From an optimization exercise on the open Yosys and OpenROAD flow, aimed at small area, a short achievable clock period and few clock cycles; shortcuts taken in it are not production practice.
Where RTL was checked, it was by simulation tests only, not by an equivalence proof against the original.
Not every run is shown, and edits may drop behaviour that the tests do not exercise.
Function not checked in runs 2 and 3: the RTL went through the layout flow alone.

## config.mk

```make
export PLATFORM = sky130hd
export DESIGN_NAME = SME
export DESIGN_NICKNAME = SME
export VERILOG_FILES = /design/flow/design.v
export SDC_FILE = /design/flow/constraint.sdc
export NUM_CORES = 4
export LEC_CHECK = 0
export CAP_MARGIN = 20
export CORE_MARGIN = 2
export CORE_UTILIZATION = 40
export SLEW_MARGIN = 20
```

## constraint.sdc

```tcl
create_clock -name core_clock -period 8.0 [get_ports {clk}]
set_input_delay 1.6000 -clock core_clock [delete_from_list [all_inputs] [get_ports {clk}]]
set_output_delay 1.6000 -clock core_clock [all_outputs]
set_load 0.01 [all_outputs]
```

## design.v

```verilog
module PE_Result_Comparator(clk, reset, pe_result, i_valid, output_result, o_valid);
input clk;
input reset;
input [4  * (5 + 1) - 1 : 0] pe_result;
input i_valid;
output reg [5 - 1 : 0] output_result;
output reg o_valid;
reg [ 4 * (5 + 1) - 1 : 0] compare_buf;
reg [ 2 : 0] left_compare;
localparam NUM_STATE = 4;
reg [NUM_STATE - 2 : 0] current_st;
reg [NUM_STATE - 2 : 0] next_st;
  localparam IDLE = 3'b000;
  localparam LOAD_IN = 3'b001;
  localparam COMPARE = 3'b010;
  localparam DONE = 3'b100;
reg load_done;
reg compare_done;
integer i;
always@(*)
begin
  if(reset)
  begin
    next_st = IDLE;
  end
  else
  begin
    case(current_st)
    IDLE:begin if(i_valid) next_st = LOAD_IN; else next_st = IDLE; end
    LOAD_IN:begin if(load_done) next_st = COMPARE; else next_st = LOAD_IN; end
    COMPARE:begin if(compare_done) next_st = DONE; else next_st = COMPARE; end
    DONE:begin if(!i_valid) next_st = IDLE; else next_st = DONE; end
    default: next_st = IDLE;
    endcase
  end
end
always@(posedge clk)
begin
  if(reset)  current_st <= IDLE;
  else current_st <= next_st;
end
always@(posedge clk)
begin
  if(reset)
  begin
    output_result <= 0;
    o_valid <= 0;
    compare_buf <= 0;
    left_compare <= 4;
    load_done <= 0;
    compare_done <= 0;
  end
  else
  begin
    if(current_st == LOAD_IN)
    begin
      compare_buf <= pe_result;
      load_done <= 1;
    end
    else if(current_st == COMPARE)
    begin
      load_done <= 0;
      if(left_compare != 1)
      begin
        left_compare <= left_compare >> 1;
        for(i = 0; i < 4; i = i + 1)
        begin
            if((left_compare - 1 - i) >= 0)
            begin
            compare_buf[i * (5 + 1) +: (5 + 1)] <= 
            (compare_buf[i * (5 + 1) +: (5 + 1)] <= compare_buf[(left_compare - 1 - i) * (5 + 1) +: (5 + 1)])?
            compare_buf[i * (5 + 1) +: (5 + 1)] : compare_buf[(left_compare - 1 - i) * (5 + 1) +: (5 + 1)];
            end
            else begin compare_buf[i * (5 + 1) +: (5 + 1)] <= 0; end
        end
      end
      else
      begin
        compare_done <= 1;
        output_result <= compare_buf[0 +: 5];
      end
    end
    else if(current_st == DONE)
    begin
      left_compare <= 4;
      compare_done <= 0;
      o_valid <= 1;
    end
    else
    begin
      o_valid <= 0;
      output_result <= 0;
    end
  end
end
endmodule
module KMP_Control(clk, reset, input_valid, str_last_idx, pat_last_idx, i_match_valid ,i_match, i_match_idx, pe_valid, start_idx, process_2idx, o_match, o_valid, o_match_idx);
input clk;
input reset;
input input_valid;
input [5 - 1: 0] str_last_idx;
input [3 - 1: 0] pat_last_idx;  
input [4 - 1 : 0] i_match_valid;
input [4 - 1 : 0] i_match;
input [4  * 5 - 1 : 0] i_match_idx;
output reg pe_valid;
output reg [5 * 4 - 1 : 0] start_idx;
output reg [5 * 4 - 1 : 0] process_2idx;
output o_match;
output reg o_valid;
output reg [5 - 1 : 0] o_match_idx;
reg compare_valid;
reg pe_done_distri;
reg o_done;
reg o_sent;  
integer i, j;
wire [5 - 1: 0] num_part;
assign num_part = (str_last_idx + 1) >> 2;
wire [5 - 1: 0] remaining;
assign remaining = (str_last_idx + 1) - (num_part * 4);
assign o_match = (i_match == 0)?  0 : 1;
wire [4  * (5 + 1) - 1 : 0] match_idx_extension;
genvar g_i;
generate
  for(g_i = 0; g_i < 4; g_i = g_i + 1)
  begin
    assign match_idx_extension[(5 + 1) * g_i +: (5 + 1)] = { !i_match[g_i], i_match_idx[g_i * 5 +: 5] };
  end
endgenerate
wire [5 - 1 : 0] compare_result;
wire compare_done;
PE_Result_Comparator comp1(
  .clk(clk),
  .reset(reset),
  .pe_result(match_idx_extension),
  .i_valid(compare_valid),
  .output_result(compare_result),
  .o_valid(compare_done));
always@(posedge clk)
begin
  if(reset)
  begin
    pe_valid <= 0;
    start_idx <= 0;
    process_2idx <= 0;
    o_valid <= 0;
    o_match_idx <= 0;
    pe_done_distri <= 0;
    o_done <= 0;
    o_sent <= 0;
    compare_valid <= 0;
  end
  else
  begin
    if(input_valid)
    begin
      if(pe_done_distri)begin pe_valid <= 1; pe_done_distri <= 0; end else ;
      if(remaining > pat_last_idx)
      begin
        pe_done_distri <= 1;
        start_idx[0 * 5 +: 5] <= 0;
        for(i = 1; i < 4; i = i + 1)
        begin
          start_idx[i * 5 +: 5] <= i * num_part + remaining - pat_last_idx;
        end
        for(j = 0; j < 4; j = j + 1)
        begin
          process_2idx[j * 5 +: 5] <= (j+1) * num_part + remaining - 1;
        end
      end
      else
      begin
        pe_done_distri <= 1;
        for(i = 0; i < 4; i = i + 1)
        begin
          start_idx[i * 5 +: 5] <= i * num_part;
        end
        for(j = 0; j < 4 - 1; j = j + 1)
        begin
          process_2idx[j * 5 +: 5] <= ((j+1) * num_part + pat_last_idx - 1 > str_last_idx) ? str_last_idx : (j+1) * num_part + pat_last_idx - 1;
        end
        process_2idx[(4 - 1) * 5 +: 5] <= 4 * num_part + remaining - 1;
      end
    end
    else
    begin
      pe_valid <= 0;
      start_idx <= 0;
      process_2idx <= 0;
      pe_done_distri <= 0;
    end
    if(i_match_valid == {4{1'b1}} && input_valid)
    begin
      if(!o_match)
      begin
        if(!o_sent) o_done <= 1;
        o_match_idx <= 0;
      end
      else
      begin 
        compare_valid <= 1;
        if(compare_done && !o_sent)
        begin
          o_done <= 1;
          o_match_idx <= compare_result;
        end
      end
      if(o_done)begin o_valid <= 1; o_done <= 0; o_sent <= 1; end else o_valid <= 0;
    end
    else
    begin
      o_done <= 0;
      o_sent <= 0;
      o_valid <= 0;
      o_match_idx <= 0;
      compare_valid <= 0;
    end
  end
end
endmodule
module DP_FailFunc(clk, reset, i_valid, pattern, last_pat_idx, o_fail_func, o_valid);
  input clk;
  input reset;
  input i_valid;
  input [8 * 8 - 1 : 0] pattern;
  input [3 - 1: 0] last_pat_idx;
  output reg [3 * 8 - 1 : 0] o_fail_func;
  output reg o_valid;
  reg [3 - 1 : 0] process_idx;
  reg [3 - 1 : 0] last_ff_map;
  reg done_flag;
  localparam NUM_STATE = 2;
  reg [NUM_STATE - 1:0] current_st;
  reg [NUM_STATE - 1:0] next_st;
    localparam IDLE_ST = 2'b00;
    localparam CALCU_ST = 2'b01;
    localparam DONE_ST = 2'b10;
  integer i;
  always@(posedge clk)
  begin
    if(reset) current_st <= IDLE_ST;
    else current_st <= next_st;
  end
  always@(*)
  begin
    if(reset) next_st = IDLE_ST;
    else
    begin
      case(current_st)
        IDLE_ST : if(i_valid) next_st = CALCU_ST; else next_st = IDLE_ST;
        CALCU_ST : if(done_flag) next_st = DONE_ST; else next_st = CALCU_ST;
        DONE_ST : if(!i_valid) next_st = IDLE_ST; else next_st = DONE_ST;
        default : next_st = IDLE_ST;
      endcase
    end
  end
  always@(posedge clk)
  begin
    if(reset || (!i_valid) )
    begin
      o_valid <= 0;
    end
    else if(done_flag)
    begin
      o_valid <= 1;
    end
    else ; 
  end
  always@(posedge clk)
  begin
    if(reset)
    begin
      process_idx <= 0;
      done_flag <= 0;
      last_ff_map <= 0;
      for(i = 0; i < (3 * 8); i = i + 1)
      begin
        o_fail_func[i] <= 0;
      end
    end
    else if(current_st == CALCU_ST)
    begin
      if(!done_flag)
      begin
        if(process_idx == 0)
        begin
          o_fail_func[2:0] <= 0;
          last_ff_map <= 0;
          if(process_idx == last_pat_idx) done_flag <= 1; else process_idx <= process_idx + 1;
        end
        else if(pattern[last_ff_map * 8 +: 8] == pattern[process_idx * 8 +: 8])
        begin
          o_fail_func[process_idx * 3 +: 3] <= last_ff_map + 1;
          if(process_idx == last_pat_idx)begin process_idx <= 0; last_ff_map <= 0; done_flag <= 1; end
          else begin last_ff_map <= last_ff_map + 1; process_idx <= process_idx + 1; end
        end
        else if(last_ff_map != 0)
        begin
          last_ff_map <= o_fail_func[(last_ff_map - 1) * 3 +: 3];
        end
        else
        begin
          o_fail_func[process_idx * 3 +: 3] <= 0;
          if(process_idx == last_pat_idx)begin process_idx <= 0; last_ff_map <= 0; done_flag <= 1; end
          else process_idx <= process_idx + 1;
        end
      end
    end
    else
    begin
      process_idx <= 0;
      done_flag <= 0;
      last_ff_map <= 0;
    end
  end
endmodule
module KMP_pe(clk, reset, str_input, pat_input, input_valid, start_idx, process_2idx, pat_last_idx, ff_result, output_valid, match, match_idx);
  input clk;
  input reset;
  input [32 * 8 - 1 : 0] str_input;
  input [8 * 8 - 1 : 0] pat_input;
  input input_valid;
  input [5 - 1 : 0] start_idx;
  input [5 - 1 : 0] process_2idx;
  input [3 - 1 : 0] pat_last_idx;
  input [3 * 8 - 1 : 0] ff_result;
  output reg output_valid;
  output reg match;
  output reg [5 - 1 : 0] match_idx;
  localparam NUM_STATE = 4;
  reg [NUM_STATE - 2 : 0] current_st;
  reg [NUM_STATE - 2 : 0] next_st;
    localparam IDLE_ST = 3'b000;
    localparam INIT_PRO_IDX = 3'b001;
    localparam COM_ST = 3'b010;
    localparam DONE_ST = 3'b100;
  reg done;
  reg [5 - 1 : 0] str_pro_idx;
  reg [3 - 1 : 0] pat_pro_idx;
  always@(posedge clk)
  begin
    if(reset) current_st <= IDLE_ST;
    else current_st <= next_st;
  end
  always@(*)
  begin
    if(reset)  next_st = IDLE_ST;
    else
    begin
      case(current_st)
        IDLE_ST: if(input_valid) next_st = INIT_PRO_IDX; else next_st = IDLE_ST;
        INIT_PRO_IDX: next_st = COM_ST;
        COM_ST: if(done) next_st = DONE_ST; else next_st = COM_ST;
        DONE_ST: if(!input_valid) next_st = IDLE_ST; else next_st = DONE_ST;
        default : next_st = IDLE_ST;
      endcase
    end
  end
  always@(posedge clk)
  begin
    if(reset)
    begin
      output_valid <= 0;
      match <= 0;
      match_idx <= 0;
      str_pro_idx <= 0;
      pat_pro_idx <= 0;
    end
    else if(current_st == INIT_PRO_IDX)
    begin
      str_pro_idx <= start_idx;
      pat_pro_idx <= 0;
    end
    else if(current_st == COM_ST)
    begin
      if(str_input[str_pro_idx * 8 +: 8] == pat_input[pat_pro_idx * 8 +: 8])
      begin
        if(pat_pro_idx == pat_last_idx)
        begin
          done <= 1;
          match <= 1;
          match_idx <= str_pro_idx - pat_last_idx;
        end
        else if(str_pro_idx == process_2idx)
        begin
          done <= 1;
          match <= 0;
          match_idx <= 0;
        end
        else
        begin
          str_pro_idx <= str_pro_idx + 1;
          pat_pro_idx <= pat_pro_idx + 1;
        end
      end
      else
      begin
        if(str_pro_idx == process_2idx)
        begin
          done <= 1;
          match <= 0;
          match_idx <= 0;
        end
        else
        begin
          if(pat_pro_idx == 0) begin pat_pro_idx <= 0; str_pro_idx <= str_pro_idx + 1; end
          else pat_pro_idx <= ff_result[(pat_pro_idx - 1) * 3 +: 3];
        end
      end
    end
    else if(current_st == DONE_ST && input_valid)
    begin
      output_valid <= 1;
    end
    else
    begin
      done <= 0;
      output_valid <= 0;
      match <= 0;
      match_idx <= 0;
    end
  end
endmodule
module shared_memory(clk, reset, w_data, write, w_sel, str_reg, pat_reg, str_last_idx, pat_last_idx, ff_result, valid);
  input clk;
  input reset;
  input [8 - 1:0] w_data;
  input write;
  input w_sel;
  output reg [32 * 8 - 1 : 0] str_reg;
  output reg [8 * 8 - 1 : 0] pat_reg;
  output reg [5 - 1: 0] str_last_idx;
  output reg [3 - 1: 0] pat_last_idx;
  output [3 * 8 - 1 : 0] ff_result;
  output reg valid;
  integer i, j;
  parameter sel_str_reg = 0;
  parameter sel_pat_reg = 1;
  reg [5 - 1 : 0] s_index;
  reg [3 - 1 : 0] p_index;
  reg [1:0] active;
    localparam NON_READ = 0;
    localparam READING = 1;
    localparam FF_CAL = 2;
    localparam DONE = 3;
  reg read_done;
  wire ff_valid;
  DP_FailFunc dp1(.clk(clk), 
                  .reset(reset), 
                  .i_valid(read_done), 
                  .pattern(pat_reg), 
                  .last_pat_idx(pat_last_idx), 
                  .o_fail_func(ff_result), 
                  .o_valid(ff_valid));
  always@(posedge clk)
  begin
      if(reset)
      begin
        s_index <= 0;
        p_index <= 0;
        str_last_idx <= 0;
        pat_last_idx <= 0;
        active <= NON_READ;
        valid <= 0;
        read_done <= 0;
        for(i = 0; i < (32 * 8); i = i + 1)
        begin
          str_reg[i] <= 0;
        end
        for(j = 0; j < (8 * 8); j = j + 1)
        begin
          pat_reg[j] <= 0;
        end
      end
      else if(write)
      begin
        active <= READING;
        read_done <= 0;
        valid <= 0;
        case(w_sel)
          sel_str_reg : begin str_reg[s_index * 8 +: 8] <= w_data; s_index <= s_index + 1; str_last_idx <= s_index; p_index <= p_index; pat_last_idx <= pat_last_idx; end
          sel_pat_reg : begin pat_reg[p_index * 8 +: 8] <= w_data; p_index <= p_index + 1; pat_last_idx <= p_index; s_index <= s_index; str_last_idx <= str_last_idx; end
          default : ;
        endcase
      end
      else
      begin
        if(active == READING) begin active <= FF_CAL; read_done <= 1; end
        else if(active == FF_CAL)begin if(ff_valid) begin active <= DONE;  end end
        else if(active == DONE) begin active <= NON_READ; valid <= 1; end
        else begin active <= NON_READ; end
        s_index <= 0;
        p_index <= 0;
      end
end
endmodule
module SME(
  input clk,
  input reset,
  input [8 - 1 : 0] chardata,
  input isstring,
  input ispattern,
  output valid,
  output match,
  output [5 - 1 : 0] match_index
  );
  wire write;
  assign write = (ispattern || isstring)? 1:0;
  wire w_sel;
  assign w_sel = (ispattern)? 1:0;
  wire [32 * 8 - 1 : 0]str;
  wire [8 * 8 - 1 : 0] pat;
  wire [5 - 1: 0] str_last_index;
  wire [3 - 1: 0] pat_last_index;
  wire input_valid;
  wire [3 * 8 - 1 : 0] ff_result;
  wire pe_i_valid;
  wire [4 - 1 : 0] pe_o_valid;
  wire [4 - 1 : 0] pe_match;
  wire [4 * 5 - 1 : 0] pe_m_idx;
  wire [4 * 5  - 1 : 0] pe_start_idx;
  wire [4 * 5  - 1 : 0] pe_pro_2idx;
  KMP_Control control(.clk(clk),
                      .reset(reset),
                      .input_valid(input_valid),
                      .str_last_idx(str_last_index),
                      .pat_last_idx(pat_last_index),
                      .i_match_valid(pe_o_valid),
                      .i_match(pe_match),
                      .i_match_idx(pe_m_idx),
                      .pe_valid(pe_i_valid),
                      .start_idx(pe_start_idx),
                      .process_2idx(pe_pro_2idx),
                      .o_match(match),
                      .o_valid(valid),
                      .o_match_idx(match_index));
  shared_memory s1(.clk(clk), 
                   .reset(reset), 
                   .w_data(chardata), 
                   .write(write), 
                   .w_sel(w_sel), 
                   .str_reg(str), 
                   .pat_reg(pat), 
                   .str_last_idx(str_last_index), 
                   .pat_last_idx(pat_last_index), 
                   .ff_result(ff_result), 
                   .valid(input_valid));
  genvar i;
  generate
      for(i = 0; i < 4; i = i + 1)
      begin
      KMP_pe pe(.clk(clk),
                .reset(reset),
                .str_input(str), 
                .pat_input(pat),
                .input_valid(pe_i_valid),
                .start_idx( pe_start_idx[i * 5 +: 5] ),
                .process_2idx( pe_pro_2idx[i * 5 +: 5] ),
                .pat_last_idx(pat_last_index),
                .ff_result(ff_result),
                .output_valid( pe_o_valid[i] ),
                .match( pe_match[i] ),
                .match_idx(pe_m_idx[i * 5 +: 5]));
      end
  endgenerate
endmodule
```

## run.sh

```bash
#!/bin/bash
# synth_recipe.tcl (not shown) runs the flow's synth.tcl, then flattens the netlist and writes it again
# the make line also repeats each setting of config.mk as NAME=value (left out here)
make -C /OpenROAD-flow-scripts/flow DESIGN_CONFIG=/design/flow/config.mk WORK_HOME=/design/flow/orfs CLKGATE_MAP_FILE= SYNTH_SCRIPT=/design/flow/synth_recipe.tcl finish
```

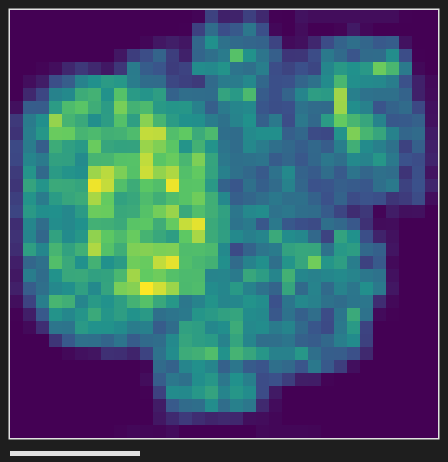
run_1/wire_density.png
Scale bar: 100 microns. The die is cut into 33 by 33 equal tiles; dark purple is low, yellow is high, scaled to the fullest tile. Values are wire area over tile area, all layers added.
The mean over all tiles is 0.25. 24% of the tiles are nearly empty. The emptiest ninth of the die: south-east.

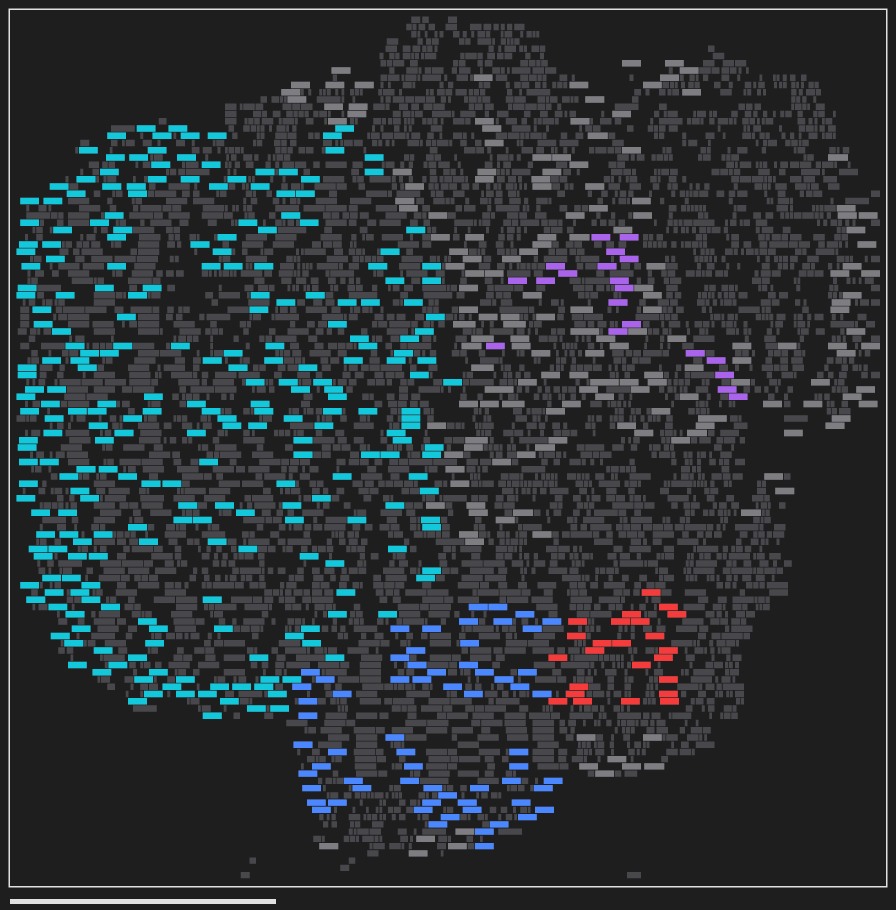
run_1/registers.png
Scale bar: 100 microns.
Blue marks `s1.pat_reg`, flops 64, where south. Purple marks `genblk1.pe.match_idx`, flops 20. Cyan marks `s1.str_reg`, flops 256. Red marks `s1.dp1.o_fail_func`, flops 24.
Another 169 sequential cells are not colored.

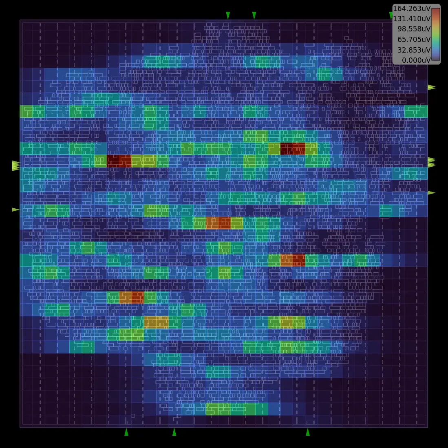
run_1/final_ir_drop.png

==> run_summary.xml, run 1 <==
<?xml version="1.0" encoding="UTF-8"?>
<metrics>
  <group name="die">
    <metric name="start_util" unit="%">40.2</metric>
    <metric name="die_h" unit="microns">329</metric>
    <metric name="core-area" unit="sq um">105000</metric>
  </group>
  <group name="placed_design">
    <metric name="placedCellCount" unit="">5701</metric>
    <metric name="detailedPlacementHpwl" unit="microns">110000</metric>
  </group>
  <group name="grt">
    <metric name="global_route.peak_usage_layer" unit="">met2</metric>
    <metric name="grt_util_met3" unit="%">6.46</metric>
    <metric name="grt_max_degree" unit="">192</metric>
  </group>
  <group name="logic_synthesis">
    <metric name="syn-num-nets" unit="">4782</metric>
    <metric name="ys_ff_latch" unit="">533</metric>
    <metric name="synth_warnings" unit="">5</metric>
    <metric name="syn_area" unit="sq um">42200</metric>
  </group>
  <group name="clock_network">
    <metric name="ctsResizeCount" unit="">0</metric>
    <metric name="post-cts-setup-buffers" unit="">0</metric>
    <metric name="worst_skew_pair.late_latency" unit="ps">680</metric>
  </group>
  <group name="worst_setup_path">
    <metric name="cp.buffers_inverters" unit="">4</metric>
    <metric name="critPathMaxStageDelay" unit="ps">810</metric>
    <metric name="cp_data_arrival_time" unit="ps">7540</metric>
    <metric name="reg2regPathDepth" unit="">26</metric>
    <metric name="cp.required" unit="ps">8530</metric>
    <metric name="worstSetupStartpointType" unit="">flip-flop</metric>
  </group>
  <group name="outcome">
    <metric name="run_status" unit="">no timing/DRC/antenna violations</metric>
  </group>
  <group name="drt">
    <metric name="met3_length" unit="microns">17600</metric>
    <metric name="drtIter0Drc" unit="">5130</metric>
  </group>
  <group name="final_layout">
    <metric name="clk_buf_instances" unit="">70</metric>
    <metric name="proportion_of_layout_cells_with_a_drive_suffix_above_1" unit="%">14.4</metric>
    <metric name="numSequentialCells" unit="">533</metric>
    <metric name="syn_to_final_growth" unit="%">7.56</metric>
  </group>
  <group name="timing">
    <metric name="max_freq" unit="GHz">0.143</metric>
    <metric name="finalCriticalPeriod" unit="ps">7010</metric>
  </group>
</metrics>
Testbench counts for the RTL of run 1, summed over its fixed seeds: cycles 21,352.
==> run 1: cell families after synthesis <==
family / after synthesis / synth area share (%)
xor+xnor: 176 / 3.67
simple gates: 1363 / 14.8
flops: 533 / 25.4
fa+ha+maj: 189 / 6.09
mux: 704 / 26.6
compound gates: 1122 / 18.6
buf+inv: 494 / 4.90
==> run 1: final timing paths <==
path	start	slack, ps	endpoint
worst min register to register	control.pe_done_distri$_SDFF_PP0_	450	control.pe_valid$_SDFFE_PP0P_
worst max register to register	control.comp1.left_compare[1]$_SDFFE_PP0P_	990	control.comp1.compare_buf[15]$_SDFFE_PP0P_
worst min-delay path	control.pe_done_distri$_SDFF_PP0_	450	control.pe_valid$_SDFFE_PP0P_
worst max-delay path	control.comp1.left_compare[1]$_SDFFE_PP0P_	990	control.comp1.compare_buf[15]$_SDFFE_PP0P_
==> run 1: cells in the final DEF (no fill, tap or decap), drive strengths merged, types with 118 or more instances in the layout <==
cell type and n:
nor2 596, dfxtp 529, a22oi 335, mux4 326, mux2i 321, nand2 291, a21oi 227, ha 162
inv 128, o21ai 118
==> run 2, diff against run 1 <==
==> design.v (replaced) <==
module SME(
  input clk,
  input reset,
  input [7:0] chardata,
  input isstring,
  input ispattern,
  output valid,
  output match,
  output [4:0] match_index
  );
  reg [7:0]   b_r;       
  reg         s_r, p_r;  
  reg         s_prev, p_prev;
  reg [255:0] ring;      
  reg [4:0]   z;         
  reg [4:0]   hi;        
  reg [4:0]   lo;        
  reg [31:0]  m;
  reg         valid_r, match_r;
  reg [4:0]   idx_r;
  wire s_first = s_r & ~s_prev;
  wire [4:0] z_n = s_first ? 5'd0 : z + 5'd1;
  wire wrap = (lo > hi);
  wire [31:0] m_n;
  wire [31:0] cand_a, cand_b;
  genvar q;
  generate
    for (q = 0; q < 32; q = q + 1) begin : g_slot
      wire eq = (ring[8*q +: 8] == b_r);
      assign m_n[q] = eq & (~p_prev | m[q]);
      wire le_hi = (q <= hi);
      wire ge_lo = (q >= lo);
      assign cand_a[q] = m_n[q] & le_hi & (ge_lo | wrap);
      assign cand_b[q] = m_n[q] & ~le_hi & ge_lo & wrap;
    end
  endgenerate
  reg [4:0] top_a, top_b;
  integer i;
  always @(*) begin
    top_a = 5'd0;
    top_b = 5'd0;
    for (i = 0; i < 32; i = i + 1) begin
      if (cand_a[i]) top_a = i;
      if (cand_b[i]) top_b = i;
    end
  end
  wire any_a = |cand_a;
  wire any = any_a | (|cand_b);
  wire [4:0] top = any_a ? top_a : top_b;
  always @(posedge clk) begin
    b_r <= chardata;
    if (reset) begin
      s_r <= 1'b0;
      p_r <= 1'b0;
      s_prev <= 1'b0;
      p_prev <= 1'b0;
      valid_r <= 1'b0;
    end else begin
      s_r <= isstring;
      p_r <= ispattern;
      s_prev <= s_r;
      p_prev <= p_r;
      valid_r <= p_r & ~ispattern;
    end
    ring <= {ring[247:0], s_r ? b_r : ring[255:248]};
    z <= z_n;
    if (!p_r) hi <= z_n;
    if (s_first) lo <= 5'd0;
    else if (!s_r) lo <= lo + 5'd1;
    m <= m_n;
    match_r <= any;
    idx_r <= any ? hi - top : 5'd0;
  end
  assign valid = valid_r;
  assign match = match_r;
  assign match_index = idx_r;
endmodule
--- a/config.mk
+++ b/config.mk
@@ -8,4 +8,5 @@
 export CAP_MARGIN = 20
 export CORE_MARGIN = 2
 export CORE_UTILIZATION = 40
+export SETUP_SLACK_MARGIN = 5
 export SLEW_MARGIN = 20
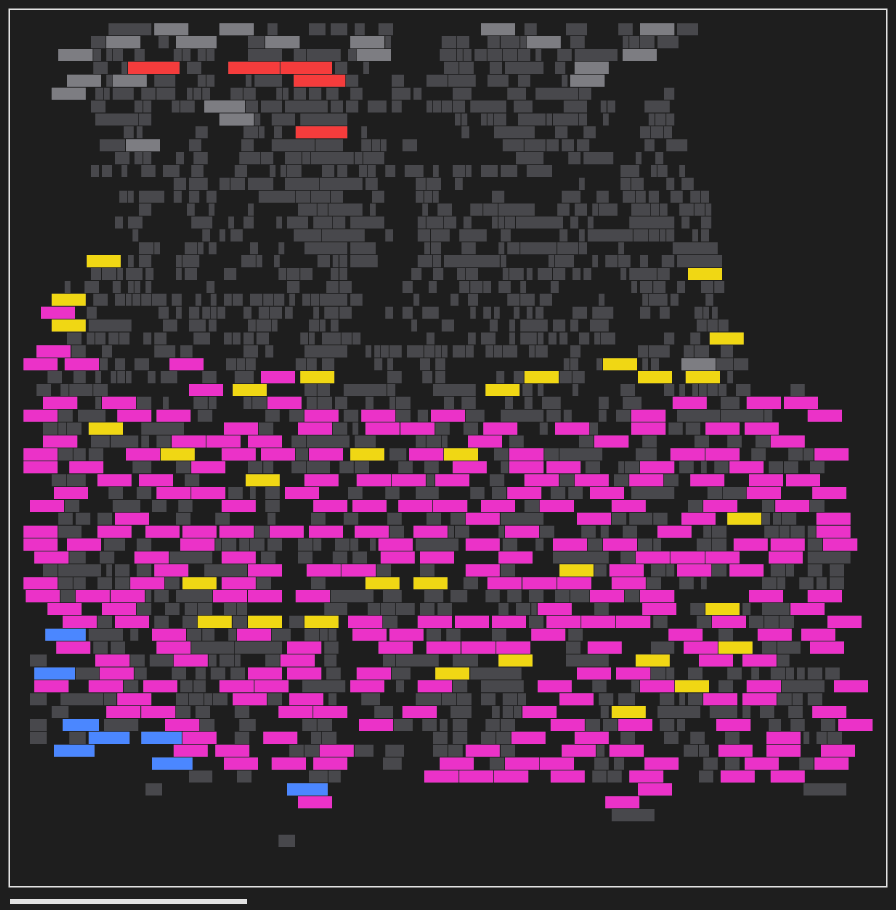
run_2/registers.png
Scale bar: 50 microns.
Yellow marks `m`, flops 32. Blue marks `b_r`, flops 8, where south-west. Magenta marks `ring`, flops 256. Red marks `hi`, flops 5.
sequential cell area: 6530 sq um
sequential cell area share: 41.0%

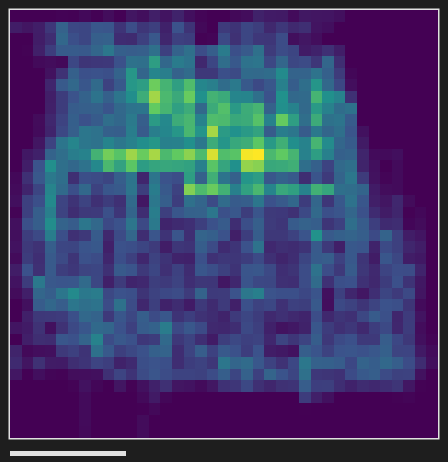
run_2/wire_density.png
Scale bar: 50 microns. The die is cut into 37 by 37 equal tiles; dark purple is low, yellow is high, scaled to the fullest tile. Values are wire area over tile area, all layers added.
The densest ninth of the die: north. 7.7% of the tiles are over half the peak. 23% of the tiles are nearly empty. The fullest tile reaches 0.91.
global-route usage over all layers: 22.7%
post-detailed-route wirelength per cell: 21.4 microns
wire length reported by the detailed router: 38700 microns

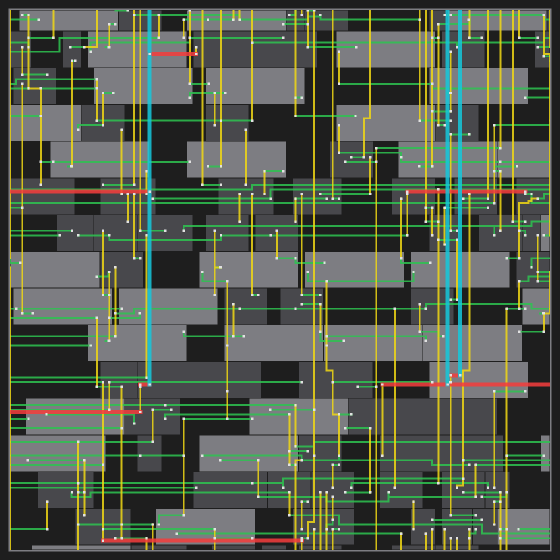
run_2/zoom.png
Window x 72 to 112, y 35 to 75 microns. Cells in gray, sequential cells in the stronger gray; small squares are vias.
Cyan marks met4. Green marks met1. Yellow marks met2. Red marks met3.
Sequential cells in the window: 31. Most frequent: dfxtp_1 (31), xnor2_1 (15), xor2_1 (9). Netlist names of flops here include `ring` (27), `m` (4). 85 logic cells have their middle in the window.

==> run 2 against run 1 <==
- via count shrank 75%
- sequential share of layout area is 17 points higher
- flip-flop and latch count fell by 211
- highest routed layer is now met5
- area after synthesis is 69% lower
- setup slack better by 2600 ps
- die area decreased by 68%
- register-to-register slack improved by 2600 ps
- non-clock buffer count increased by 17
- fmax increased by 58%
- count of clock-buffer cells in the layout fell by 22
- synthesized cell count is 73% lower
- critical path type unchanged
==> run_summary.xml, run 2 <==
<?xml version="1.0" encoding="UTF-8"?>
<metrics>
  <group name="grt">
    <metric name="grt_util_met3" unit="%">4.50</metric>
    <metric name="global_route.peak_usage_layer" unit="">met2</metric>
  </group>
  <group name="worst_setup_path">
    <metric name="worst-r2r-setup-slack" unit="ps">3560</metric>
    <metric name="setup.worst_path.start" unit="">hi[4]$_DFFE_PN_</metric>
    <metric name="cp.required" unit="ps">8480</metric>
    <metric name="cp-endpoint" unit="">idx_r[4]$_SDFF_PN0_</metric>
    <metric name="worstSetupStartpointType" unit="">flip-flop</metric>
    <metric name="reg2reg_from" unit="">hi[4]$_DFFE_PN_</metric>
    <metric name="crit-reg2reg-capture" unit="">idx_r[4]$_SDFF_PN0_</metric>
    <metric name="critPathMaxStageDelay" unit="ps">460</metric>
    <metric name="cp_data_arrival_time" unit="ps">4920</metric>
    <metric name="reg2regPathDepth" unit="">22</metric>
  </group>
  <group name="drt">
    <metric name="met3_length" unit="microns">2400</metric>
    <metric name="drtIter0Drc" unit="">841</metric>
  </group>
  <group name="logic_synthesis">
    <metric name="ys_ff_latch" unit="">322</metric>
    <metric name="synth_warnings" unit="">1</metric>
    <metric name="syn-num-nets" unit="">1284</metric>
    <metric name="syn_area" unit="sq um">13100</metric>
  </group>
  <group name="timing">
    <metric name="max_freq" unit="GHz">0.225</metric>
    <metric name="finalCriticalPeriod" unit="ps">4440</metric>
  </group>
  <group name="final_layout">
    <metric name="syn_to_final_growth" unit="%">21.7</metric>
    <metric name="layout.cells.most_common_list" unit="">sky130_fd_sc_hd__dfxtp_1 (307), sky130_fd_sc_hd__xnor2_1 (160), sky130_fd_sc_hd__xor2_1 (102)</metric>
    <metric name="numSequentialCells" unit="">322</metric>
    <metric name="clk_buf_instances" unit="">48</metric>
  </group>
  <group name="clock_network">
    <metric name="worst_skew_pair.late_latency" unit="ps">570</metric>
  </group>
  <group name="worst_hold_path">
    <metric name="worst_hold_path.endpoint" unit="">ring[119]$_DFF_P_</metric>
  </group>
  <group name="die">
    <metric name="start_util" unit="%">40.5</metric>
    <metric name="die_h" unit="microns">185</metric>
    <metric name="core-area" unit="sq um">32400</metric>
  </group>
  <group name="outcome">
    <metric name="run_status" unit="">no timing/DRC/antenna violations</metric>
  </group>
</metrics>
-- run 2: cell count changes in the layout (fill, tap and decap cells not counted), moves of 206 or more --
| cell | change |
|---|---|
| sky130_fd_sc_hd__nor2_1 | -521 |
| sky130_fd_sc_hd__a22oi_1 | -334 |
| sky130_fd_sc_hd__mux4_2 | -326 |
| sky130_fd_sc_hd__mux2i_1 | -321 |
| sky130_fd_sc_hd__nand2_1 | -248 |
| sky130_fd_sc_hd__dfxtp_1 | -206 |
-- run 2: what timing repair did --
item                                    in CTS  in global routing
resized for setup                          127                 17
setup buffers                               67                  6
pin swaps                                   36                 20
endpoints found under the setup margin      10                  9
cloned                                       5                  0
-- run 2: kinds of logic (layout without fill, tap and decap cells) --
group / Yosys count / after routing / synth area share (%)
AO/OA/AOI/OAI: 225 / 226 / 12.0
XOR/XNOR: 266 / 266 / 18.0
adder cells (fa/ha/maj): 14 / 14 / 1.39
buffers and inverters: 94 / 200 / 4.96
flip-flops: 322 / 322 / 49.6
multiplexers: 9 / 9 / 0.774
AND/OR/NAND/NOR: 328 / 328 / 13.3
==> run 3, diff against run 2 <==
--- a/config.mk
+++ b/config.mk
@@ -5,6 +5,7 @@
 export SDC_FILE = /design/flow/constraint.sdc
 export NUM_CORES = 4
 export LEC_CHECK = 0
+export ABC_CLOCK_PERIOD_IN_PS = 2000
 export CAP_MARGIN = 20
 export CORE_MARGIN = 2
 export CORE_UTILIZATION = 40
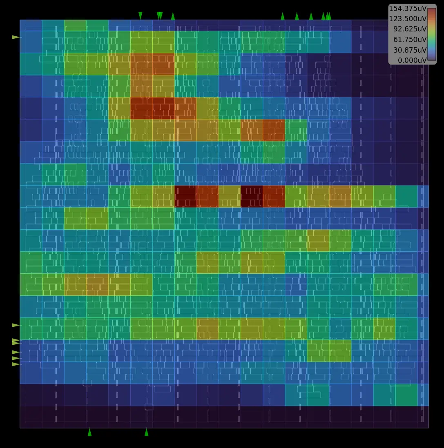
run_3/final_ir_drop.png

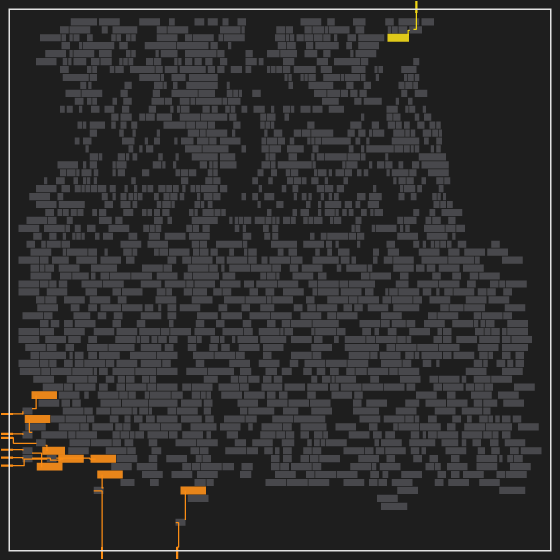
run_3/port_nets.png
Yellow marks `match`, direction output, edge north, end cells 1, buffers 1, wire 9.40 microns. Orange marks `chardata`, direction input, edge 6 west, 2 south, end cells 8, buffers 8, wire 137 microns.

==> run 3 against run 2 <==
- still clean
- final cell count did not move
- cell area is the same
- global-route usage is the same
- non-clock buffer count stayed put
- wire length stayed put
- area after synthesis did not move
- hold slack is the same
- fmax unchanged
- critical endpoint unchanged
- highest routed layer unchanged
==> run_summary.xml, run 3 <==
<?xml version="1.0" encoding="UTF-8"?>
<metrics>
  <group name="final_layout">
    <metric name="proportion_of_layout_cells_with_a_drive_suffix_above_1" unit="%">19.2</metric>
    <metric name="syn_to_final_growth" unit="%">21.7</metric>
    <metric name="multiInputCombCellCount" unit="">843</metric>
    <metric name="layout.cells.most_common_list" unit="">sky130_fd_sc_hd__dfxtp_1 (307), sky130_fd_sc_hd__xnor2_1 (160), sky130_fd_sc_hd__xor2_1 (102)</metric>
    <metric name="final.signal_buffer_count" unit="">113</metric>
    <metric name="most_common_cell_after_layout_fill_and_taps_aside" unit="">sky130_fd_sc_hd__dfxtp_1</metric>
    <metric name="seqCellArea" unit="sq um">6530</metric>
    <metric name="clk_buf_instances" unit="">48</metric>
    <metric name="numSequentialCells" unit="">322</metric>
    <metric name="seq_share" unit="%">41.0</metric>
    <metric name="dominant_cells" unit="">sequential cells</metric>
  </group>
  <group name="clock_network">
    <metric name="cts.sink_count" unit="">322</metric>
    <metric name="ctsResizeCount" unit="">127</metric>
    <metric name="worst_skew_pair.late_latency" unit="ps">570</metric>
    <metric name="maximum_clock_insertion_buffer_count" unit="">3</metric>
    <metric name="post-cts-setup-buffers" unit="">67</metric>
  </group>
  <group name="logic_synthesis">
    <metric name="muxShareOfSynthArea" unit="%">0.774</metric>
    <metric name="yosys.area_share.xor_xnor" unit="%">18.0</metric>
    <metric name="synth-adder-area-share" unit="%">1.39</metric>
    <metric name="largest_family_of_logic_cells_by_synthesized_area" unit="">XOR/XNOR gates</metric>
    <metric name="synth_warnings" unit="">1</metric>
    <metric name="synthArstFlopShare" unit="%">0</metric>
    <metric name="synth_compound_gate_area_share" unit="%">12.0</metric>
    <metric name="yosysMostFrequentCell" unit="">sky130_fd_sc_hd__dfxtp_1</metric>
    <metric name="syn_area" unit="sq um">13100</metric>
    <metric name="ys_ff_latch" unit="">322</metric>
    <metric name="syn-num-nets" unit="">1284</metric>
    <metric name="yosys.area_share.simple" unit="%">13.3</metric>
  </group>
  <group name="worst_setup_path">
    <metric name="reg2regPathDepth" unit="">22</metric>
    <metric name="cp.buffers_inverters" unit="">4</metric>
    <metric name="crit-reg2reg-capture" unit="">idx_r[4]$_SDFF_PN0_</metric>
    <metric name="setup.worst_path.start" unit="">hi[4]$_DFFE_PN_</metric>
    <metric name="cp.required" unit="ps">8480</metric>
    <metric name="timing.critical_path.fanout_max" unit="">4</metric>
    <metric name="reg2reg_from" unit="">hi[4]$_DFFE_PN_</metric>
    <metric name="critPathMaxStageDelay" unit="ps">460</metric>
    <metric name="cp_data_arrival_time" unit="ps">4920</metric>
    <metric name="cp-endpoint" unit="">idx_r[4]$_SDFF_PN0_</metric>
    <metric name="worstSetupStartpointType" unit="">flip-flop</metric>
    <metric name="worst-r2r-setup-slack" unit="ps">3560</metric>
  </group>
  <group name="placed_design">
    <metric name="placedCellCount" unit="">1671</metric>
    <metric name="area_after_dpl" unit="sq um">13600</metric>
    <metric name="detailedPlacementHpwl" unit="microns">26100</metric>
  </group>
  <group name="outcome">
    <metric name="run_status" unit="">no timing/DRC/antenna violations</metric>
  </group>
  <group name="drt">
    <metric name="postRouteWirelength" unit="microns">38700</metric>
    <metric name="detail_route.wl_per_cell" unit="microns">21.4</metric>
    <metric name="drtIter0Drc" unit="">841</metric>
  </group>
  <group name="die">
    <metric name="start_util" unit="%">40.5</metric>
    <metric name="fp.dieW" unit="microns">185</metric>
    <metric name="dieArea" unit="sq um">34200</metric>
    <metric name="die_h" unit="microns">185</metric>
    <metric name="core-area" unit="sq um">32400</metric>
  </group>
  <group name="timing">
    <metric name="skew" unit="ps">23.8</metric>
    <metric name="max_freq" unit="GHz">0.225</metric>
    <metric name="finalCriticalPeriod" unit="ps">4440</metric>
  </group>
  <group name="grt">
    <metric name="groute.usage.overall" unit="%">22.7</metric>
    <metric name="grt_max_degree" unit="">33</metric>
  </group>
</metrics>
==> run 3: cell counts after synthesis <==
Identical to the previous run, type by type.
==> run 3: how the worst min path moves through the flow <==
stage | start | end | slack, ps
after global placement | ring[137]$_DFF_P_ | ring[145]$_DFF_P_ | 350
after CTS | ring[110]$_DFF_P_ | ring[118]$_DFF_P_ | 360
final | ring[111]$_DFF_P_ | ring[119]$_DFF_P_ | 360
after floorplan | ring[92]$_DFF_P_ | ring[100]$_DFF_P_ | 350
after global routing | ring[89]$_DFF_P_ | ring[97]$_DFF_P_ | 370
after detailed placement | ring[170]$_DFF_P_ | ring[178]$_DFF_P_ | 350
==> run 3: routing by layer <==
| metal | global-route usage [%] | vias to the layer above | part of all wire, % |
|---|---|---|---|
| met4 | 7.81 | 2 | 3.9 |
| met3 | 4.50 | 78 | 6.2 |
| met1 | 30.5 | 4668 | 45 |
| met5 | 1.48 | - | 0.17 |
| li1 | - | 4594 | - |
| met2 | 36.0 | 324 | 44 |
==> run 4, diff against run 3 <==
==> design.v (replaced) <==
module SME(
  input clk,
  input reset,
  input [7:0] chardata,
  input isstring,
  input ispattern,
  output valid,
  output match,
  output [4:0] match_index
  );
  reg [7:0]   b_r;       
  reg         s_r, p_r;  
  reg         s_prev, p_prev;
  reg [255:0] str;       
  reg [4:0]   lm1;       
  reg [4:0]   base;      
  reg [31:0]  m;
  reg         valid_r, match_r;
  reg [4:0]   idx_r;
  wire [31:0] in_str;
  wire [31:0] m_n;
  genvar q;
  generate
    for (q = 0; q < 32; q = q + 1) begin : g_slot
      assign in_str[q] = (q <= lm1);
      wire eq = (str[8*q +: 8] == b_r);
      if (q == 31)
        assign m_n[q] = eq & (~p_prev & in_str[q]);
      else
        assign m_n[q] = eq & (p_prev ? m[q+1] : in_str[q]);
    end
  endgenerate
  reg [4:0] top;
  integer i;
  always @(*) begin
    top = 5'd0;
    for (i = 0; i < 32; i = i + 1)
      if (m_n[i]) top = i;
  end
  wire any = |m_n;
  always @(posedge clk) begin
    b_r <= chardata;
    if (reset) begin
      s_r <= 1'b0;
      p_r <= 1'b0;
      s_prev <= 1'b0;
      p_prev <= 1'b0;
      valid_r <= 1'b0;
    end else begin
      s_r <= isstring;
      p_r <= ispattern;
      s_prev <= s_r;
      p_prev <= p_r;
      valid_r <= p_r & ~ispattern;
    end
    if (s_r) begin
      str <= {str[247:0], b_r};
      lm1 <= s_prev ? lm1 + 5'd1 : 5'd0;
      base <= s_prev ? lm1 + 5'd1 : 5'd0;
    end else if (p_r)
      base <= base - 5'd1;
    else
      base <= lm1;
    m <= m_n;
    match_r <= any;
    idx_r <= any ? base - top : 5'd0;
  end
  assign valid = valid_r;
  assign match = match_r;
  assign match_index = idx_r;
endmodule
--- a/config.mk
+++ b/config.mk
@@ -5,7 +5,6 @@
 export SDC_FILE = /design/flow/constraint.sdc
 export NUM_CORES = 4
 export LEC_CHECK = 0
-export ABC_CLOCK_PERIOD_IN_PS = 2000
 export CAP_MARGIN = 20
 export CORE_MARGIN = 2
 export CORE_UTILIZATION = 40
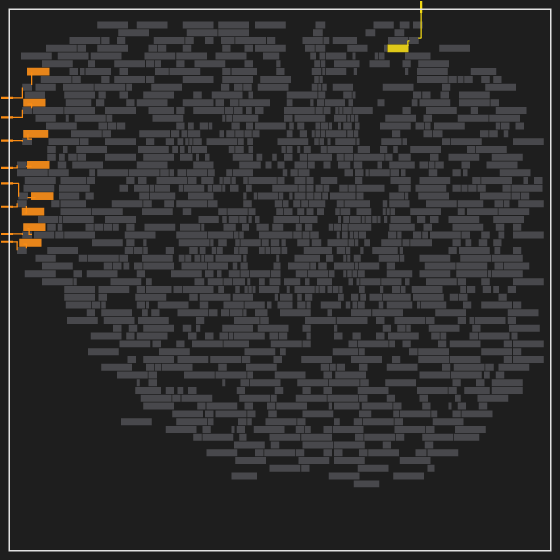
run_4/port_nets.png
Yellow marks `match`, direction output, edge north, end cells 1, buffers 1, wire 12.7 microns. Orange marks `chardata`, direction input, edge west, end cells 8, buffers 8, wire 62.9 microns.
IO Port Bufs: 18
number of ports placed on the die boundary: 19

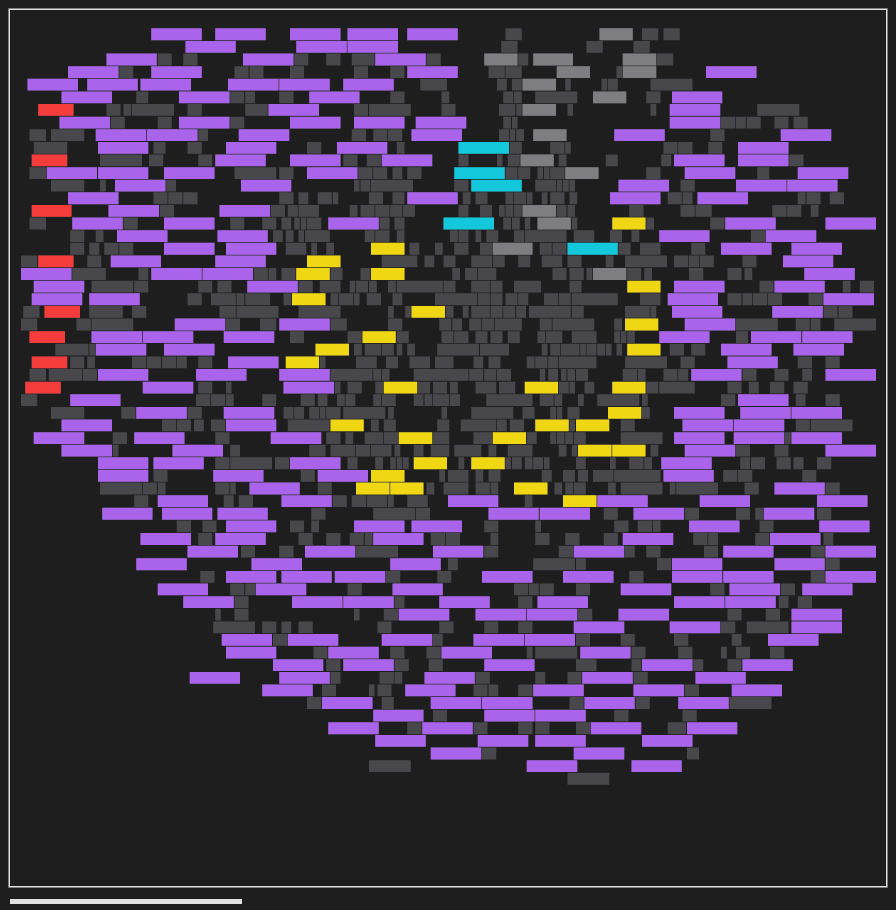
run_4/registers.png
Scale bar: 50 microns.
Red marks `b_r`, flops 8. Purple marks `str`, flops 256, where spread over the die. Yellow marks `m`, flops 31, where center. Cyan marks `lm1`, flops 5, where north.
Another 16 sequential cells are not colored.
sequential cell area share: 56.1%
final core occ: 47.5%

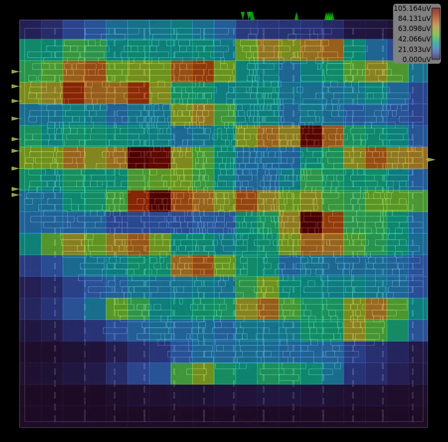
run_4/final_ir_drop.png

==> run 4 against run 3 <==
- cell area up 0.13%
- still clean on timing, DRC and antenna
- hold slack better by 100 ps
- setup slack better by 840 ps
- flip-flop and latch count down 6
- register-to-register slack better by 840 ps
- non-clock buffer count down 41
- fmax up 23%
==> run_summary.xml, run 4 <==
<?xml version="1.0" encoding="UTF-8"?>
<metrics>
  <group name="die">
    <metric name="core-area" unit="sq um">33600</metric>
    <metric name="dieArea" unit="sq um">35700</metric>
  </group>
  <group name="grt">
    <metric name="global_route.peak_usage_layer" unit="">met2</metric>
    <metric name="grt.met2_usage" unit="%">27.6</metric>
    <metric name="use_met1" unit="%">22.8</metric>
  </group>
  <group name="final_layout">
    <metric name="seqCellArea" unit="sq um">8960</metric>
    <metric name="multiInputCombCellCount" unit="">568</metric>
    <metric name="most_common_cell_after_layout_fill_and_taps_aside" unit="">sky130_fd_sc_hd__edfxtp_1</metric>
    <metric name="proportion_of_layout_cells_with_a_drive_suffix_above_1" unit="%">17.0</metric>
    <metric name="final.signal_buffer_count" unit="">72</metric>
  </group>
  <group name="drt">
    <metric name="drtIter0Drc" unit="">692</metric>
    <metric name="detail_route.wl_per_cell" unit="microns">20.0</metric>
    <metric name="wirelength_met1" unit="microns">13400</metric>
    <metric name="postRouteWirelength" unit="microns">29700</metric>
  </group>
  <group name="logic_synthesis">
    <metric name="yosysMostFrequentCell" unit="">sky130_fd_sc_hd__edfxtp_1</metric>
    <metric name="syn-num-nets" unit="">972</metric>
    <metric name="synth_warnings" unit="">1</metric>
    <metric name="syn_area" unit="sq um">13700</metric>
  </group>
  <group name="worst_setup_path">
    <metric name="reg2regPathDepth" unit="">18</metric>
    <metric name="cp_data_arrival_time" unit="ps">4010</metric>
    <metric name="reg2reg_from" unit="">lm1[0]$_DFFE_PP_</metric>
    <metric name="crit-reg2reg-capture" unit="">idx_r[4]$_SDFF_PN0_</metric>
  </group>
  <group name="placed_design">
    <metric name="detailedPlacementHpwl" unit="microns">18000</metric>
  </group>
  <group name="clock_network">
    <metric name="maximum_clock_insertion_buffer_count" unit="">3</metric>
  </group>
  <group name="worst_hold_path">
    <metric name="worst_hold_startpoint" unit="">str[40]$_DFFE_PP_</metric>
  </group>
  <group name="outcome">
    <metric name="run_status" unit="">no timing/DRC/antenna violations</metric>
  </group>
  <group name="timing">
    <metric name="skew" unit="ps">10.9</metric>
  </group>
</metrics>
Testbench counts for the RTL of run 4, summed over its fixed seeds: cycles 4,687.
[run 4: kinds of logic after synthesis]
kind of cell / after synthesis / synth area share [%]
XOR/XNOR: 263 / 16.9
adder cells (fa/ha/maj): 10 / 0.971
AO/OA/AOI/OAI: 101 / 4.85
AND/OR/NAND/NOR: 193 / 8.08
multiplexers: 1 / 0.0733
flip-flops: 316 / 65.4
buffers and inverters: 66 / 3.70
[run 4: what timing repair did]
item	in CTS	in global routing
resized for setup	67	24
buffers inserted	35	7
pin swaps	14	19
cloned	2	0
endpoints found under the setup margin	7	75
[run 4: critical path, delay by kind of cell, from the launching register on]
| kind | cells | cell delay, ps |
|---|---|---|
| AOI/OAI and AO/OA | 8 | 1360 |
| DFF | 1 | 460 |
| adders and majority gates | 2 | 510 |
| buffers and inverters | 3 | 380 |
| xor gates and xnor gates | 2 | 280 |
| and+or+nand+nor | 3 | 520 |
==> run 5, diff against run 4 <==
--- a/config.mk
+++ b/config.mk
@@ -5,6 +5,7 @@
 export SDC_FILE = /design/flow/constraint.sdc
 export NUM_CORES = 4
 export LEC_CHECK = 0
+export ABC_CLOCK_PERIOD_IN_PS = 2000
 export CAP_MARGIN = 20
 export CORE_MARGIN = 2
 export CORE_UTILIZATION = 40
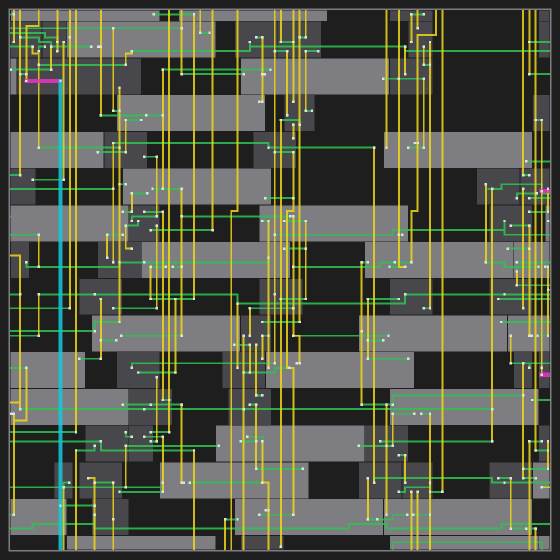
run_5/zoom.png
Window x 74 to 114, y 37 to 77 microns. Cells in gray, sequential cells in the stronger gray; small squares are vias.
Cyan marks met4. Green marks met1. Magenta marks met3. Yellow marks met2.
56 logic cells have their middle in the window. Netlist names of flops here include `str` (20). Sequential cells in the window: 20. Most frequent: xnor2_1 (23), edfxtp_1 (20), nand4_1 (5).

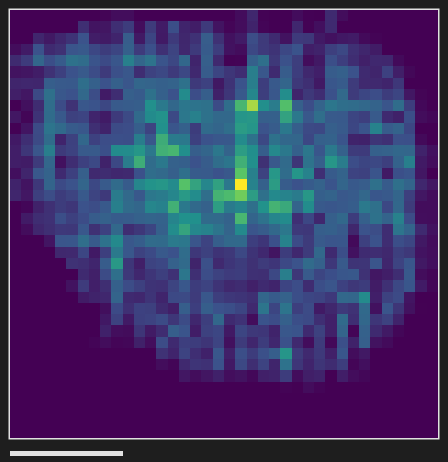
run_5/wire_density.png
Scale bar: 50 microns. The die is cut into 38 by 38 equal tiles; dark purple is low, yellow is high, scaled to the fullest tile. Values are wire area over tile area, all layers added.
3.0% of the tiles are over half the peak. 29% of the tiles are nearly empty. The densest ninth of the die: center. The fullest tile reaches 0.78.
DR vias: 7669
post-detailed-route wirelength per cell: 20.0 microns
wire length reported by the detailed router: 29700 microns
global-route usage over all layers: 16.8%

==> run 5 against run 4 <==
- fmax unchanged
- count of clock-buffer cells in the layout unchanged
- sequential share of layout area unchanged
- critical path depth unchanged
- die area unchanged
- flip-flop and latch count unchanged
- hold slack unchanged
- non-clock buffer count unchanged
- largest cell class unchanged
- highest routed layer unchanged
==> run_summary.xml, run 5 <==
<?xml version="1.0" encoding="UTF-8"?>
<metrics>
  <group name="worst_setup_path">
    <metric name="cp_data_arrival_time" unit="ps">4010</metric>
    <metric name="worstSetupStartpointType" unit="">flip-flop</metric>
    <metric name="critPathTopFamily" unit="">compound AO/OA/AOI/OAI gates</metric>
    <metric name="cp.buffers_inverters" unit="">3</metric>
    <metric name="critPathMaxStageDelay" unit="ps">460</metric>
  </group>
  <group name="placed_design">
    <metric name="placedCellCount" unit="">1380</metric>
    <metric name="io_port_bufs" unit="">18</metric>
    <metric name="detailedPlacementHpwl" unit="microns">18000</metric>
    <metric name="area_after_dpl" unit="sq um">14200</metric>
  </group>
  <group name="final_layout">
    <metric name="seq_share" unit="%">56.1</metric>
    <metric name="post-route-util" unit="%">47.5</metric>
    <metric name="multiInputCombCellCount" unit="">568</metric>
    <metric name="clk_buf_instances" unit="">53</metric>
    <metric name="numSequentialCells" unit="">316</metric>
    <metric name="layout.cells.most_common_list" unit="">sky130_fd_sc_hd__edfxtp_1 (261), sky130_fd_sc_hd__xnor2_1 (216), sky130_fd_sc_hd__xor2_1 (45), sky130_fd_sc_hd__dfxtp_1 (45), sky130_fd_sc_hd__nand4_1 (42)</metric>
    <metric name="proportion_of_layout_cells_with_a_drive_suffix_above_1" unit="%">17.0</metric>
    <metric name="seqCellArea" unit="sq um">8960</metric>
    <metric name="final.signal_buffer_count" unit="">72</metric>
    <metric name="most_common_cell_after_layout_fill_and_taps_aside" unit="">sky130_fd_sc_hd__edfxtp_1</metric>
    <metric name="syn_to_final_growth" unit="%">16.8</metric>
  </group>
  <group name="die">
    <metric name="fp.dieW" unit="microns">189</metric>
    <metric name="dieArea" unit="sq um">35700</metric>
    <metric name="die_h" unit="microns">189</metric>
  </group>
  <group name="drt">
    <metric name="route.met2.wl" unit="microns">14300</metric>
    <metric name="met3_length" unit="microns">1210</metric>
  </group>
  <group name="logic_synthesis">
    <metric name="ys_ff_latch" unit="">316</metric>
    <metric name="synthArstFlopShare" unit="%">0</metric>
    <metric name="synth_warnings" unit="">1</metric>
    <metric name="yosysMostFrequentCell" unit="">sky130_fd_sc_hd__edfxtp_1</metric>
  </group>
  <group name="timing">
    <metric name="max_freq" unit="GHz">0.277</metric>
    <metric name="finalCriticalPeriod" unit="ps">3610</metric>
  </group>
  <group name="grt">
    <metric name="grt_util_met3" unit="%">2.91</metric>
    <metric name="grt_max_degree" unit="">80</metric>
    <metric name="use_met1" unit="%">22.8</metric>
  </group>
  <group name="clock_network">
    <metric name="worst_skew_pair.late_latency" unit="ps">500</metric>
    <metric name="cts.sink_count" unit="">316</metric>
  </group>
  <group name="outcome">
    <metric name="run_status" unit="">no timing/DRC/antenna violations</metric>
  </group>
</metrics>
## run 5: cell counts after synthesis
Identical to the previous run, type by type.
## run 5: final timing paths
check	from	endpoint	slack, ps	cells past startpoint
hold / removal	str[40]$_DFFE_PP_	str[48]$_DFFE_PP_	460	0
setup reg to reg	lm1[0]$_DFFE_PP_	idx_r[4]$_SDFF_PN0_	4390	18
setup / recovery	lm1[0]$_DFFE_PP_	idx_r[4]$_SDFF_PN0_	4390	18
hold reg to reg	str[40]$_DFFE_PP_	str[48]$_DFFE_PP_	460	0
## run 5: cell families after synthesis
logic type               count (synthesis)  share of synthesized area, %
flip-flops                             316                          65.4
XOR/XNOR                               263                          16.9
AND/OR/NAND/NOR                        193                          8.08
AO/OA/AOI/OAI                          101                          4.85
buffers and inverters                   66                          3.70
adder cells (fa/ha/maj)                 10                         0.971
multiplexers                             1                        0.0733
## run 5: repair_timing
item                                    4_1_cts  5_1_grt
buffers inserted                             35        7
endpoints found under the setup margin        7       75
gates cloned                                  2        0
resized for setup                            67       24
pin swaps                                    14       19
hold buffers                                  0        0
==> run 6, diff against run 5 <==
--- a/config.mk
+++ b/config.mk
@@ -5,9 +5,7 @@
 export SDC_FILE = /design/flow/constraint.sdc
 export NUM_CORES = 4
 export LEC_CHECK = 0
-export ABC_CLOCK_PERIOD_IN_PS = 2000
 export CAP_MARGIN = 20
 export CORE_MARGIN = 2
 export CORE_UTILIZATION = 40
-export SETUP_SLACK_MARGIN = 5
 export SLEW_MARGIN = 20
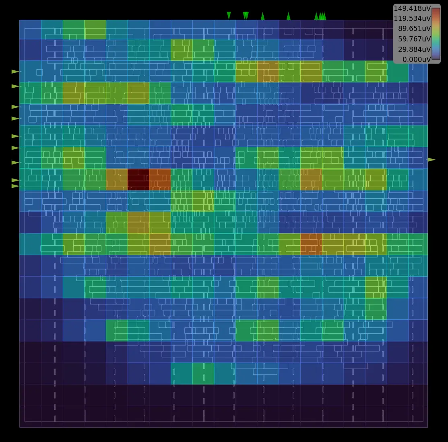
run_6/final_ir_drop.png

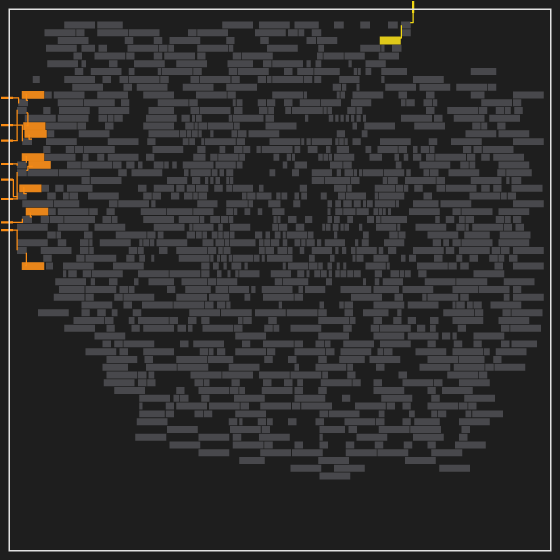
run_6/port_nets.png
Yellow marks `match`, direction output, edge north, end cells 1, buffers 1, wire 9.90 microns. Orange marks `chardata`, direction input, edge west, end cells 8, buffers 8, wire 87.6 microns.

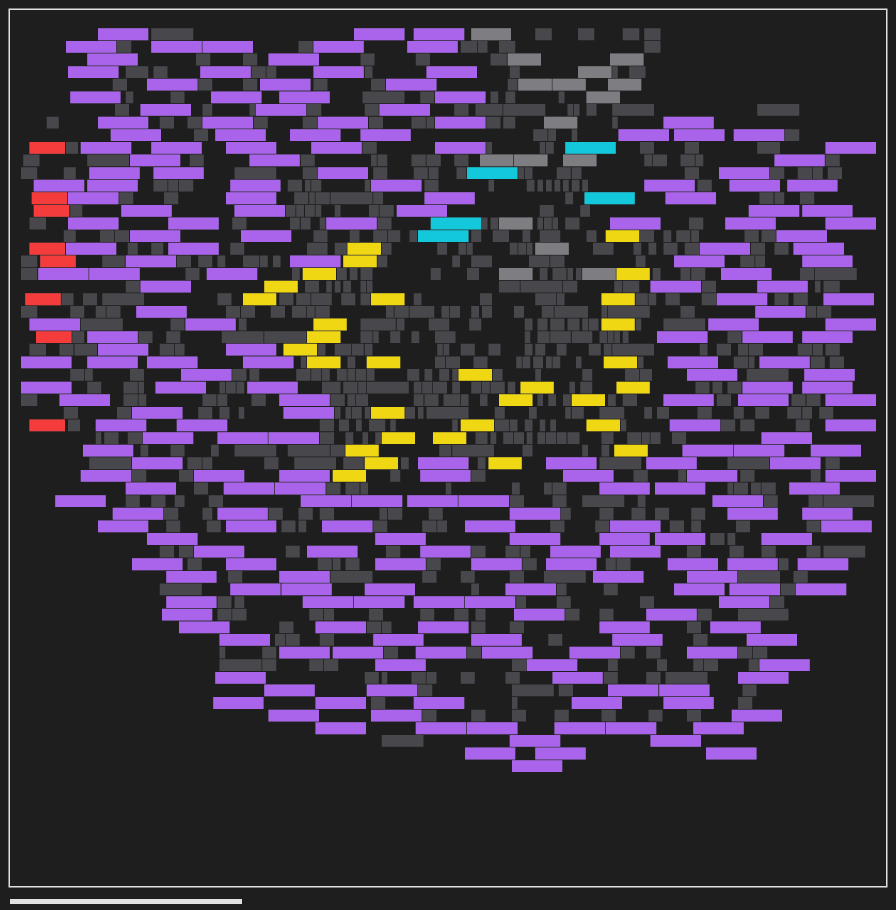
run_6/registers.png
Scale bar: 50 microns.
Cyan marks `lm1`, flops 5, where north. Purple marks `str`, flops 256, where spread over the die. Red marks `b_r`, flops 8, where north-west. Yellow marks `m`, flops 31, where center.
Another 16 sequential cells are not colored.

==> run 6 against run 5 <==
- still clean on timing, DRC and antenna
- synthesized cell count did not move
- utilization fell by 2.3 points
- final cell count fell by 3.0%
- wire length fell by 5.0%
- critical path type unchanged
- largest cell class unchanged
==> run_summary.xml, run 6 <==
<?xml version="1.0" encoding="UTF-8"?>
<metrics>
  <group name="outcome">
    <metric name="run_status" unit="">no timing/DRC/antenna violations</metric>
  </group>
  <group name="final_layout">
    <metric name="layout.cells.most_common_list" unit="">sky130_fd_sc_hd__edfxtp_1 (261), sky130_fd_sc_hd__xnor2_1 (217), sky130_fd_sc_hd__dfxtp_1 (46)</metric>
    <metric name="multiInputCombCellCount" unit="">568</metric>
    <metric name="syn_to_final_growth" unit="%">11.1</metric>
    <metric name="dominant_cells" unit="">sequential cells</metric>
    <metric name="clk_buf_instances" unit="">49</metric>
    <metric name="seq_share" unit="%">59.0</metric>
    <metric name="final.signal_buffer_count" unit="">29</metric>
    <metric name="seqCellArea" unit="sq um">8950</metric>
    <metric name="most_common_cell_after_layout_fill_and_taps_aside" unit="">sky130_fd_sc_hd__edfxtp_1</metric>
    <metric name="post-route-util" unit="%">45.2</metric>
    <metric name="proportion_of_layout_cells_with_a_drive_suffix_above_1" unit="%">7.96</metric>
  </group>
  <group name="drt">
    <metric name="wirelength_met1" unit="microns">12800</metric>
    <metric name="met3_length" unit="microns">1480</metric>
    <metric name="vias" unit="">7395</metric>
    <metric name="postRouteWirelength" unit="microns">28200</metric>
    <metric name="drtIter0Drc" unit="">690</metric>
  </group>
  <group name="worst_setup_path">
    <metric name="cp_data_arrival_time" unit="ps">4830</metric>
    <metric name="timing.critical_path.fanout_max" unit="">26</metric>
    <metric name="critPathKind" unit="">reg2reg</metric>
    <metric name="critPathMaxStageDelay" unit="ps">930</metric>
    <metric name="worstSetupStartpointType" unit="">flip-flop</metric>
  </group>
  <group name="grt">
    <metric name="groute.usage.overall" unit="%">16.1</metric>
    <metric name="grt_max_degree" unit="">85</metric>
  </group>
  <group name="clock_network">
    <metric name="ctsResizeCount" unit="">0</metric>
    <metric name="maximum_clock_insertion_buffer_count" unit="">3</metric>
    <metric name="worst_skew_pair.late_latency" unit="ps">500</metric>
    <metric name="ctsHoldBuffers" unit="">0</metric>
  </group>
  <group name="logic_synthesis">
    <metric name="largest_family_of_logic_cells_by_synthesized_area" unit="">XOR/XNOR gates</metric>
    <metric name="synth_compound_gate_area_share" unit="%">4.85</metric>
    <metric name="ys_ff_latch" unit="">316</metric>
    <metric name="synth-adder-area-share" unit="%">0.971</metric>
    <metric name="syn-num-nets" unit="">972</metric>
    <metric name="netlist.top_cell.by_area" unit="">sky130_fd_sc_hd__edfxtp_1</metric>
    <metric name="muxShareOfSynthArea" unit="%">0.0733</metric>
    <metric name="synthArstFlopShare" unit="%">0</metric>
    <metric name="yosysMostFrequentCell" unit="">sky130_fd_sc_hd__edfxtp_1</metric>
    <metric name="synth_warnings" unit="">1</metric>
    <metric name="syn_area" unit="sq um">13700</metric>
  </group>
  <group name="die">
    <metric name="core-area" unit="sq um">33600</metric>
    <metric name="floorplan.io_pins" unit="">19</metric>
    <metric name="dieArea" unit="sq um">35700</metric>
  </group>
  <group name="placed_design">
    <metric name="io_port_bufs" unit="">18</metric>
    <metric name="placedCellCount" unit="">1380</metric>
    <metric name="area_after_dpl" unit="sq um">14100</metric>
  </group>
  <group name="timing">
    <metric name="skew" unit="ps">13.5</metric>
    <metric name="max_freq" unit="GHz">0.225</metric>
  </group>
</metrics>
==> run 6: cell counts after synthesis <==
Identical to the previous run, type by type.
==> run 6: critical path: cells and delay by family (launching register included) <==
family	cells	cell delay (ps)
flops	1	930
buf+inv	1	50
xor+xnor	2	280
fa+ha+maj	2	560
compound gates	7	1550
simple gates	3	950
==> run 6: path summary, 6_finish.rpt <==
kind	start	end	slack (ps)	depth (start not counted)
setup / recovery	p_prev$_SDFF_PP0_	idx_r[4]$_SDFF_PN0_	3550	15
hold / removal	b_r[3]$_DFF_P_	str[3]$_DFFE_PP_	460	0
setup reg to reg	p_prev$_SDFF_PP0_	idx_r[4]$_SDFF_PN0_	3550	15
hold reg to reg	b_r[3]$_DFF_P_	str[3]$_DFFE_PP_	460	0
==> run 6: cells by family after synthesis <==
logic type	count (synthesis)
DFF	316
xor gates and xnor gates	263
and+or+nand+nor	193
AOI/OAI and AO/OA	101
buffers and inverters	66
adders and majority gates	10
muxes	1
==> run 7, diff against run 6 <==
==> design.v (replaced) <==
module SME(
  input clk,
  input reset,
  input [7:0] chardata,
  input isstring,
  input ispattern,
  output valid,
  output match,
  output [4:0] match_index
  );
  reg         s_prev, p_prev;  
  reg [255:0] str;             
  reg [4:0]   lm1;             
  reg [4:0]   base;            
  reg [31:0]  m;
  reg         valid_r, match_r;
  reg [4:0]   idx_r;
  wire [31:0] m_n;
  genvar q;
  generate
    for (q = 0; q < 32; q = q + 1) begin : g_slot
      wire in_str = (q <= lm1);
      wire eq = (str[8*q +: 8] == chardata);
      if (q == 31)
        assign m_n[q] = eq & ~p_prev & in_str;
      else
        assign m_n[q] = eq & (p_prev ? m[q+1] : in_str);
    end
  endgenerate
  reg [4:0] top;
  integer i;
  always @(*) begin
    top = 5'd0;
    for (i = 0; i < 32; i = i + 1)
      if (m[i]) top = i;
  end
  wire any = |m;
  always @(posedge clk) begin
    if (reset) begin
      s_prev <= 1'b0;
      p_prev <= 1'b0;
      valid_r <= 1'b0;
    end else begin
      s_prev <= isstring;
      p_prev <= ispattern;
      valid_r <= p_prev & ~ispattern;
    end
    if (isstring) begin
      str <= {str[247:0], chardata};
      lm1 <= s_prev ? lm1 + 5'd1 : 5'd0;
    end
    if (ispattern)
      base <= p_prev ? base - 5'd1 : lm1;
    m <= m_n;
    match_r <= any;
    idx_r <= any ? base - top : 5'd0;
  end
  assign valid = valid_r;
  assign match = match_r;
  assign match_index = idx_r;
endmodule
--- a/config.mk
+++ b/config.mk
@@ -8,4 +8,5 @@
 export CAP_MARGIN = 20
 export CORE_MARGIN = 2
 export CORE_UTILIZATION = 40
+export SETUP_SLACK_MARGIN = 5
 export SLEW_MARGIN = 20
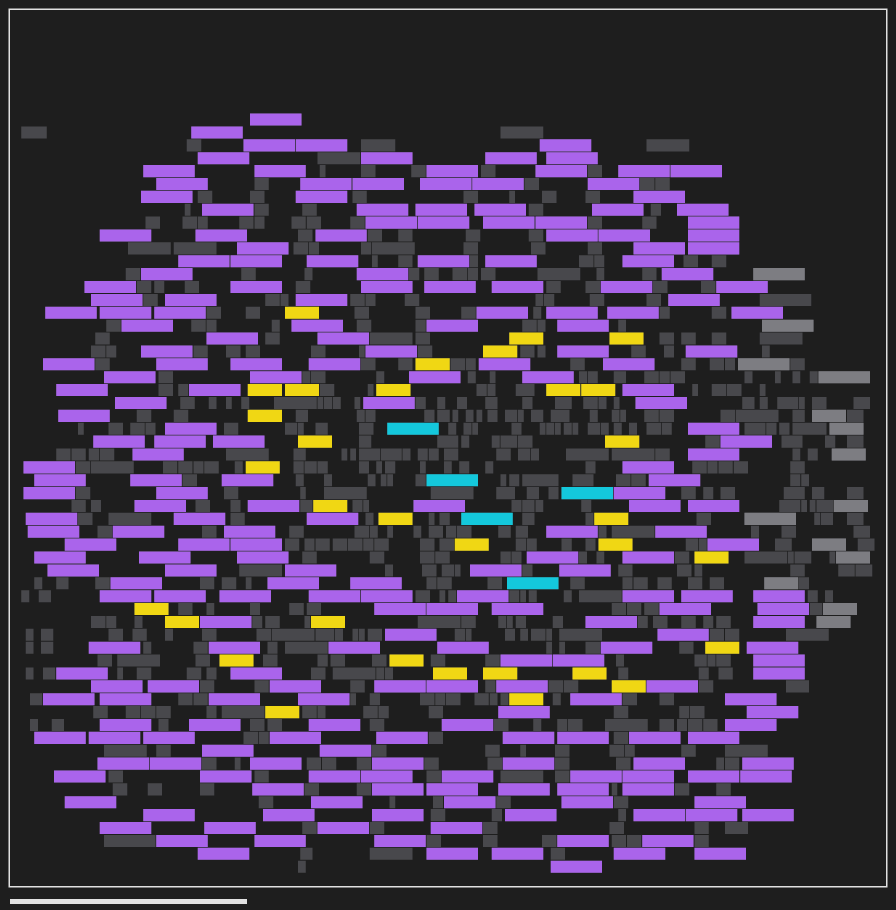
run_7/registers.png
Scale bar: 50 microns.
Cyan marks `lm1`, flops 5, where center. Purple marks `str`, flops 256, where spread over the die. Yellow marks `m`, flops 32.
Another 14 sequential cells are not colored.

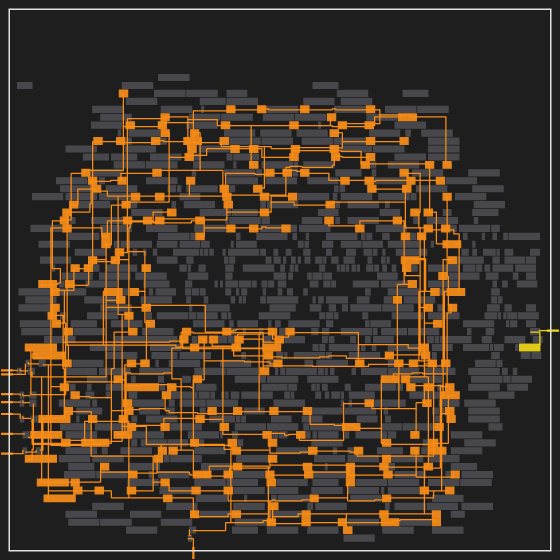
run_7/port_nets.png
Yellow marks `match`, direction output, edge east, end cells 1, buffers 1, wire 10.8 microns. Orange marks `chardata`, direction input, edge 7 west, 1 south, end cells 264, buffers 15, wire 5040 microns.

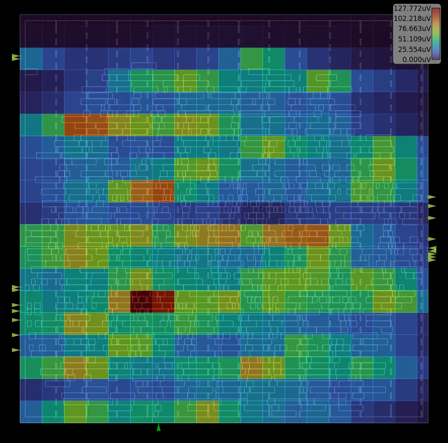
run_7/final_ir_drop.png

==> run 7 against run 6 <==
- flip-flop and latch count fell by 9
- register-to-register slack improved by 1700 ps
- critical path type is now reg2out
- highest routed layer unchanged
==> run_summary.xml, run 7 <==
<?xml version="1.0" encoding="UTF-8"?>
<metrics>
  <group name="outcome">
    <metric name="run_status" unit="">no timing/DRC/antenna violations</metric>
  </group>
  <group name="clock_network">
    <metric name="ctsResizeCount" unit="">0</metric>
    <metric name="worst_skew_pair.late_latency" unit="ps">510</metric>
  </group>
  <group name="logic_synthesis">
    <metric name="yosysMostFrequentCell" unit="">sky130_fd_sc_hd__edfxtp_1</metric>
    <metric name="ys_ff_latch" unit="">307</metric>
    <metric name="syn-num-nets" unit="">923</metric>
    <metric name="syn_area" unit="sq um">13100</metric>
  </group>
  <group name="die">
    <metric name="floorplan.io_pins" unit="">19</metric>
    <metric name="dieArea" unit="sq um">34200</metric>
  </group>
  <group name="placed_design">
    <metric name="io_port_bufs" unit="">18</metric>
    <metric name="detailedPlacementHpwl" unit="microns">17100</metric>
  </group>
  <group name="final_layout">
    <metric name="final.signal_buffer_count" unit="">27</metric>
    <metric name="dominant_cells" unit="">sequential cells</metric>
    <metric name="seqCellArea" unit="sq um">8810</metric>
    <metric name="multiInputCombCellCount" unit="">535</metric>
  </group>
  <group name="worst_setup_path">
    <metric name="reg2regPathDepth" unit="">10</metric>
    <metric name="cp_data_arrival_time" unit="ps">1340</metric>
    <metric name="timing.critical_path.depth" unit="">1</metric>
    <metric name="worstSetupStartpointType" unit="">flip-flop</metric>
    <metric name="critPathMaxStageDelay" unit="ps">520</metric>
  </group>
  <group name="worst_hold_path">
    <metric name="timing.hold.worst_path_depth" unit="">0</metric>
  </group>
  <group name="grt">
    <metric name="grt_max_degree" unit="">168</metric>
  </group>
  <group name="timing">
    <metric name="finalCriticalPeriod" unit="ps">2940</metric>
    <metric name="max_freq" unit="GHz">0.340</metric>
  </group>
  <group name="drt">
    <metric name="met3_length" unit="microns">1650</metric>
  </group>
</metrics>
Testbench counts for the RTL of run 7, summed over its fixed seeds: cycles 4,687.
-- run 7: changes by cell type in the layout (fill, tap and decap cells not counted), sizes merged, moves of 11 or more --
| cell | change |
|---|---|
| nor4 | +12 |
| o21ai | -18 |
| xnor2 | -43 |
| dfxtp | -14 |
| nand2 | -11 |
| xor2 | +43 |
-- run 7: worst paths after layout --
| kind | from | endpoint |
|---|---|---|
| hold / removal | str[89]$_DFFE_PP_ | str[97]$_DFFE_PP_ |
| hold reg to reg | str[89]$_DFFE_PP_ | str[97]$_DFFE_PP_ |
| setup / recovery | match_r$_DFF_P_ | match |
| setup reg to reg | m[16]$_DFF_P_ | idx_r[4]$_SDFF_PN0_ |
-- run 7: logic make-up (layout without fill, tap and decap cells) --
logic type                 after synthesis  after routing  share of synthesized area [%]
adders and majority gates               10             10                           1.01
AOI/OAI and AO/OA                       85             85                           4.16
xor gates and xnor gates               263            263                           17.6
DFF                                    307            307                           67.2
muxes                                    2              2                          0.153
and+or+nand+nor                        175            175                           7.86
buffers and inverters                   59            101                           2.00
-- run 7: metal layers --
layer  up-vias  GRT usage [%]
li1       3337              -
met1      3569           24.6
met2       189           26.6
met3        31           3.05
met4         0           3.87
met5         -              0
==> run 8, diff against run 7 <==
--- a/config.mk
+++ b/config.mk
@@ -8,5 +8,6 @@
 export CAP_MARGIN = 20
 export CORE_MARGIN = 2
 export CORE_UTILIZATION = 40
+export CTS_BUF_LIST = sky130_fd_sc_hd__clkbuf_4
 export SETUP_SLACK_MARGIN = 5
 export SLEW_MARGIN = 20
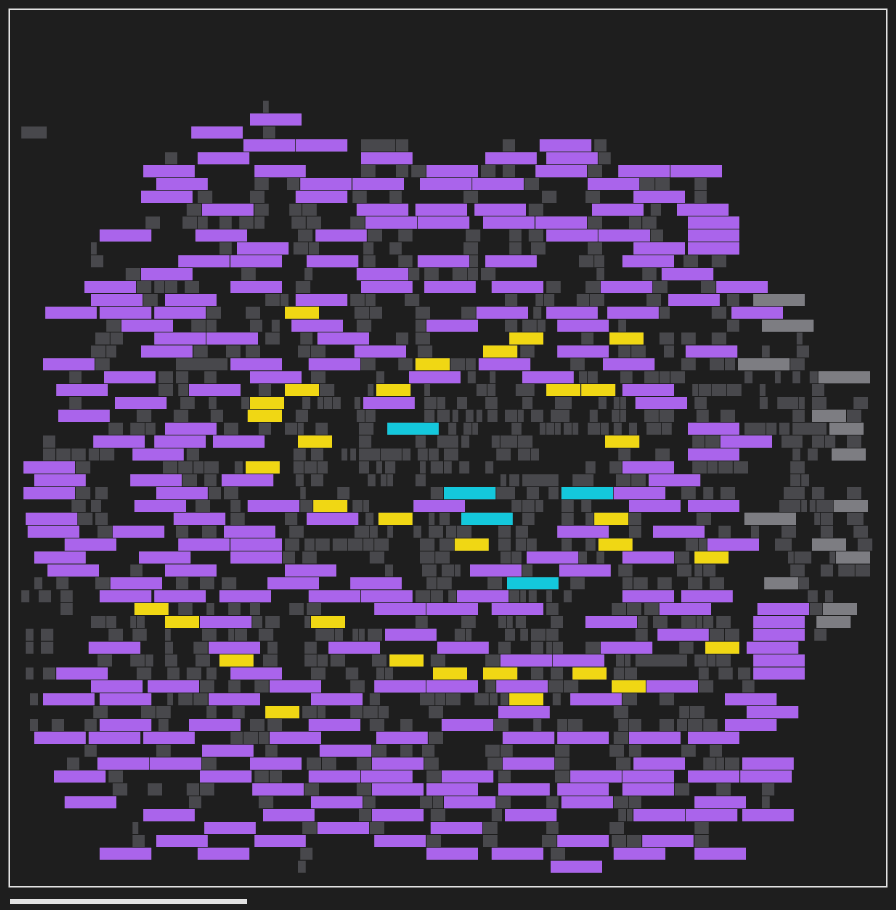
run_8/registers.png
Scale bar: 50 microns.
Cyan marks `lm1`, flops 5, where center. Yellow marks `m`, flops 32. Purple marks `str`, flops 256, where spread over the die.
Another 14 sequential cells are not colored.
sequential cell area share: 59.7%
sequential cell area: 8810 sq um
final core occ: 45.6%

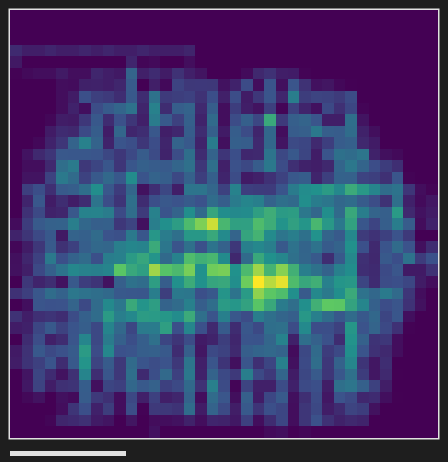
run_8/wire_density.png
Scale bar: 50 microns. The die is cut into 37 by 37 equal tiles; dark purple is low, yellow is high, scaled to the fullest tile. Values are wire area over tile area, all layers added.
The mean over all tiles is 0.13. The emptiest ninth of the die: north-east. The densest ninth of the die: center. The fullest tile reaches 0.68. 7.3% of the tiles are over half the peak. 26% of the tiles are nearly empty.

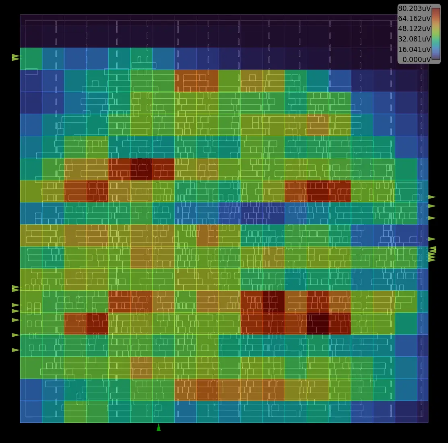
run_8/final_ir_drop.png

==> run 8 against run 7 <==
- flip-flop and latch count did not move
- final cell count is 6.3% higher
- synthesized cell count unchanged
- clock skew rose by 23 ps
- sequential share of layout area shrank 0.11 points
- critical endpoint is now match_index[3]
- largest cell class unchanged
- still clean
==> run_summary.xml, run 8 <==
<?xml version="1.0" encoding="UTF-8"?>
<metrics>
  <group name="worst_setup_path">
    <metric name="cp_data_arrival_time" unit="ps">1260</metric>
    <metric name="critPathTopFamily" unit="">flip-flops</metric>
    <metric name="worstSetupStartpointType" unit="">flip-flop</metric>
    <metric name="worst-r2r-setup-slack" unit="ps">5270</metric>
  </group>
  <group name="clock_network">
    <metric name="worst_skew_pair.late_latency" unit="ps">710</metric>
    <metric name="ctsHoldBuffers" unit="">0</metric>
    <metric name="maximum_clock_insertion_buffer_count" unit="">3</metric>
  </group>
  <group name="placed_design">
    <metric name="detailedPlacementHpwl" unit="microns">17100</metric>
    <metric name="area_after_dpl" unit="sq um">13700</metric>
    <metric name="io_port_bufs" unit="">18</metric>
  </group>
  <group name="logic_synthesis">
    <metric name="yosys.area_share.simple" unit="%">7.86</metric>
    <metric name="synthArstFlopShare" unit="%">0</metric>
    <metric name="synth_compound_gate_area_share" unit="%">4.16</metric>
    <metric name="synth_warnings" unit="">1</metric>
    <metric name="ys_ff_latch" unit="">307</metric>
    <metric name="syn_area" unit="sq um">13100</metric>
    <metric name="yosys.area_share.xor_xnor" unit="%">17.6</metric>
  </group>
  <group name="timing">
    <metric name="skew" unit="ps">39.0</metric>
    <metric name="max_freq" unit="GHz">0.350</metric>
  </group>
  <group name="grt">
    <metric name="groute.usage.overall" unit="%">17.5</metric>
  </group>
  <group name="outcome">
    <metric name="run_status" unit="">no timing/DRC/antenna violations</metric>
  </group>
  <group name="drt">
    <metric name="vias" unit="">7458</metric>
  </group>
  <group name="final_layout">
    <metric name="layout.cells.most_common_list" unit="">sky130_fd_sc_hd__edfxtp_1 (266), sky130_fd_sc_hd__xnor2_1 (175), sky130_fd_sc_hd__clkbuf_4 (130)</metric>
    <metric name="proportion_of_layout_cells_with_a_drive_suffix_above_1" unit="%">16.1</metric>
  </group>
  <group name="die">
    <metric name="dieArea" unit="sq um">34200</metric>
  </group>
  <group name="worst_hold_path">
    <metric name="timing.hold.worst_path_depth" unit="">0</metric>
  </group>
</metrics>
## run 8: cell counts after synthesis
No cell type changed its count.
## run 8: metal layers
layer / global-route usage [%] / up-vias / part of all wire, %
met5: 0 / - / 0
met3: 4.66 / 41 / 7.3
li1: - / 3477 / -
met1: 24.4 / 3700 / 45
met2: 26.6 / 240 / 46
met4: 6.03 / 0 / 1.4
## run 8: cell type report
cell class | count | area share [%]
multi-input combinational | 535 | 27.3
antenna | 1 | 0.0170
clock buffer | 130 | 6.61
tap | 442 | 3.75
timing repair buffer | 27 | 1.47
inverter | 13 | 0.331
clock inverter | 17 | 0.822
sequential | 307 | 59.7
## run 8: worst max-delay path by stage
stage,from,to,slack [ps]
after floorplan,chardata[5],m[5]$_DFF_P_,5190
after global placement,isstring,str[100]$_DFFE_PP_,4640
after detailed placement,isstring,str[100]$_DFFE_PP_,4630
after CTS,valid_r$_SDFF_PP0_,valid,5080
after global routing,valid_r$_SDFF_PP0_,valid,5040
final,idx_r[3]$_SDFF_PN0_,match_index[3],5140
==> run 9, diff against run 8 <==
--- a/config.mk
+++ b/config.mk
@@ -8,6 +8,7 @@
 export CAP_MARGIN = 20
 export CORE_MARGIN = 2
 export CORE_UTILIZATION = 40
-export CTS_BUF_LIST = sky130_fd_sc_hd__clkbuf_4
+export CTS_BUF_LIST = sky130_fd_sc_hd__clkbuf_8
+export CTS_CLUSTER_SIZE = 40
 export SETUP_SLACK_MARGIN = 5
 export SLEW_MARGIN = 20
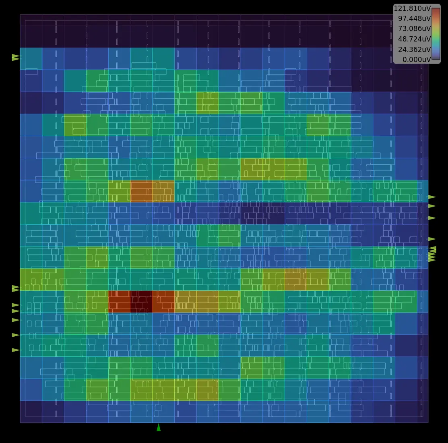
run_9/final_ir_drop.png

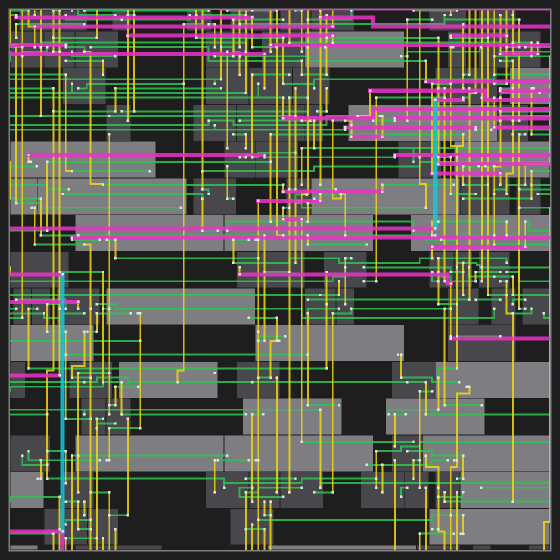
run_9/zoom.png
Window x 72 to 112, y 35 to 75 microns. Cells in gray, sequential cells in the stronger gray; small squares are vias.
Cyan marks met4. Yellow marks met2. Magenta marks met3. Green marks met1.
90 logic cells have their middle in the window. Most frequent: xor2_1 (16), edfxtp_1 (16), nor4_1 (9). Netlist names of flops here include `str` (15), `m` (5). Sequential cells in the window: 21.

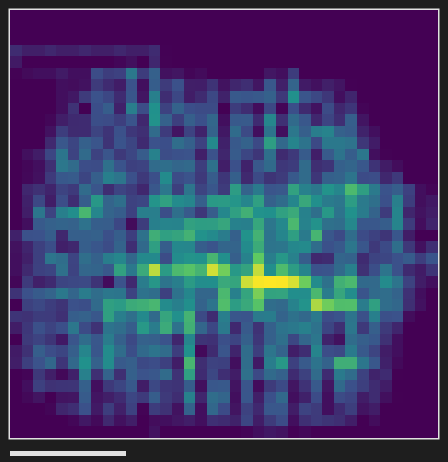
run_9/wire_density.png
Scale bar: 50 microns. The die is cut into 37 by 37 equal tiles; dark purple is low, yellow is high, scaled to the fullest tile. Values are wire area over tile area, all layers added.
The emptiest ninth of the die: north-east. The densest ninth of the die: center. 27% of the tiles are nearly empty. The fullest tile reaches 0.65.
global-route usage over all layers: 17.1%
wire length reported by the detailed router: 28400 microns
post-detailed-route wirelength per cell: 20.1 microns

==> run 9 against run 8 <==
- still clean
- wire length shrank 1.2%
- clock skew shrank 7.2 ps
- synthesized cell count stayed put
- count of clock-buffer cells in the layout shrank 76
- critical endpoint is now m[2]$_DFF_P_
==> run_summary.xml, run 9 <==
<?xml version="1.0" encoding="UTF-8"?>
<metrics>
  <group name="grt">
    <metric name="grt.met2_usage" unit="%">26.6</metric>
    <metric name="global_route.peak_usage_layer" unit="">met2</metric>
    <metric name="grt_util_met3" unit="%">3.20</metric>
  </group>
  <group name="logic_synthesis">
    <metric name="syn_area" unit="sq um">13100</metric>
    <metric name="yosys.area_share.simple" unit="%">7.86</metric>
    <metric name="synthArstFlopShare" unit="%">0</metric>
    <metric name="ys_ff_latch" unit="">307</metric>
    <metric name="synth-adder-area-share" unit="%">1.01</metric>
    <metric name="muxShareOfSynthArea" unit="%">0.153</metric>
    <metric name="largest_family_of_logic_cells_by_synthesized_area" unit="">XOR/XNOR gates</metric>
    <metric name="syn-num-nets" unit="">923</metric>
    <metric name="synth_warnings" unit="">1</metric>
    <metric name="synth_compound_gate_area_share" unit="%">4.16</metric>
    <metric name="netlist.top_cell.by_area" unit="">sky130_fd_sc_hd__edfxtp_1</metric>
  </group>
  <group name="final_layout">
    <metric name="insertedDiodeCount" unit="">0</metric>
    <metric name="most_common_cell_after_layout_fill_and_taps_aside" unit="">sky130_fd_sc_hd__edfxtp_1</metric>
    <metric name="proportion_of_layout_cells_with_a_drive_suffix_above_1" unit="%">9.46</metric>
    <metric name="syn_to_final_growth" unit="%">11.3</metric>
    <metric name="layout.cells.most_common_list" unit="">sky130_fd_sc_hd__edfxtp_1 (266), sky130_fd_sc_hd__xnor2_1 (175), sky130_fd_sc_hd__xor2_1 (88)</metric>
    <metric name="post-route-util" unit="%">45.0</metric>
  </group>
  <group name="clock_network">
    <metric name="cts.sink_count" unit="">307</metric>
    <metric name="worst_skew_pair.late_latency" unit="ps">580</metric>
    <metric name="maximum_clock_insertion_buffer_count" unit="">3</metric>
    <metric name="post-cts-setup-buffers" unit="">0</metric>
  </group>
  <group name="worst_setup_path">
    <metric name="cp.buffers_inverters" unit="">1</metric>
    <metric name="worstSetupStartpointType" unit="">primary input</metric>
    <metric name="cp_data_arrival_time" unit="ps">3310</metric>
    <metric name="critPathKind" unit="">in2reg</metric>
    <metric name="cp.required" unit="ps">8470</metric>
    <metric name="timing.critical_path.fanout_max" unit="">33</metric>
  </group>
  <group name="timing">
    <metric name="skew" unit="ps">31.7</metric>
    <metric name="max_freq" unit="GHz">0.352</metric>
  </group>
  <group name="drt">
    <metric name="maxUsedRoutingLayer" unit="">met4</metric>
    <metric name="wirelength_met1" unit="microns">13100</metric>
    <metric name="met3_length" unit="microns">1900</metric>
    <metric name="drtIter0Drc" unit="">616</metric>
  </group>
  <group name="outcome">
    <metric name="run_status" unit="">no timing/DRC/antenna violations</metric>
  </group>
  <group name="die">
    <metric name="dieArea" unit="sq um">34200</metric>
    <metric name="die_h" unit="microns">185</metric>
    <metric name="floorplan.io_pins" unit="">19</metric>
    <metric name="fp.dieW" unit="microns">185</metric>
    <metric name="start_util" unit="%">40.5</metric>
  </group>
  <group name="placed_design">
    <metric name="detailedPlacementHpwl" unit="microns">17100</metric>
  </group>
</metrics>
==> run 9: worst paths after layout <==
| check | startpoint | endpoint | slack, ps | cells past startpoint |
|---|---|---|---|---|
| hold / removal | str[212]$_DFFE_PP_ | str[220]$_DFFE_PP_ | 460 | 0 |
| hold reg to reg | str[212]$_DFFE_PP_ | str[220]$_DFFE_PP_ | 460 | 0 |
| setup / recovery | chardata[0] | m[2]$_DFF_P_ | 5160 | 5 |
| setup reg to reg | m[16]$_DFF_P_ | idx_r[4]$_SDFF_PN0_ | 5300 | 10 |
==> run 9: final cells by class <==
type / instances / area [sq um] / share of cell area (%)
Clock buffer: 54 / 743 / 5.10
Inverter: 13 / 48.8 / 0.335
Sequential cell: 307 / 8810 / 60.4
Timing Repair Buffer: 27 / 216 / 1.48
Multi-Input combinational cell: 535 / 4030 / 27.6
Clock inverter: 37 / 179 / 1.23
Tap cell: 442 / 553 / 3.79
==> run 10, diff against run 9 <==
==> flow/run.sh (new file) <==
#!/bin/bash
set -euo pipefail
bash standard.sh SETUP_SLACK_MARGIN=6.0 finish > standard_flow.log 2>&1
==> standard.sh (new file) <==
#!/bin/bash
# synth_recipe.tcl (not shown) runs the flow's synth.tcl, then flattens the netlist and writes it again
# the make line also repeats each setting of config.mk as NAME=value (left out here)
make -C /OpenROAD-flow-scripts/flow DESIGN_CONFIG=/design/flow/config.mk WORK_HOME=/design/flow/orfs CLKGATE_MAP_FILE= SYNTH_SCRIPT=/design/flow/synth_recipe.tcl "${@:-finish}"
--- a/config.mk
+++ b/config.mk
@@ -8,7 +8,5 @@
 export CAP_MARGIN = 20
 export CORE_MARGIN = 2
 export CORE_UTILIZATION = 40
-export CTS_BUF_LIST = sky130_fd_sc_hd__clkbuf_8
-export CTS_CLUSTER_SIZE = 40
-export SETUP_SLACK_MARGIN = 5
+export CTS_BUF_LIST = sky130_fd_sc_hd__clkbuf_4
 export SLEW_MARGIN = 20
removed: run.sh
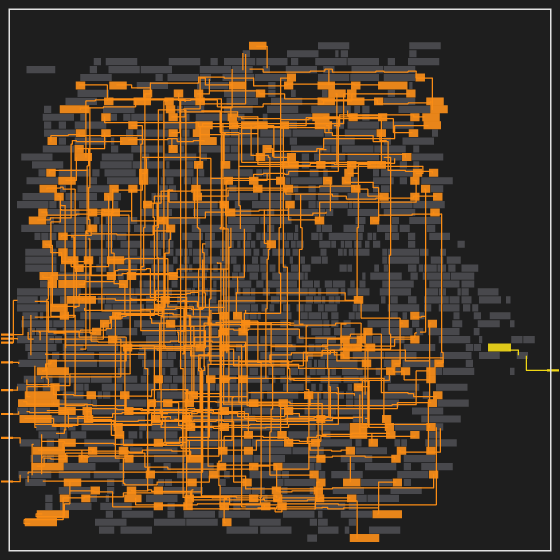
run_10/port_nets.png
Orange marks `chardata`, direction input, edge west, end cells 264, buffers 82, wire 10800 microns. Yellow marks `match`, direction output, edge east, end cells 1, buffers 1, wire 17.4 microns.

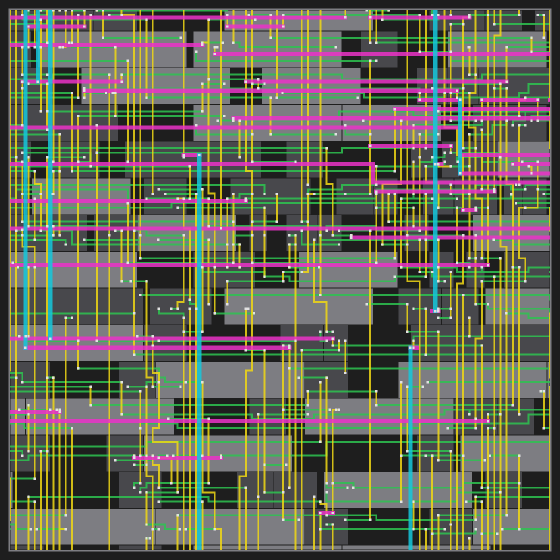
run_10/zoom.png
Window x 72 to 112, y 35 to 75 microns. Cells in gray, sequential cells in the stronger gray; small squares are vias.
Cyan marks met4. Green marks met1. Magenta marks met3. Yellow marks met2.
Sequential cells in the window: 26. Netlist names of flops here include `str` (18), `m` (6). 87 logic cells have their middle in the window. Most frequent: edfxtp_1 (18), clkbuf_4 (11), xnor2_1 (9).

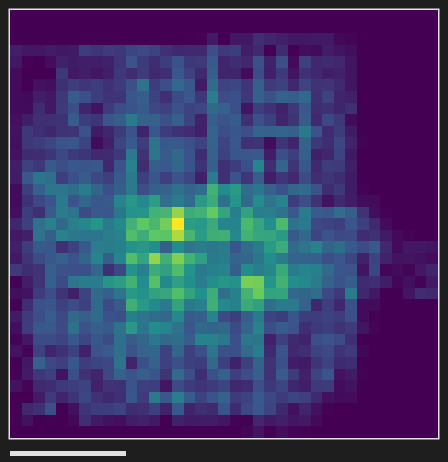
run_10/wire_density.png
Scale bar: 50 microns. The die is cut into 37 by 37 equal tiles; dark purple is low, yellow is high, scaled to the fullest tile. Values are wire area over tile area, all layers added.
The densest ninth of the die: center. The fullest tile reaches 0.89. 6.5% of the tiles are over half the peak. The mean over all tiles is 0.17.

==> run 10 against run 9 <==
- non-clock buffer count is 83 higher
- wire length rose by 24%
- die area did not move
- still clean on timing, DRC and antenna
- critical path type is now reg2out
- critical path depth decreased by 4
- largest cell class unchanged
- register-to-register slack better by 290 ps
==> run_summary.xml, run 10 <==
<?xml version="1.0" encoding="UTF-8"?>
<metrics>
  <group name="outcome">
    <metric name="run_status" unit="">no timing/DRC/antenna violations</metric>
  </group>
  <group name="final_layout">
    <metric name="seqCellArea" unit="sq um">8820</metric>
    <metric name="multiInputGateArea" unit="sq um">4680</metric>
    <metric name="dominant_cells" unit="">sequential cells</metric>
    <metric name="numSequentialCells" unit="">307</metric>
    <metric name="layout.cells.most_common_list" unit="">sky130_fd_sc_hd__edfxtp_1 (266), sky130_fd_sc_hd__xnor2_1 (138), sky130_fd_sc_hd__clkbuf_4 (138)</metric>
    <metric name="inverters_excl_clock" unit="">13</metric>
  </group>
  <group name="worst_hold_path">
    <metric name="timing.hold.worst_path_depth" unit="">0</metric>
    <metric name="worst_hold_startpoint" unit="">str[152]$_DFFE_PP_</metric>
    <metric name="worst_hold_path.endpoint" unit="">str[160]$_DFFE_PP_</metric>
  </group>
  <group name="timing">
    <metric name="skew" unit="ps">57.6</metric>
    <metric name="finalCriticalPeriod" unit="ps">2730</metric>
  </group>
  <group name="die">
    <metric name="fp.dieW" unit="microns">185</metric>
    <metric name="dieArea" unit="sq um">34200</metric>
  </group>
  <group name="worst_setup_path">
    <metric name="timing.critical_path.fanout_max" unit="">1</metric>
    <metric name="cp_data_arrival_time" unit="ps">1130</metric>
    <metric name="cp.buffers_inverters" unit="">1</metric>
    <metric name="critPathMaxStageDelay" unit="ps">310</metric>
  </group>
  <group name="clock_network">
    <metric name="cts.sink_count" unit="">307</metric>
  </group>
  <group name="placed_design">
    <metric name="placedCellCount" unit="">1326</metric>
    <metric name="area_after_dpl" unit="sq um">13700</metric>
    <metric name="detailedPlacementHpwl" unit="microns">16900</metric>
  </group>
  <group name="grt">
    <metric name="groute.usage.overall" unit="%">20.9</metric>
    <metric name="global_route.peak_usage_layer" unit="">met2</metric>
    <metric name="use_met1" unit="%">28.0</metric>
    <metric name="grt_util_met3" unit="%">5.88</metric>
  </group>
  <group name="drt">
    <metric name="maxUsedRoutingLayer" unit="">met4</metric>
    <metric name="drtIter0Drc" unit="">790</metric>
  </group>
  <group name="logic_synthesis">
    <metric name="netlist.top_cell.by_area" unit="">sky130_fd_sc_hd__edfxtp_1</metric>
    <metric name="synth_warnings" unit="">1</metric>
    <metric name="syn-num-nets" unit="">923</metric>
    <metric name="syn_area" unit="sq um">13100</metric>
  </group>
</metrics>
==> run 10: cell counts after synthesis <==
No cell type changed its count.
==> run 10: worst max path at each step <==
stage / endpoint / start
final: match_index[3] / idx_r[3]$_SDFF_PN0_
after global routing: match_index[3] / idx_r[3]$_SDFF_PN0_
after CTS: match_index[3] / idx_r[3]$_SDFF_PN0_
after detailed placement: str[161]$_DFFE_PP_ / isstring
after global placement: str[161]$_DFFE_PP_ / isstring
after floorplan: m[22]$_DFF_P_ / chardata[4]
==> run 10: what timing repair did <==
item                                    4_1_cts  5_1_grt
gates cloned                                 16        2
gates resized for setup                     170       70
buffers inserted                             42       21
endpoints found under the setup margin      306       49
pin swaps                                    57       54
==> run 10: kinds of logic (layout without fill, tap and decap cells) <==
kind of cell / after synthesis / after routing / synth area share (%)
buf+inv: 59 / 277 / 2.00
fa+ha+maj: 10 / 10 / 1.01
flops: 307 / 307 / 67.2
xor+xnor: 263 / 263 / 17.6
other cells: 0 / 1 / 0
simple gates: 175 / 175 / 7.86
compound gates: 85 / 85 / 4.16
mux: 2 / 2 / 0.153
==> run 11, diff against run 10 <==
==> flow/run.sh (replaced) <==
#!/bin/bash
set -euo pipefail
bash standard.sh SETUP_SLACK_MARGIN=5.5 finish > standard_flow.log 2>&1
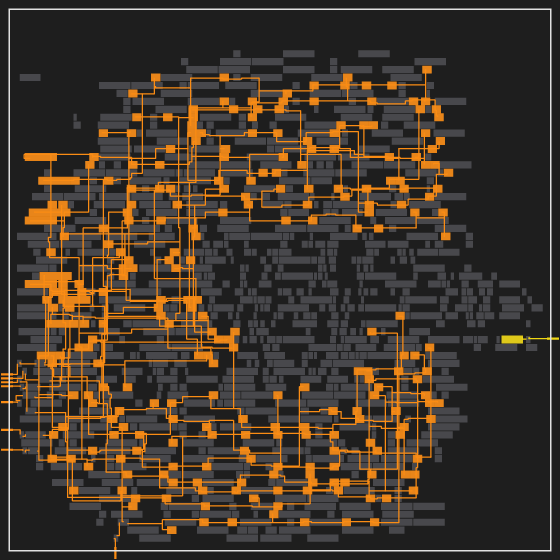
run_11/port_nets.png
Orange marks `chardata`, direction input, edge 7 west, 1 south, end cells 264, buffers 16, wire 4980 microns. Yellow marks `match`, direction output, edge east, end cells 1, buffers 1, wire 9.20 microns.

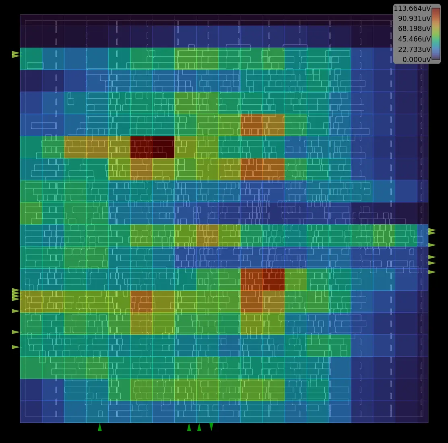
run_11/final_ir_drop.png

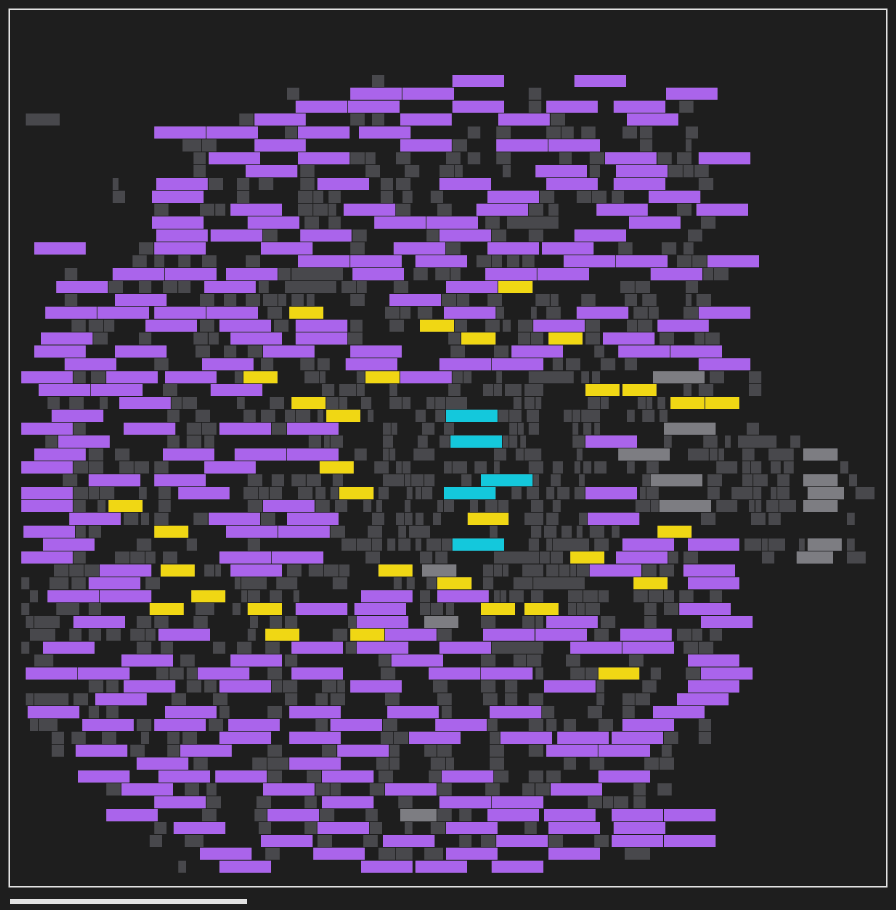
run_11/registers.png
Scale bar: 50 microns.
Cyan marks `lm1`, flops 5, where center. Yellow marks `m`, flops 32. Purple marks `str`, flops 256, where spread over the die.
Another 14 sequential cells are not colored.

==> run 11 against run 10 <==
- count of clock-buffer cells in the layout down 4
- clock skew fell by 8.7 ps
- fmax barely moved
- largest cell class unchanged
- via count decreased by 9.3%
- die area did not move
- cell area fell by 11%
- still clean
- critical endpoint is now match_index[2]
- sequential share of layout area rose by 6.4 points
==> run_summary.xml, run 11 <==
<?xml version="1.0" encoding="UTF-8"?>
<metrics>
  <group name="outcome">
    <metric name="run_status" unit="">no timing/DRC/antenna violations</metric>
  </group>
  <group name="clock_network">
    <metric name="worst_skew_pair.late_latency" unit="ps">700</metric>
    <metric name="maximum_clock_insertion_buffer_count" unit="">3</metric>
    <metric name="cts.sink_count" unit="">307</metric>
    <metric name="post-cts-setup-buffers" unit="">2</metric>
  </group>
  <group name="final_layout">
    <metric name="insertedDiodeCount" unit="">2</metric>
    <metric name="seqCellArea" unit="sq um">8820</metric>
    <metric name="seq_share" unit="%">58.6</metric>
    <metric name="multi_input_area_share" unit="%">27.3</metric>
    <metric name="final.signal_buffer_count" unit="">33</metric>
    <metric name="layout.cells.most_common_list" unit="">sky130_fd_sc_hd__edfxtp_1 (266), sky130_fd_sc_hd__xnor2_1 (175), sky130_fd_sc_hd__clkbuf_4 (134)</metric>
    <metric name="numSequentialCells" unit="">307</metric>
    <metric name="inverters_excl_clock" unit="">13</metric>
    <metric name="final-nonclk-buf-share" unit="%">2.04</metric>
    <metric name="most_common_cell_after_layout_fill_and_taps_aside" unit="">sky130_fd_sc_hd__edfxtp_1</metric>
    <metric name="clk_buf_instances" unit="">134</metric>
    <metric name="proportion_of_layout_cells_with_a_drive_suffix_above_1" unit="%">19.2</metric>
    <metric name="multiInputCombCellCount" unit="">535</metric>
    <metric name="multiInputGateArea" unit="sq um">4110</metric>
    <metric name="post-route-util" unit="%">46.5</metric>
    <metric name="dominant_cells" unit="">sequential cells</metric>
  </group>
  <group name="grt">
    <metric name="grt_max_degree" unit="">138</metric>
    <metric name="groute.usage.overall" unit="%">16.9</metric>
  </group>
  <group name="worst_setup_path">
    <metric name="cp.required" unit="ps">6400</metric>
    <metric name="timing.critical_path.fanout_max" unit="">1</metric>
    <metric name="critPathKind" unit="">reg2out</metric>
    <metric name="worstSetupStartpointType" unit="">flip-flop</metric>
    <metric name="cp.buffers_inverters" unit="">1</metric>
    <metric name="critPathTopFamily" unit="">flip-flops</metric>
  </group>
  <group name="die">
    <metric name="start_util" unit="%">40.5</metric>
    <metric name="core-area" unit="sq um">32400</metric>
    <metric name="fp.dieW" unit="microns">185</metric>
    <metric name="die_h" unit="microns">185</metric>
    <metric name="taps" unit="">442</metric>
  </group>
  <group name="logic_synthesis">
    <metric name="synthArstFlopShare" unit="%">0</metric>
    <metric name="syn_area" unit="sq um">13100</metric>
    <metric name="syn-num-nets" unit="">923</metric>
    <metric name="yosysMostFrequentCell" unit="">sky130_fd_sc_hd__edfxtp_1</metric>
  </group>
  <group name="placed_design">
    <metric name="detailedPlacementHpwl" unit="microns">17100</metric>
    <metric name="area_after_dpl" unit="sq um">13700</metric>
  </group>
  <group name="drt">
    <metric name="vias" unit="">7472</metric>
    <metric name="detail_route.wl_per_cell" unit="microns">19.1</metric>
  </group>
  <group name="timing">
    <metric name="skew" unit="ps">48.9</metric>
  </group>
</metrics>
[run 11: cells by family after synthesis]
| logic type | synth area share [%] |
|---|---|
| DFF | 67.2 |
| xor gates and xnor gates | 17.6 |
| and+or+nand+nor | 7.86 |
| AOI/OAI and AO/OA | 4.16 |
| buffers and inverters | 2.00 |
| adders and majority gates | 1.01 |
| muxes | 0.153 |
[run 11: worst paths after layout]
| path | startpoint | end | slack (ps) | depth (start not counted) |
|---|---|---|---|---|
| setup / recovery | idx_r[2]$_SDFF_PN0_ | match_index[2] | 5270 | 1 |
| hold reg to reg | str[230]$_DFFE_PP_ | str[238]$_DFFE_PP_ | 450 | 0 |
| setup reg to reg | m[18]$_DFF_P_ | idx_r[4]$_SDFF_PN0_ | 5530 | 8 |
| hold / removal | str[230]$_DFFE_PP_ | str[238]$_DFFE_PP_ | 450 | 0 |
[run 11: per-layer routing]
| metal | part of all wire (%) | vias up | global-route usage (%) |
|---|---|---|---|
| li1 | - | 3497 | - |
| met4 | 2.1 | 0 | 5.87 |
| met1 | 45 | 3730 | 22.4 |
| met3 | 5.3 | 58 | 4.21 |
| met2 | 47 | 187 | 27.2 |
| met5 | 0 | - | 0 |
==> run 12, diff against run 11 <==
==> flow/run.sh (replaced) <==
#!/bin/bash
set -euo pipefail
bash standard.sh SETUP_SLACK_MARGIN=5.5 "CTS_ARGS=-sink_clustering_enable -repair_clock_nets -buf_list sky130_fd_sc_hd__clkbuf_4 -dont_use_dummy_load" finish > standard_flow.log 2>&1
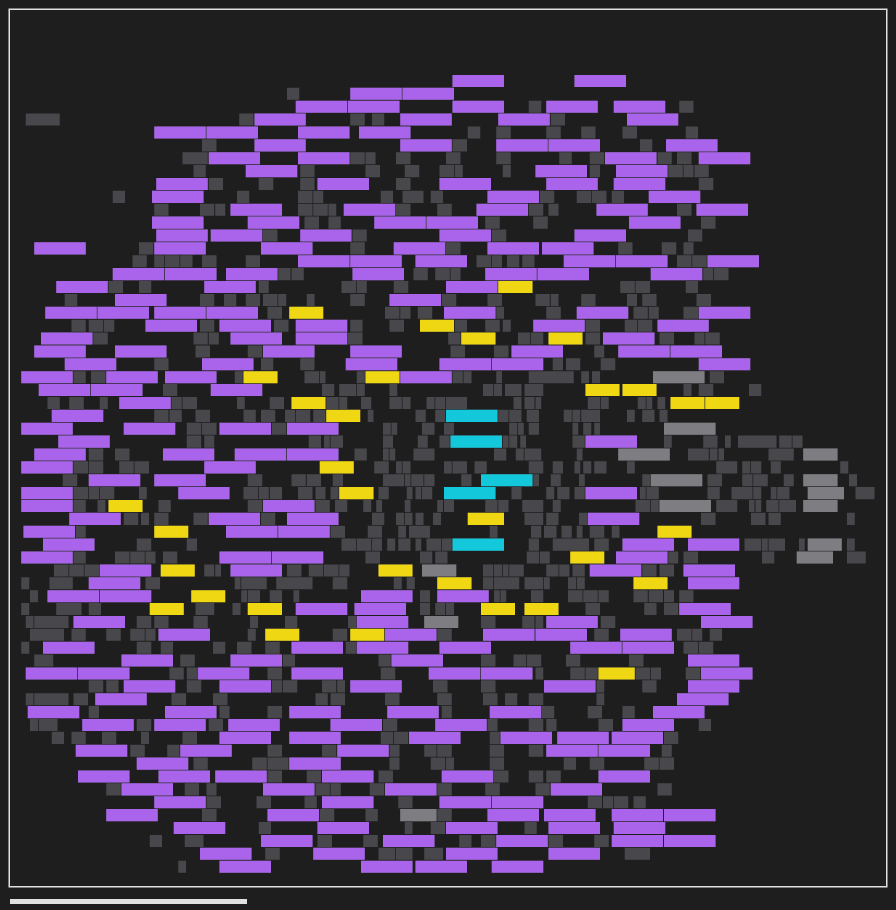
run_12/registers.png
Scale bar: 50 microns.
Purple marks `str`, flops 256, where spread over the die. Cyan marks `lm1`, flops 5, where center. Yellow marks `m`, flops 32.
Another 14 sequential cells are not colored.
sequential cell area share: 61.0%
sequential cell area: 8810 sq um

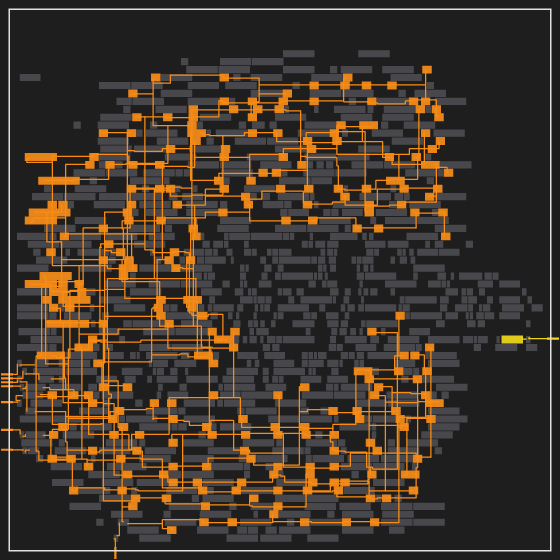
run_12/port_nets.png
Orange marks `chardata`, direction input, edge 7 west, 1 south, end cells 264, buffers 16, wire 4930 microns. Yellow marks `match`, direction output, edge east, end cells 1, buffers 1, wire 9.20 microns.

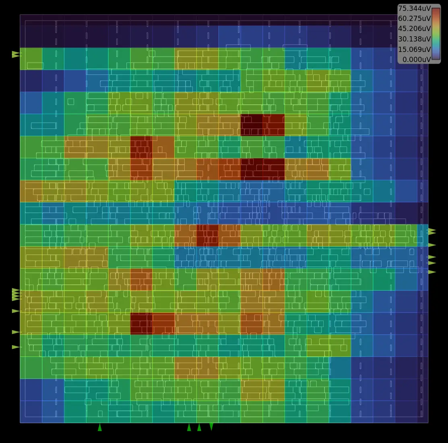
run_12/final_ir_drop.png

==> run 12 against run 11 <==
- still clean on timing, DRC and antenna
- critical path depth did not move
- wire length down 2.0%
- synthesized cell count is the same
- hold slack worse by 26 ps
- flip-flop and latch count unchanged
- cell area down 4.0%
- fmax up 0.97%
- count of clock-buffer cells in the layout shrank 53
==> run_summary.xml, run 12 <==
<?xml version="1.0" encoding="UTF-8"?>
<metrics>
  <group name="outcome">
    <metric name="run_status" unit="">no timing/DRC/antenna violations</metric>
  </group>
  <group name="worst_setup_path">
    <metric name="crit-reg2reg-capture" unit="">idx_r[3]$_SDFF_PN0_</metric>
    <metric name="reg2reg_from" unit="">m[3]$_DFF_P_</metric>
    <metric name="cp.required" unit="ps">6400</metric>
    <metric name="timing.critical_path.fanout_max" unit="">1</metric>
    <metric name="setup.worst_path.start" unit="">valid_r$_SDFF_PP0_</metric>
    <metric name="worst-r2r-setup-slack" unit="ps">5490</metric>
  </group>
  <group name="grt">
    <metric name="grt_util_met3" unit="%">4.38</metric>
    <metric name="use_met1" unit="%">21.9</metric>
  </group>
  <group name="timing">
    <metric name="skew" unit="ps">72.5</metric>
  </group>
  <group name="die">
    <metric name="taps" unit="">442</metric>
  </group>
  <group name="logic_synthesis">
    <metric name="netlist.top_cell.by_area" unit="">sky130_fd_sc_hd__edfxtp_1</metric>
    <metric name="syn-num-nets" unit="">923</metric>
    <metric name="ys_ff_latch" unit="">307</metric>
    <metric name="synthArstFlopShare" unit="%">0</metric>
    <metric name="synth_warnings" unit="">1</metric>
    <metric name="largest_family_of_logic_cells_by_synthesized_area" unit="">XOR/XNOR gates</metric>
    <metric name="synth-adder-area-share" unit="%">1.01</metric>
    <metric name="yosys.area_share.xor_xnor" unit="%">17.6</metric>
  </group>
  <group name="drt">
    <metric name="maxUsedRoutingLayer" unit="">met4</metric>
    <metric name="vias" unit="">7286</metric>
    <metric name="drtIter0Drc" unit="">457</metric>
  </group>
  <group name="final_layout">
    <metric name="multiInputCombCellCount" unit="">535</metric>
    <metric name="multi_input_area_share" unit="%">28.5</metric>
    <metric name="clkCellAreaFrac" unit="%">4.21</metric>
    <metric name="clk_buf_instances" unit="">81</metric>
  </group>
  <group name="clock_network">
    <metric name="ctsResizeCount" unit="">50</metric>
    <metric name="cts.sink_count" unit="">307</metric>
  </group>
  <group name="worst_hold_path">
    <metric name="timing.hold.worst_path_depth" unit="">0</metric>
  </group>
  <group name="placed_design">
    <metric name="detailedPlacementHpwl" unit="microns">17100</metric>
    <metric name="placedCellCount" unit="">1326</metric>
  </group>
</metrics>
==> run 12: cell count changes in the layout (fill, tap and decap cells not counted), moves of 2 or more <==
cell / delta
sky130_fd_sc_hd__clkbuf_4: -53
sky130_fd_sc_hd__clkinv_1: -7
sky130_fd_sc_hd__bufinv_16: -5
sky130_fd_sc_hd__buf_4: -3
sky130_fd_sc_hd__buf_12: +2
sky130_fd_sc_hd__buf_6: -2
sky130_fd_sc_hd__dfxtp_2: +2
sky130_fd_sc_hd__dfxtp_4: -2
==> run 12: worst min path at each step <==
stage / startpoint / to / slack [ps]
after floorplan: str[93]$_DFFE_PP_ / str[101]$_DFFE_PP_ / 450
after global placement: str[54]$_DFFE_PP_ / str[62]$_DFFE_PP_ / 450
after detailed placement: str[52]$_DFFE_PP_ / str[60]$_DFFE_PP_ / 450
after CTS: str[61]$_DFFE_PP_ / str[69]$_DFFE_PP_ / 410
after global routing: str[25]$_DFFE_PP_ / str[33]$_DFFE_PP_ / 400
final: str[26]$_DFFE_PP_ / str[34]$_DFFE_PP_ / 420

==> notes/layouts.md <==
Pictures saved along the way, in no particular order.

Signal metal coverage by tile.
Plate I
Scale bar: 50 microns. The die is cut into 38 by 38 equal tiles; dark purple is low, yellow is high, scaled to the fullest tile. Values are wire area over tile area, all layers added.
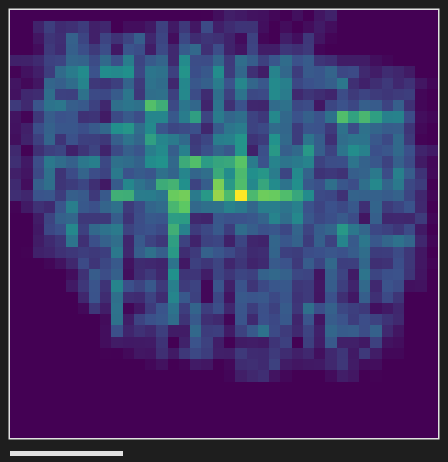
Plate II
Scale bar: 50 microns. The die is cut into 37 by 37 equal tiles; dark purple is low, yellow is high, scaled to the fullest tile. Values are wire area over tile area, all layers added.
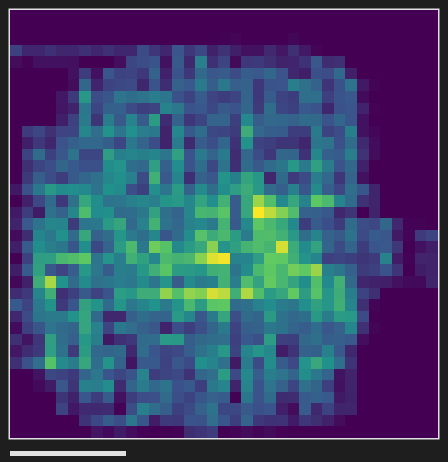
Plate III
Scale bar: 50 microns. The die is cut into 37 by 37 equal tiles; dark purple is low, yellow is high, scaled to the fullest tile. Values are wire area over tile area, all layers added.
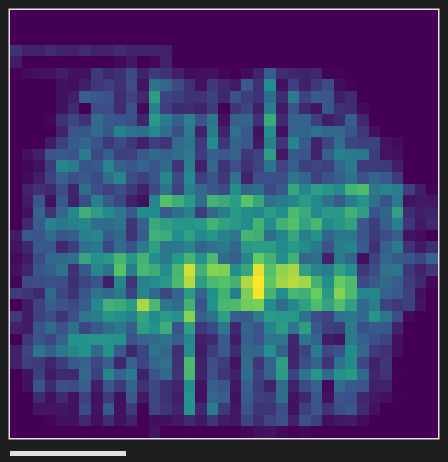
For run 12, see Plate II.
For run 7, see Plate III.
For run 6, see Plate I.

Key to Plate III:
The mean over all tiles is 0.13. 12% of the tiles are over half the peak. The emptiest ninth of the die: north-east. 25% of the tiles are nearly empty.

separate check: timing with driven ports:
The flow's constraints put no driver on any port. The routed layouts listed below were extracted and timed again, unchanged, in two steps. Step 1: set_driving_cell puts a clkbuf_16 on clk and a buf_2 on each other input, an assumption about the parent block. Step 2 moves the port delays by t, midway between the first and last clock arrival at a register: inputs arrive t later, outputs are due t later. That takes back most of the time a late clock gives input paths. a / b / c = no drivers / after step 1 / after step 2; a / b = the first two.
run | t (ns) | setup WS [ns] | clock arrival spread, ns | worst slew at a driven data input, ns
run 1 | 0.726 | 0.986 / 0.986 / 0.986 | 0.046 / 0.046 | 0.05
run 2 | 0.603 | 3.556 / 3.556 / 3.556 | 0.024 / 0.023 | 0.03
run 3 | 0.603 | 3.556 / 3.556 / 3.556 | 0.024 / 0.023 | 0.03
run 4 | 0.550 | 4.392 / 4.392 / 4.392 | 0.012 / 0.011 | 0.03
run 5 | 0.550 | 4.392 / 4.392 / 4.392 | 0.012 / 0.011 | 0.03
run 6 | 0.549 | 3.555 / 3.555 / 3.555 | 0.017 / 0.016 | 0.03
run 7 | 0.550 | 5.061 / 5.012 / 4.609 | 0.017 / 0.017 | 0.05
run 8 | 0.730 | 5.143 / 5.101 / 4.554 | 0.046 / 0.047 | 0.05
run 9 | 0.609 | 5.161 / 5.184 / 4.574 | 0.035 / 0.035 | 0.05
run 10 | 0.724 | 5.271 / 5.223 / 5.069 | 0.079 / 0.078 | 0.16
run 11 | 0.727 | 5.272 / 5.225 / 4.848 | 0.050 / 0.050 | 0.06
run 12 | 0.689 | 5.298 / 5.251 / 4.848 | 0.096 / 0.096 | 0.06
After both steps every run listed still meets setup and hold. For run 8, which loses most, drivers alone change the setup slack by -0.042 ns; drivers and shift together by -0.589 ns.
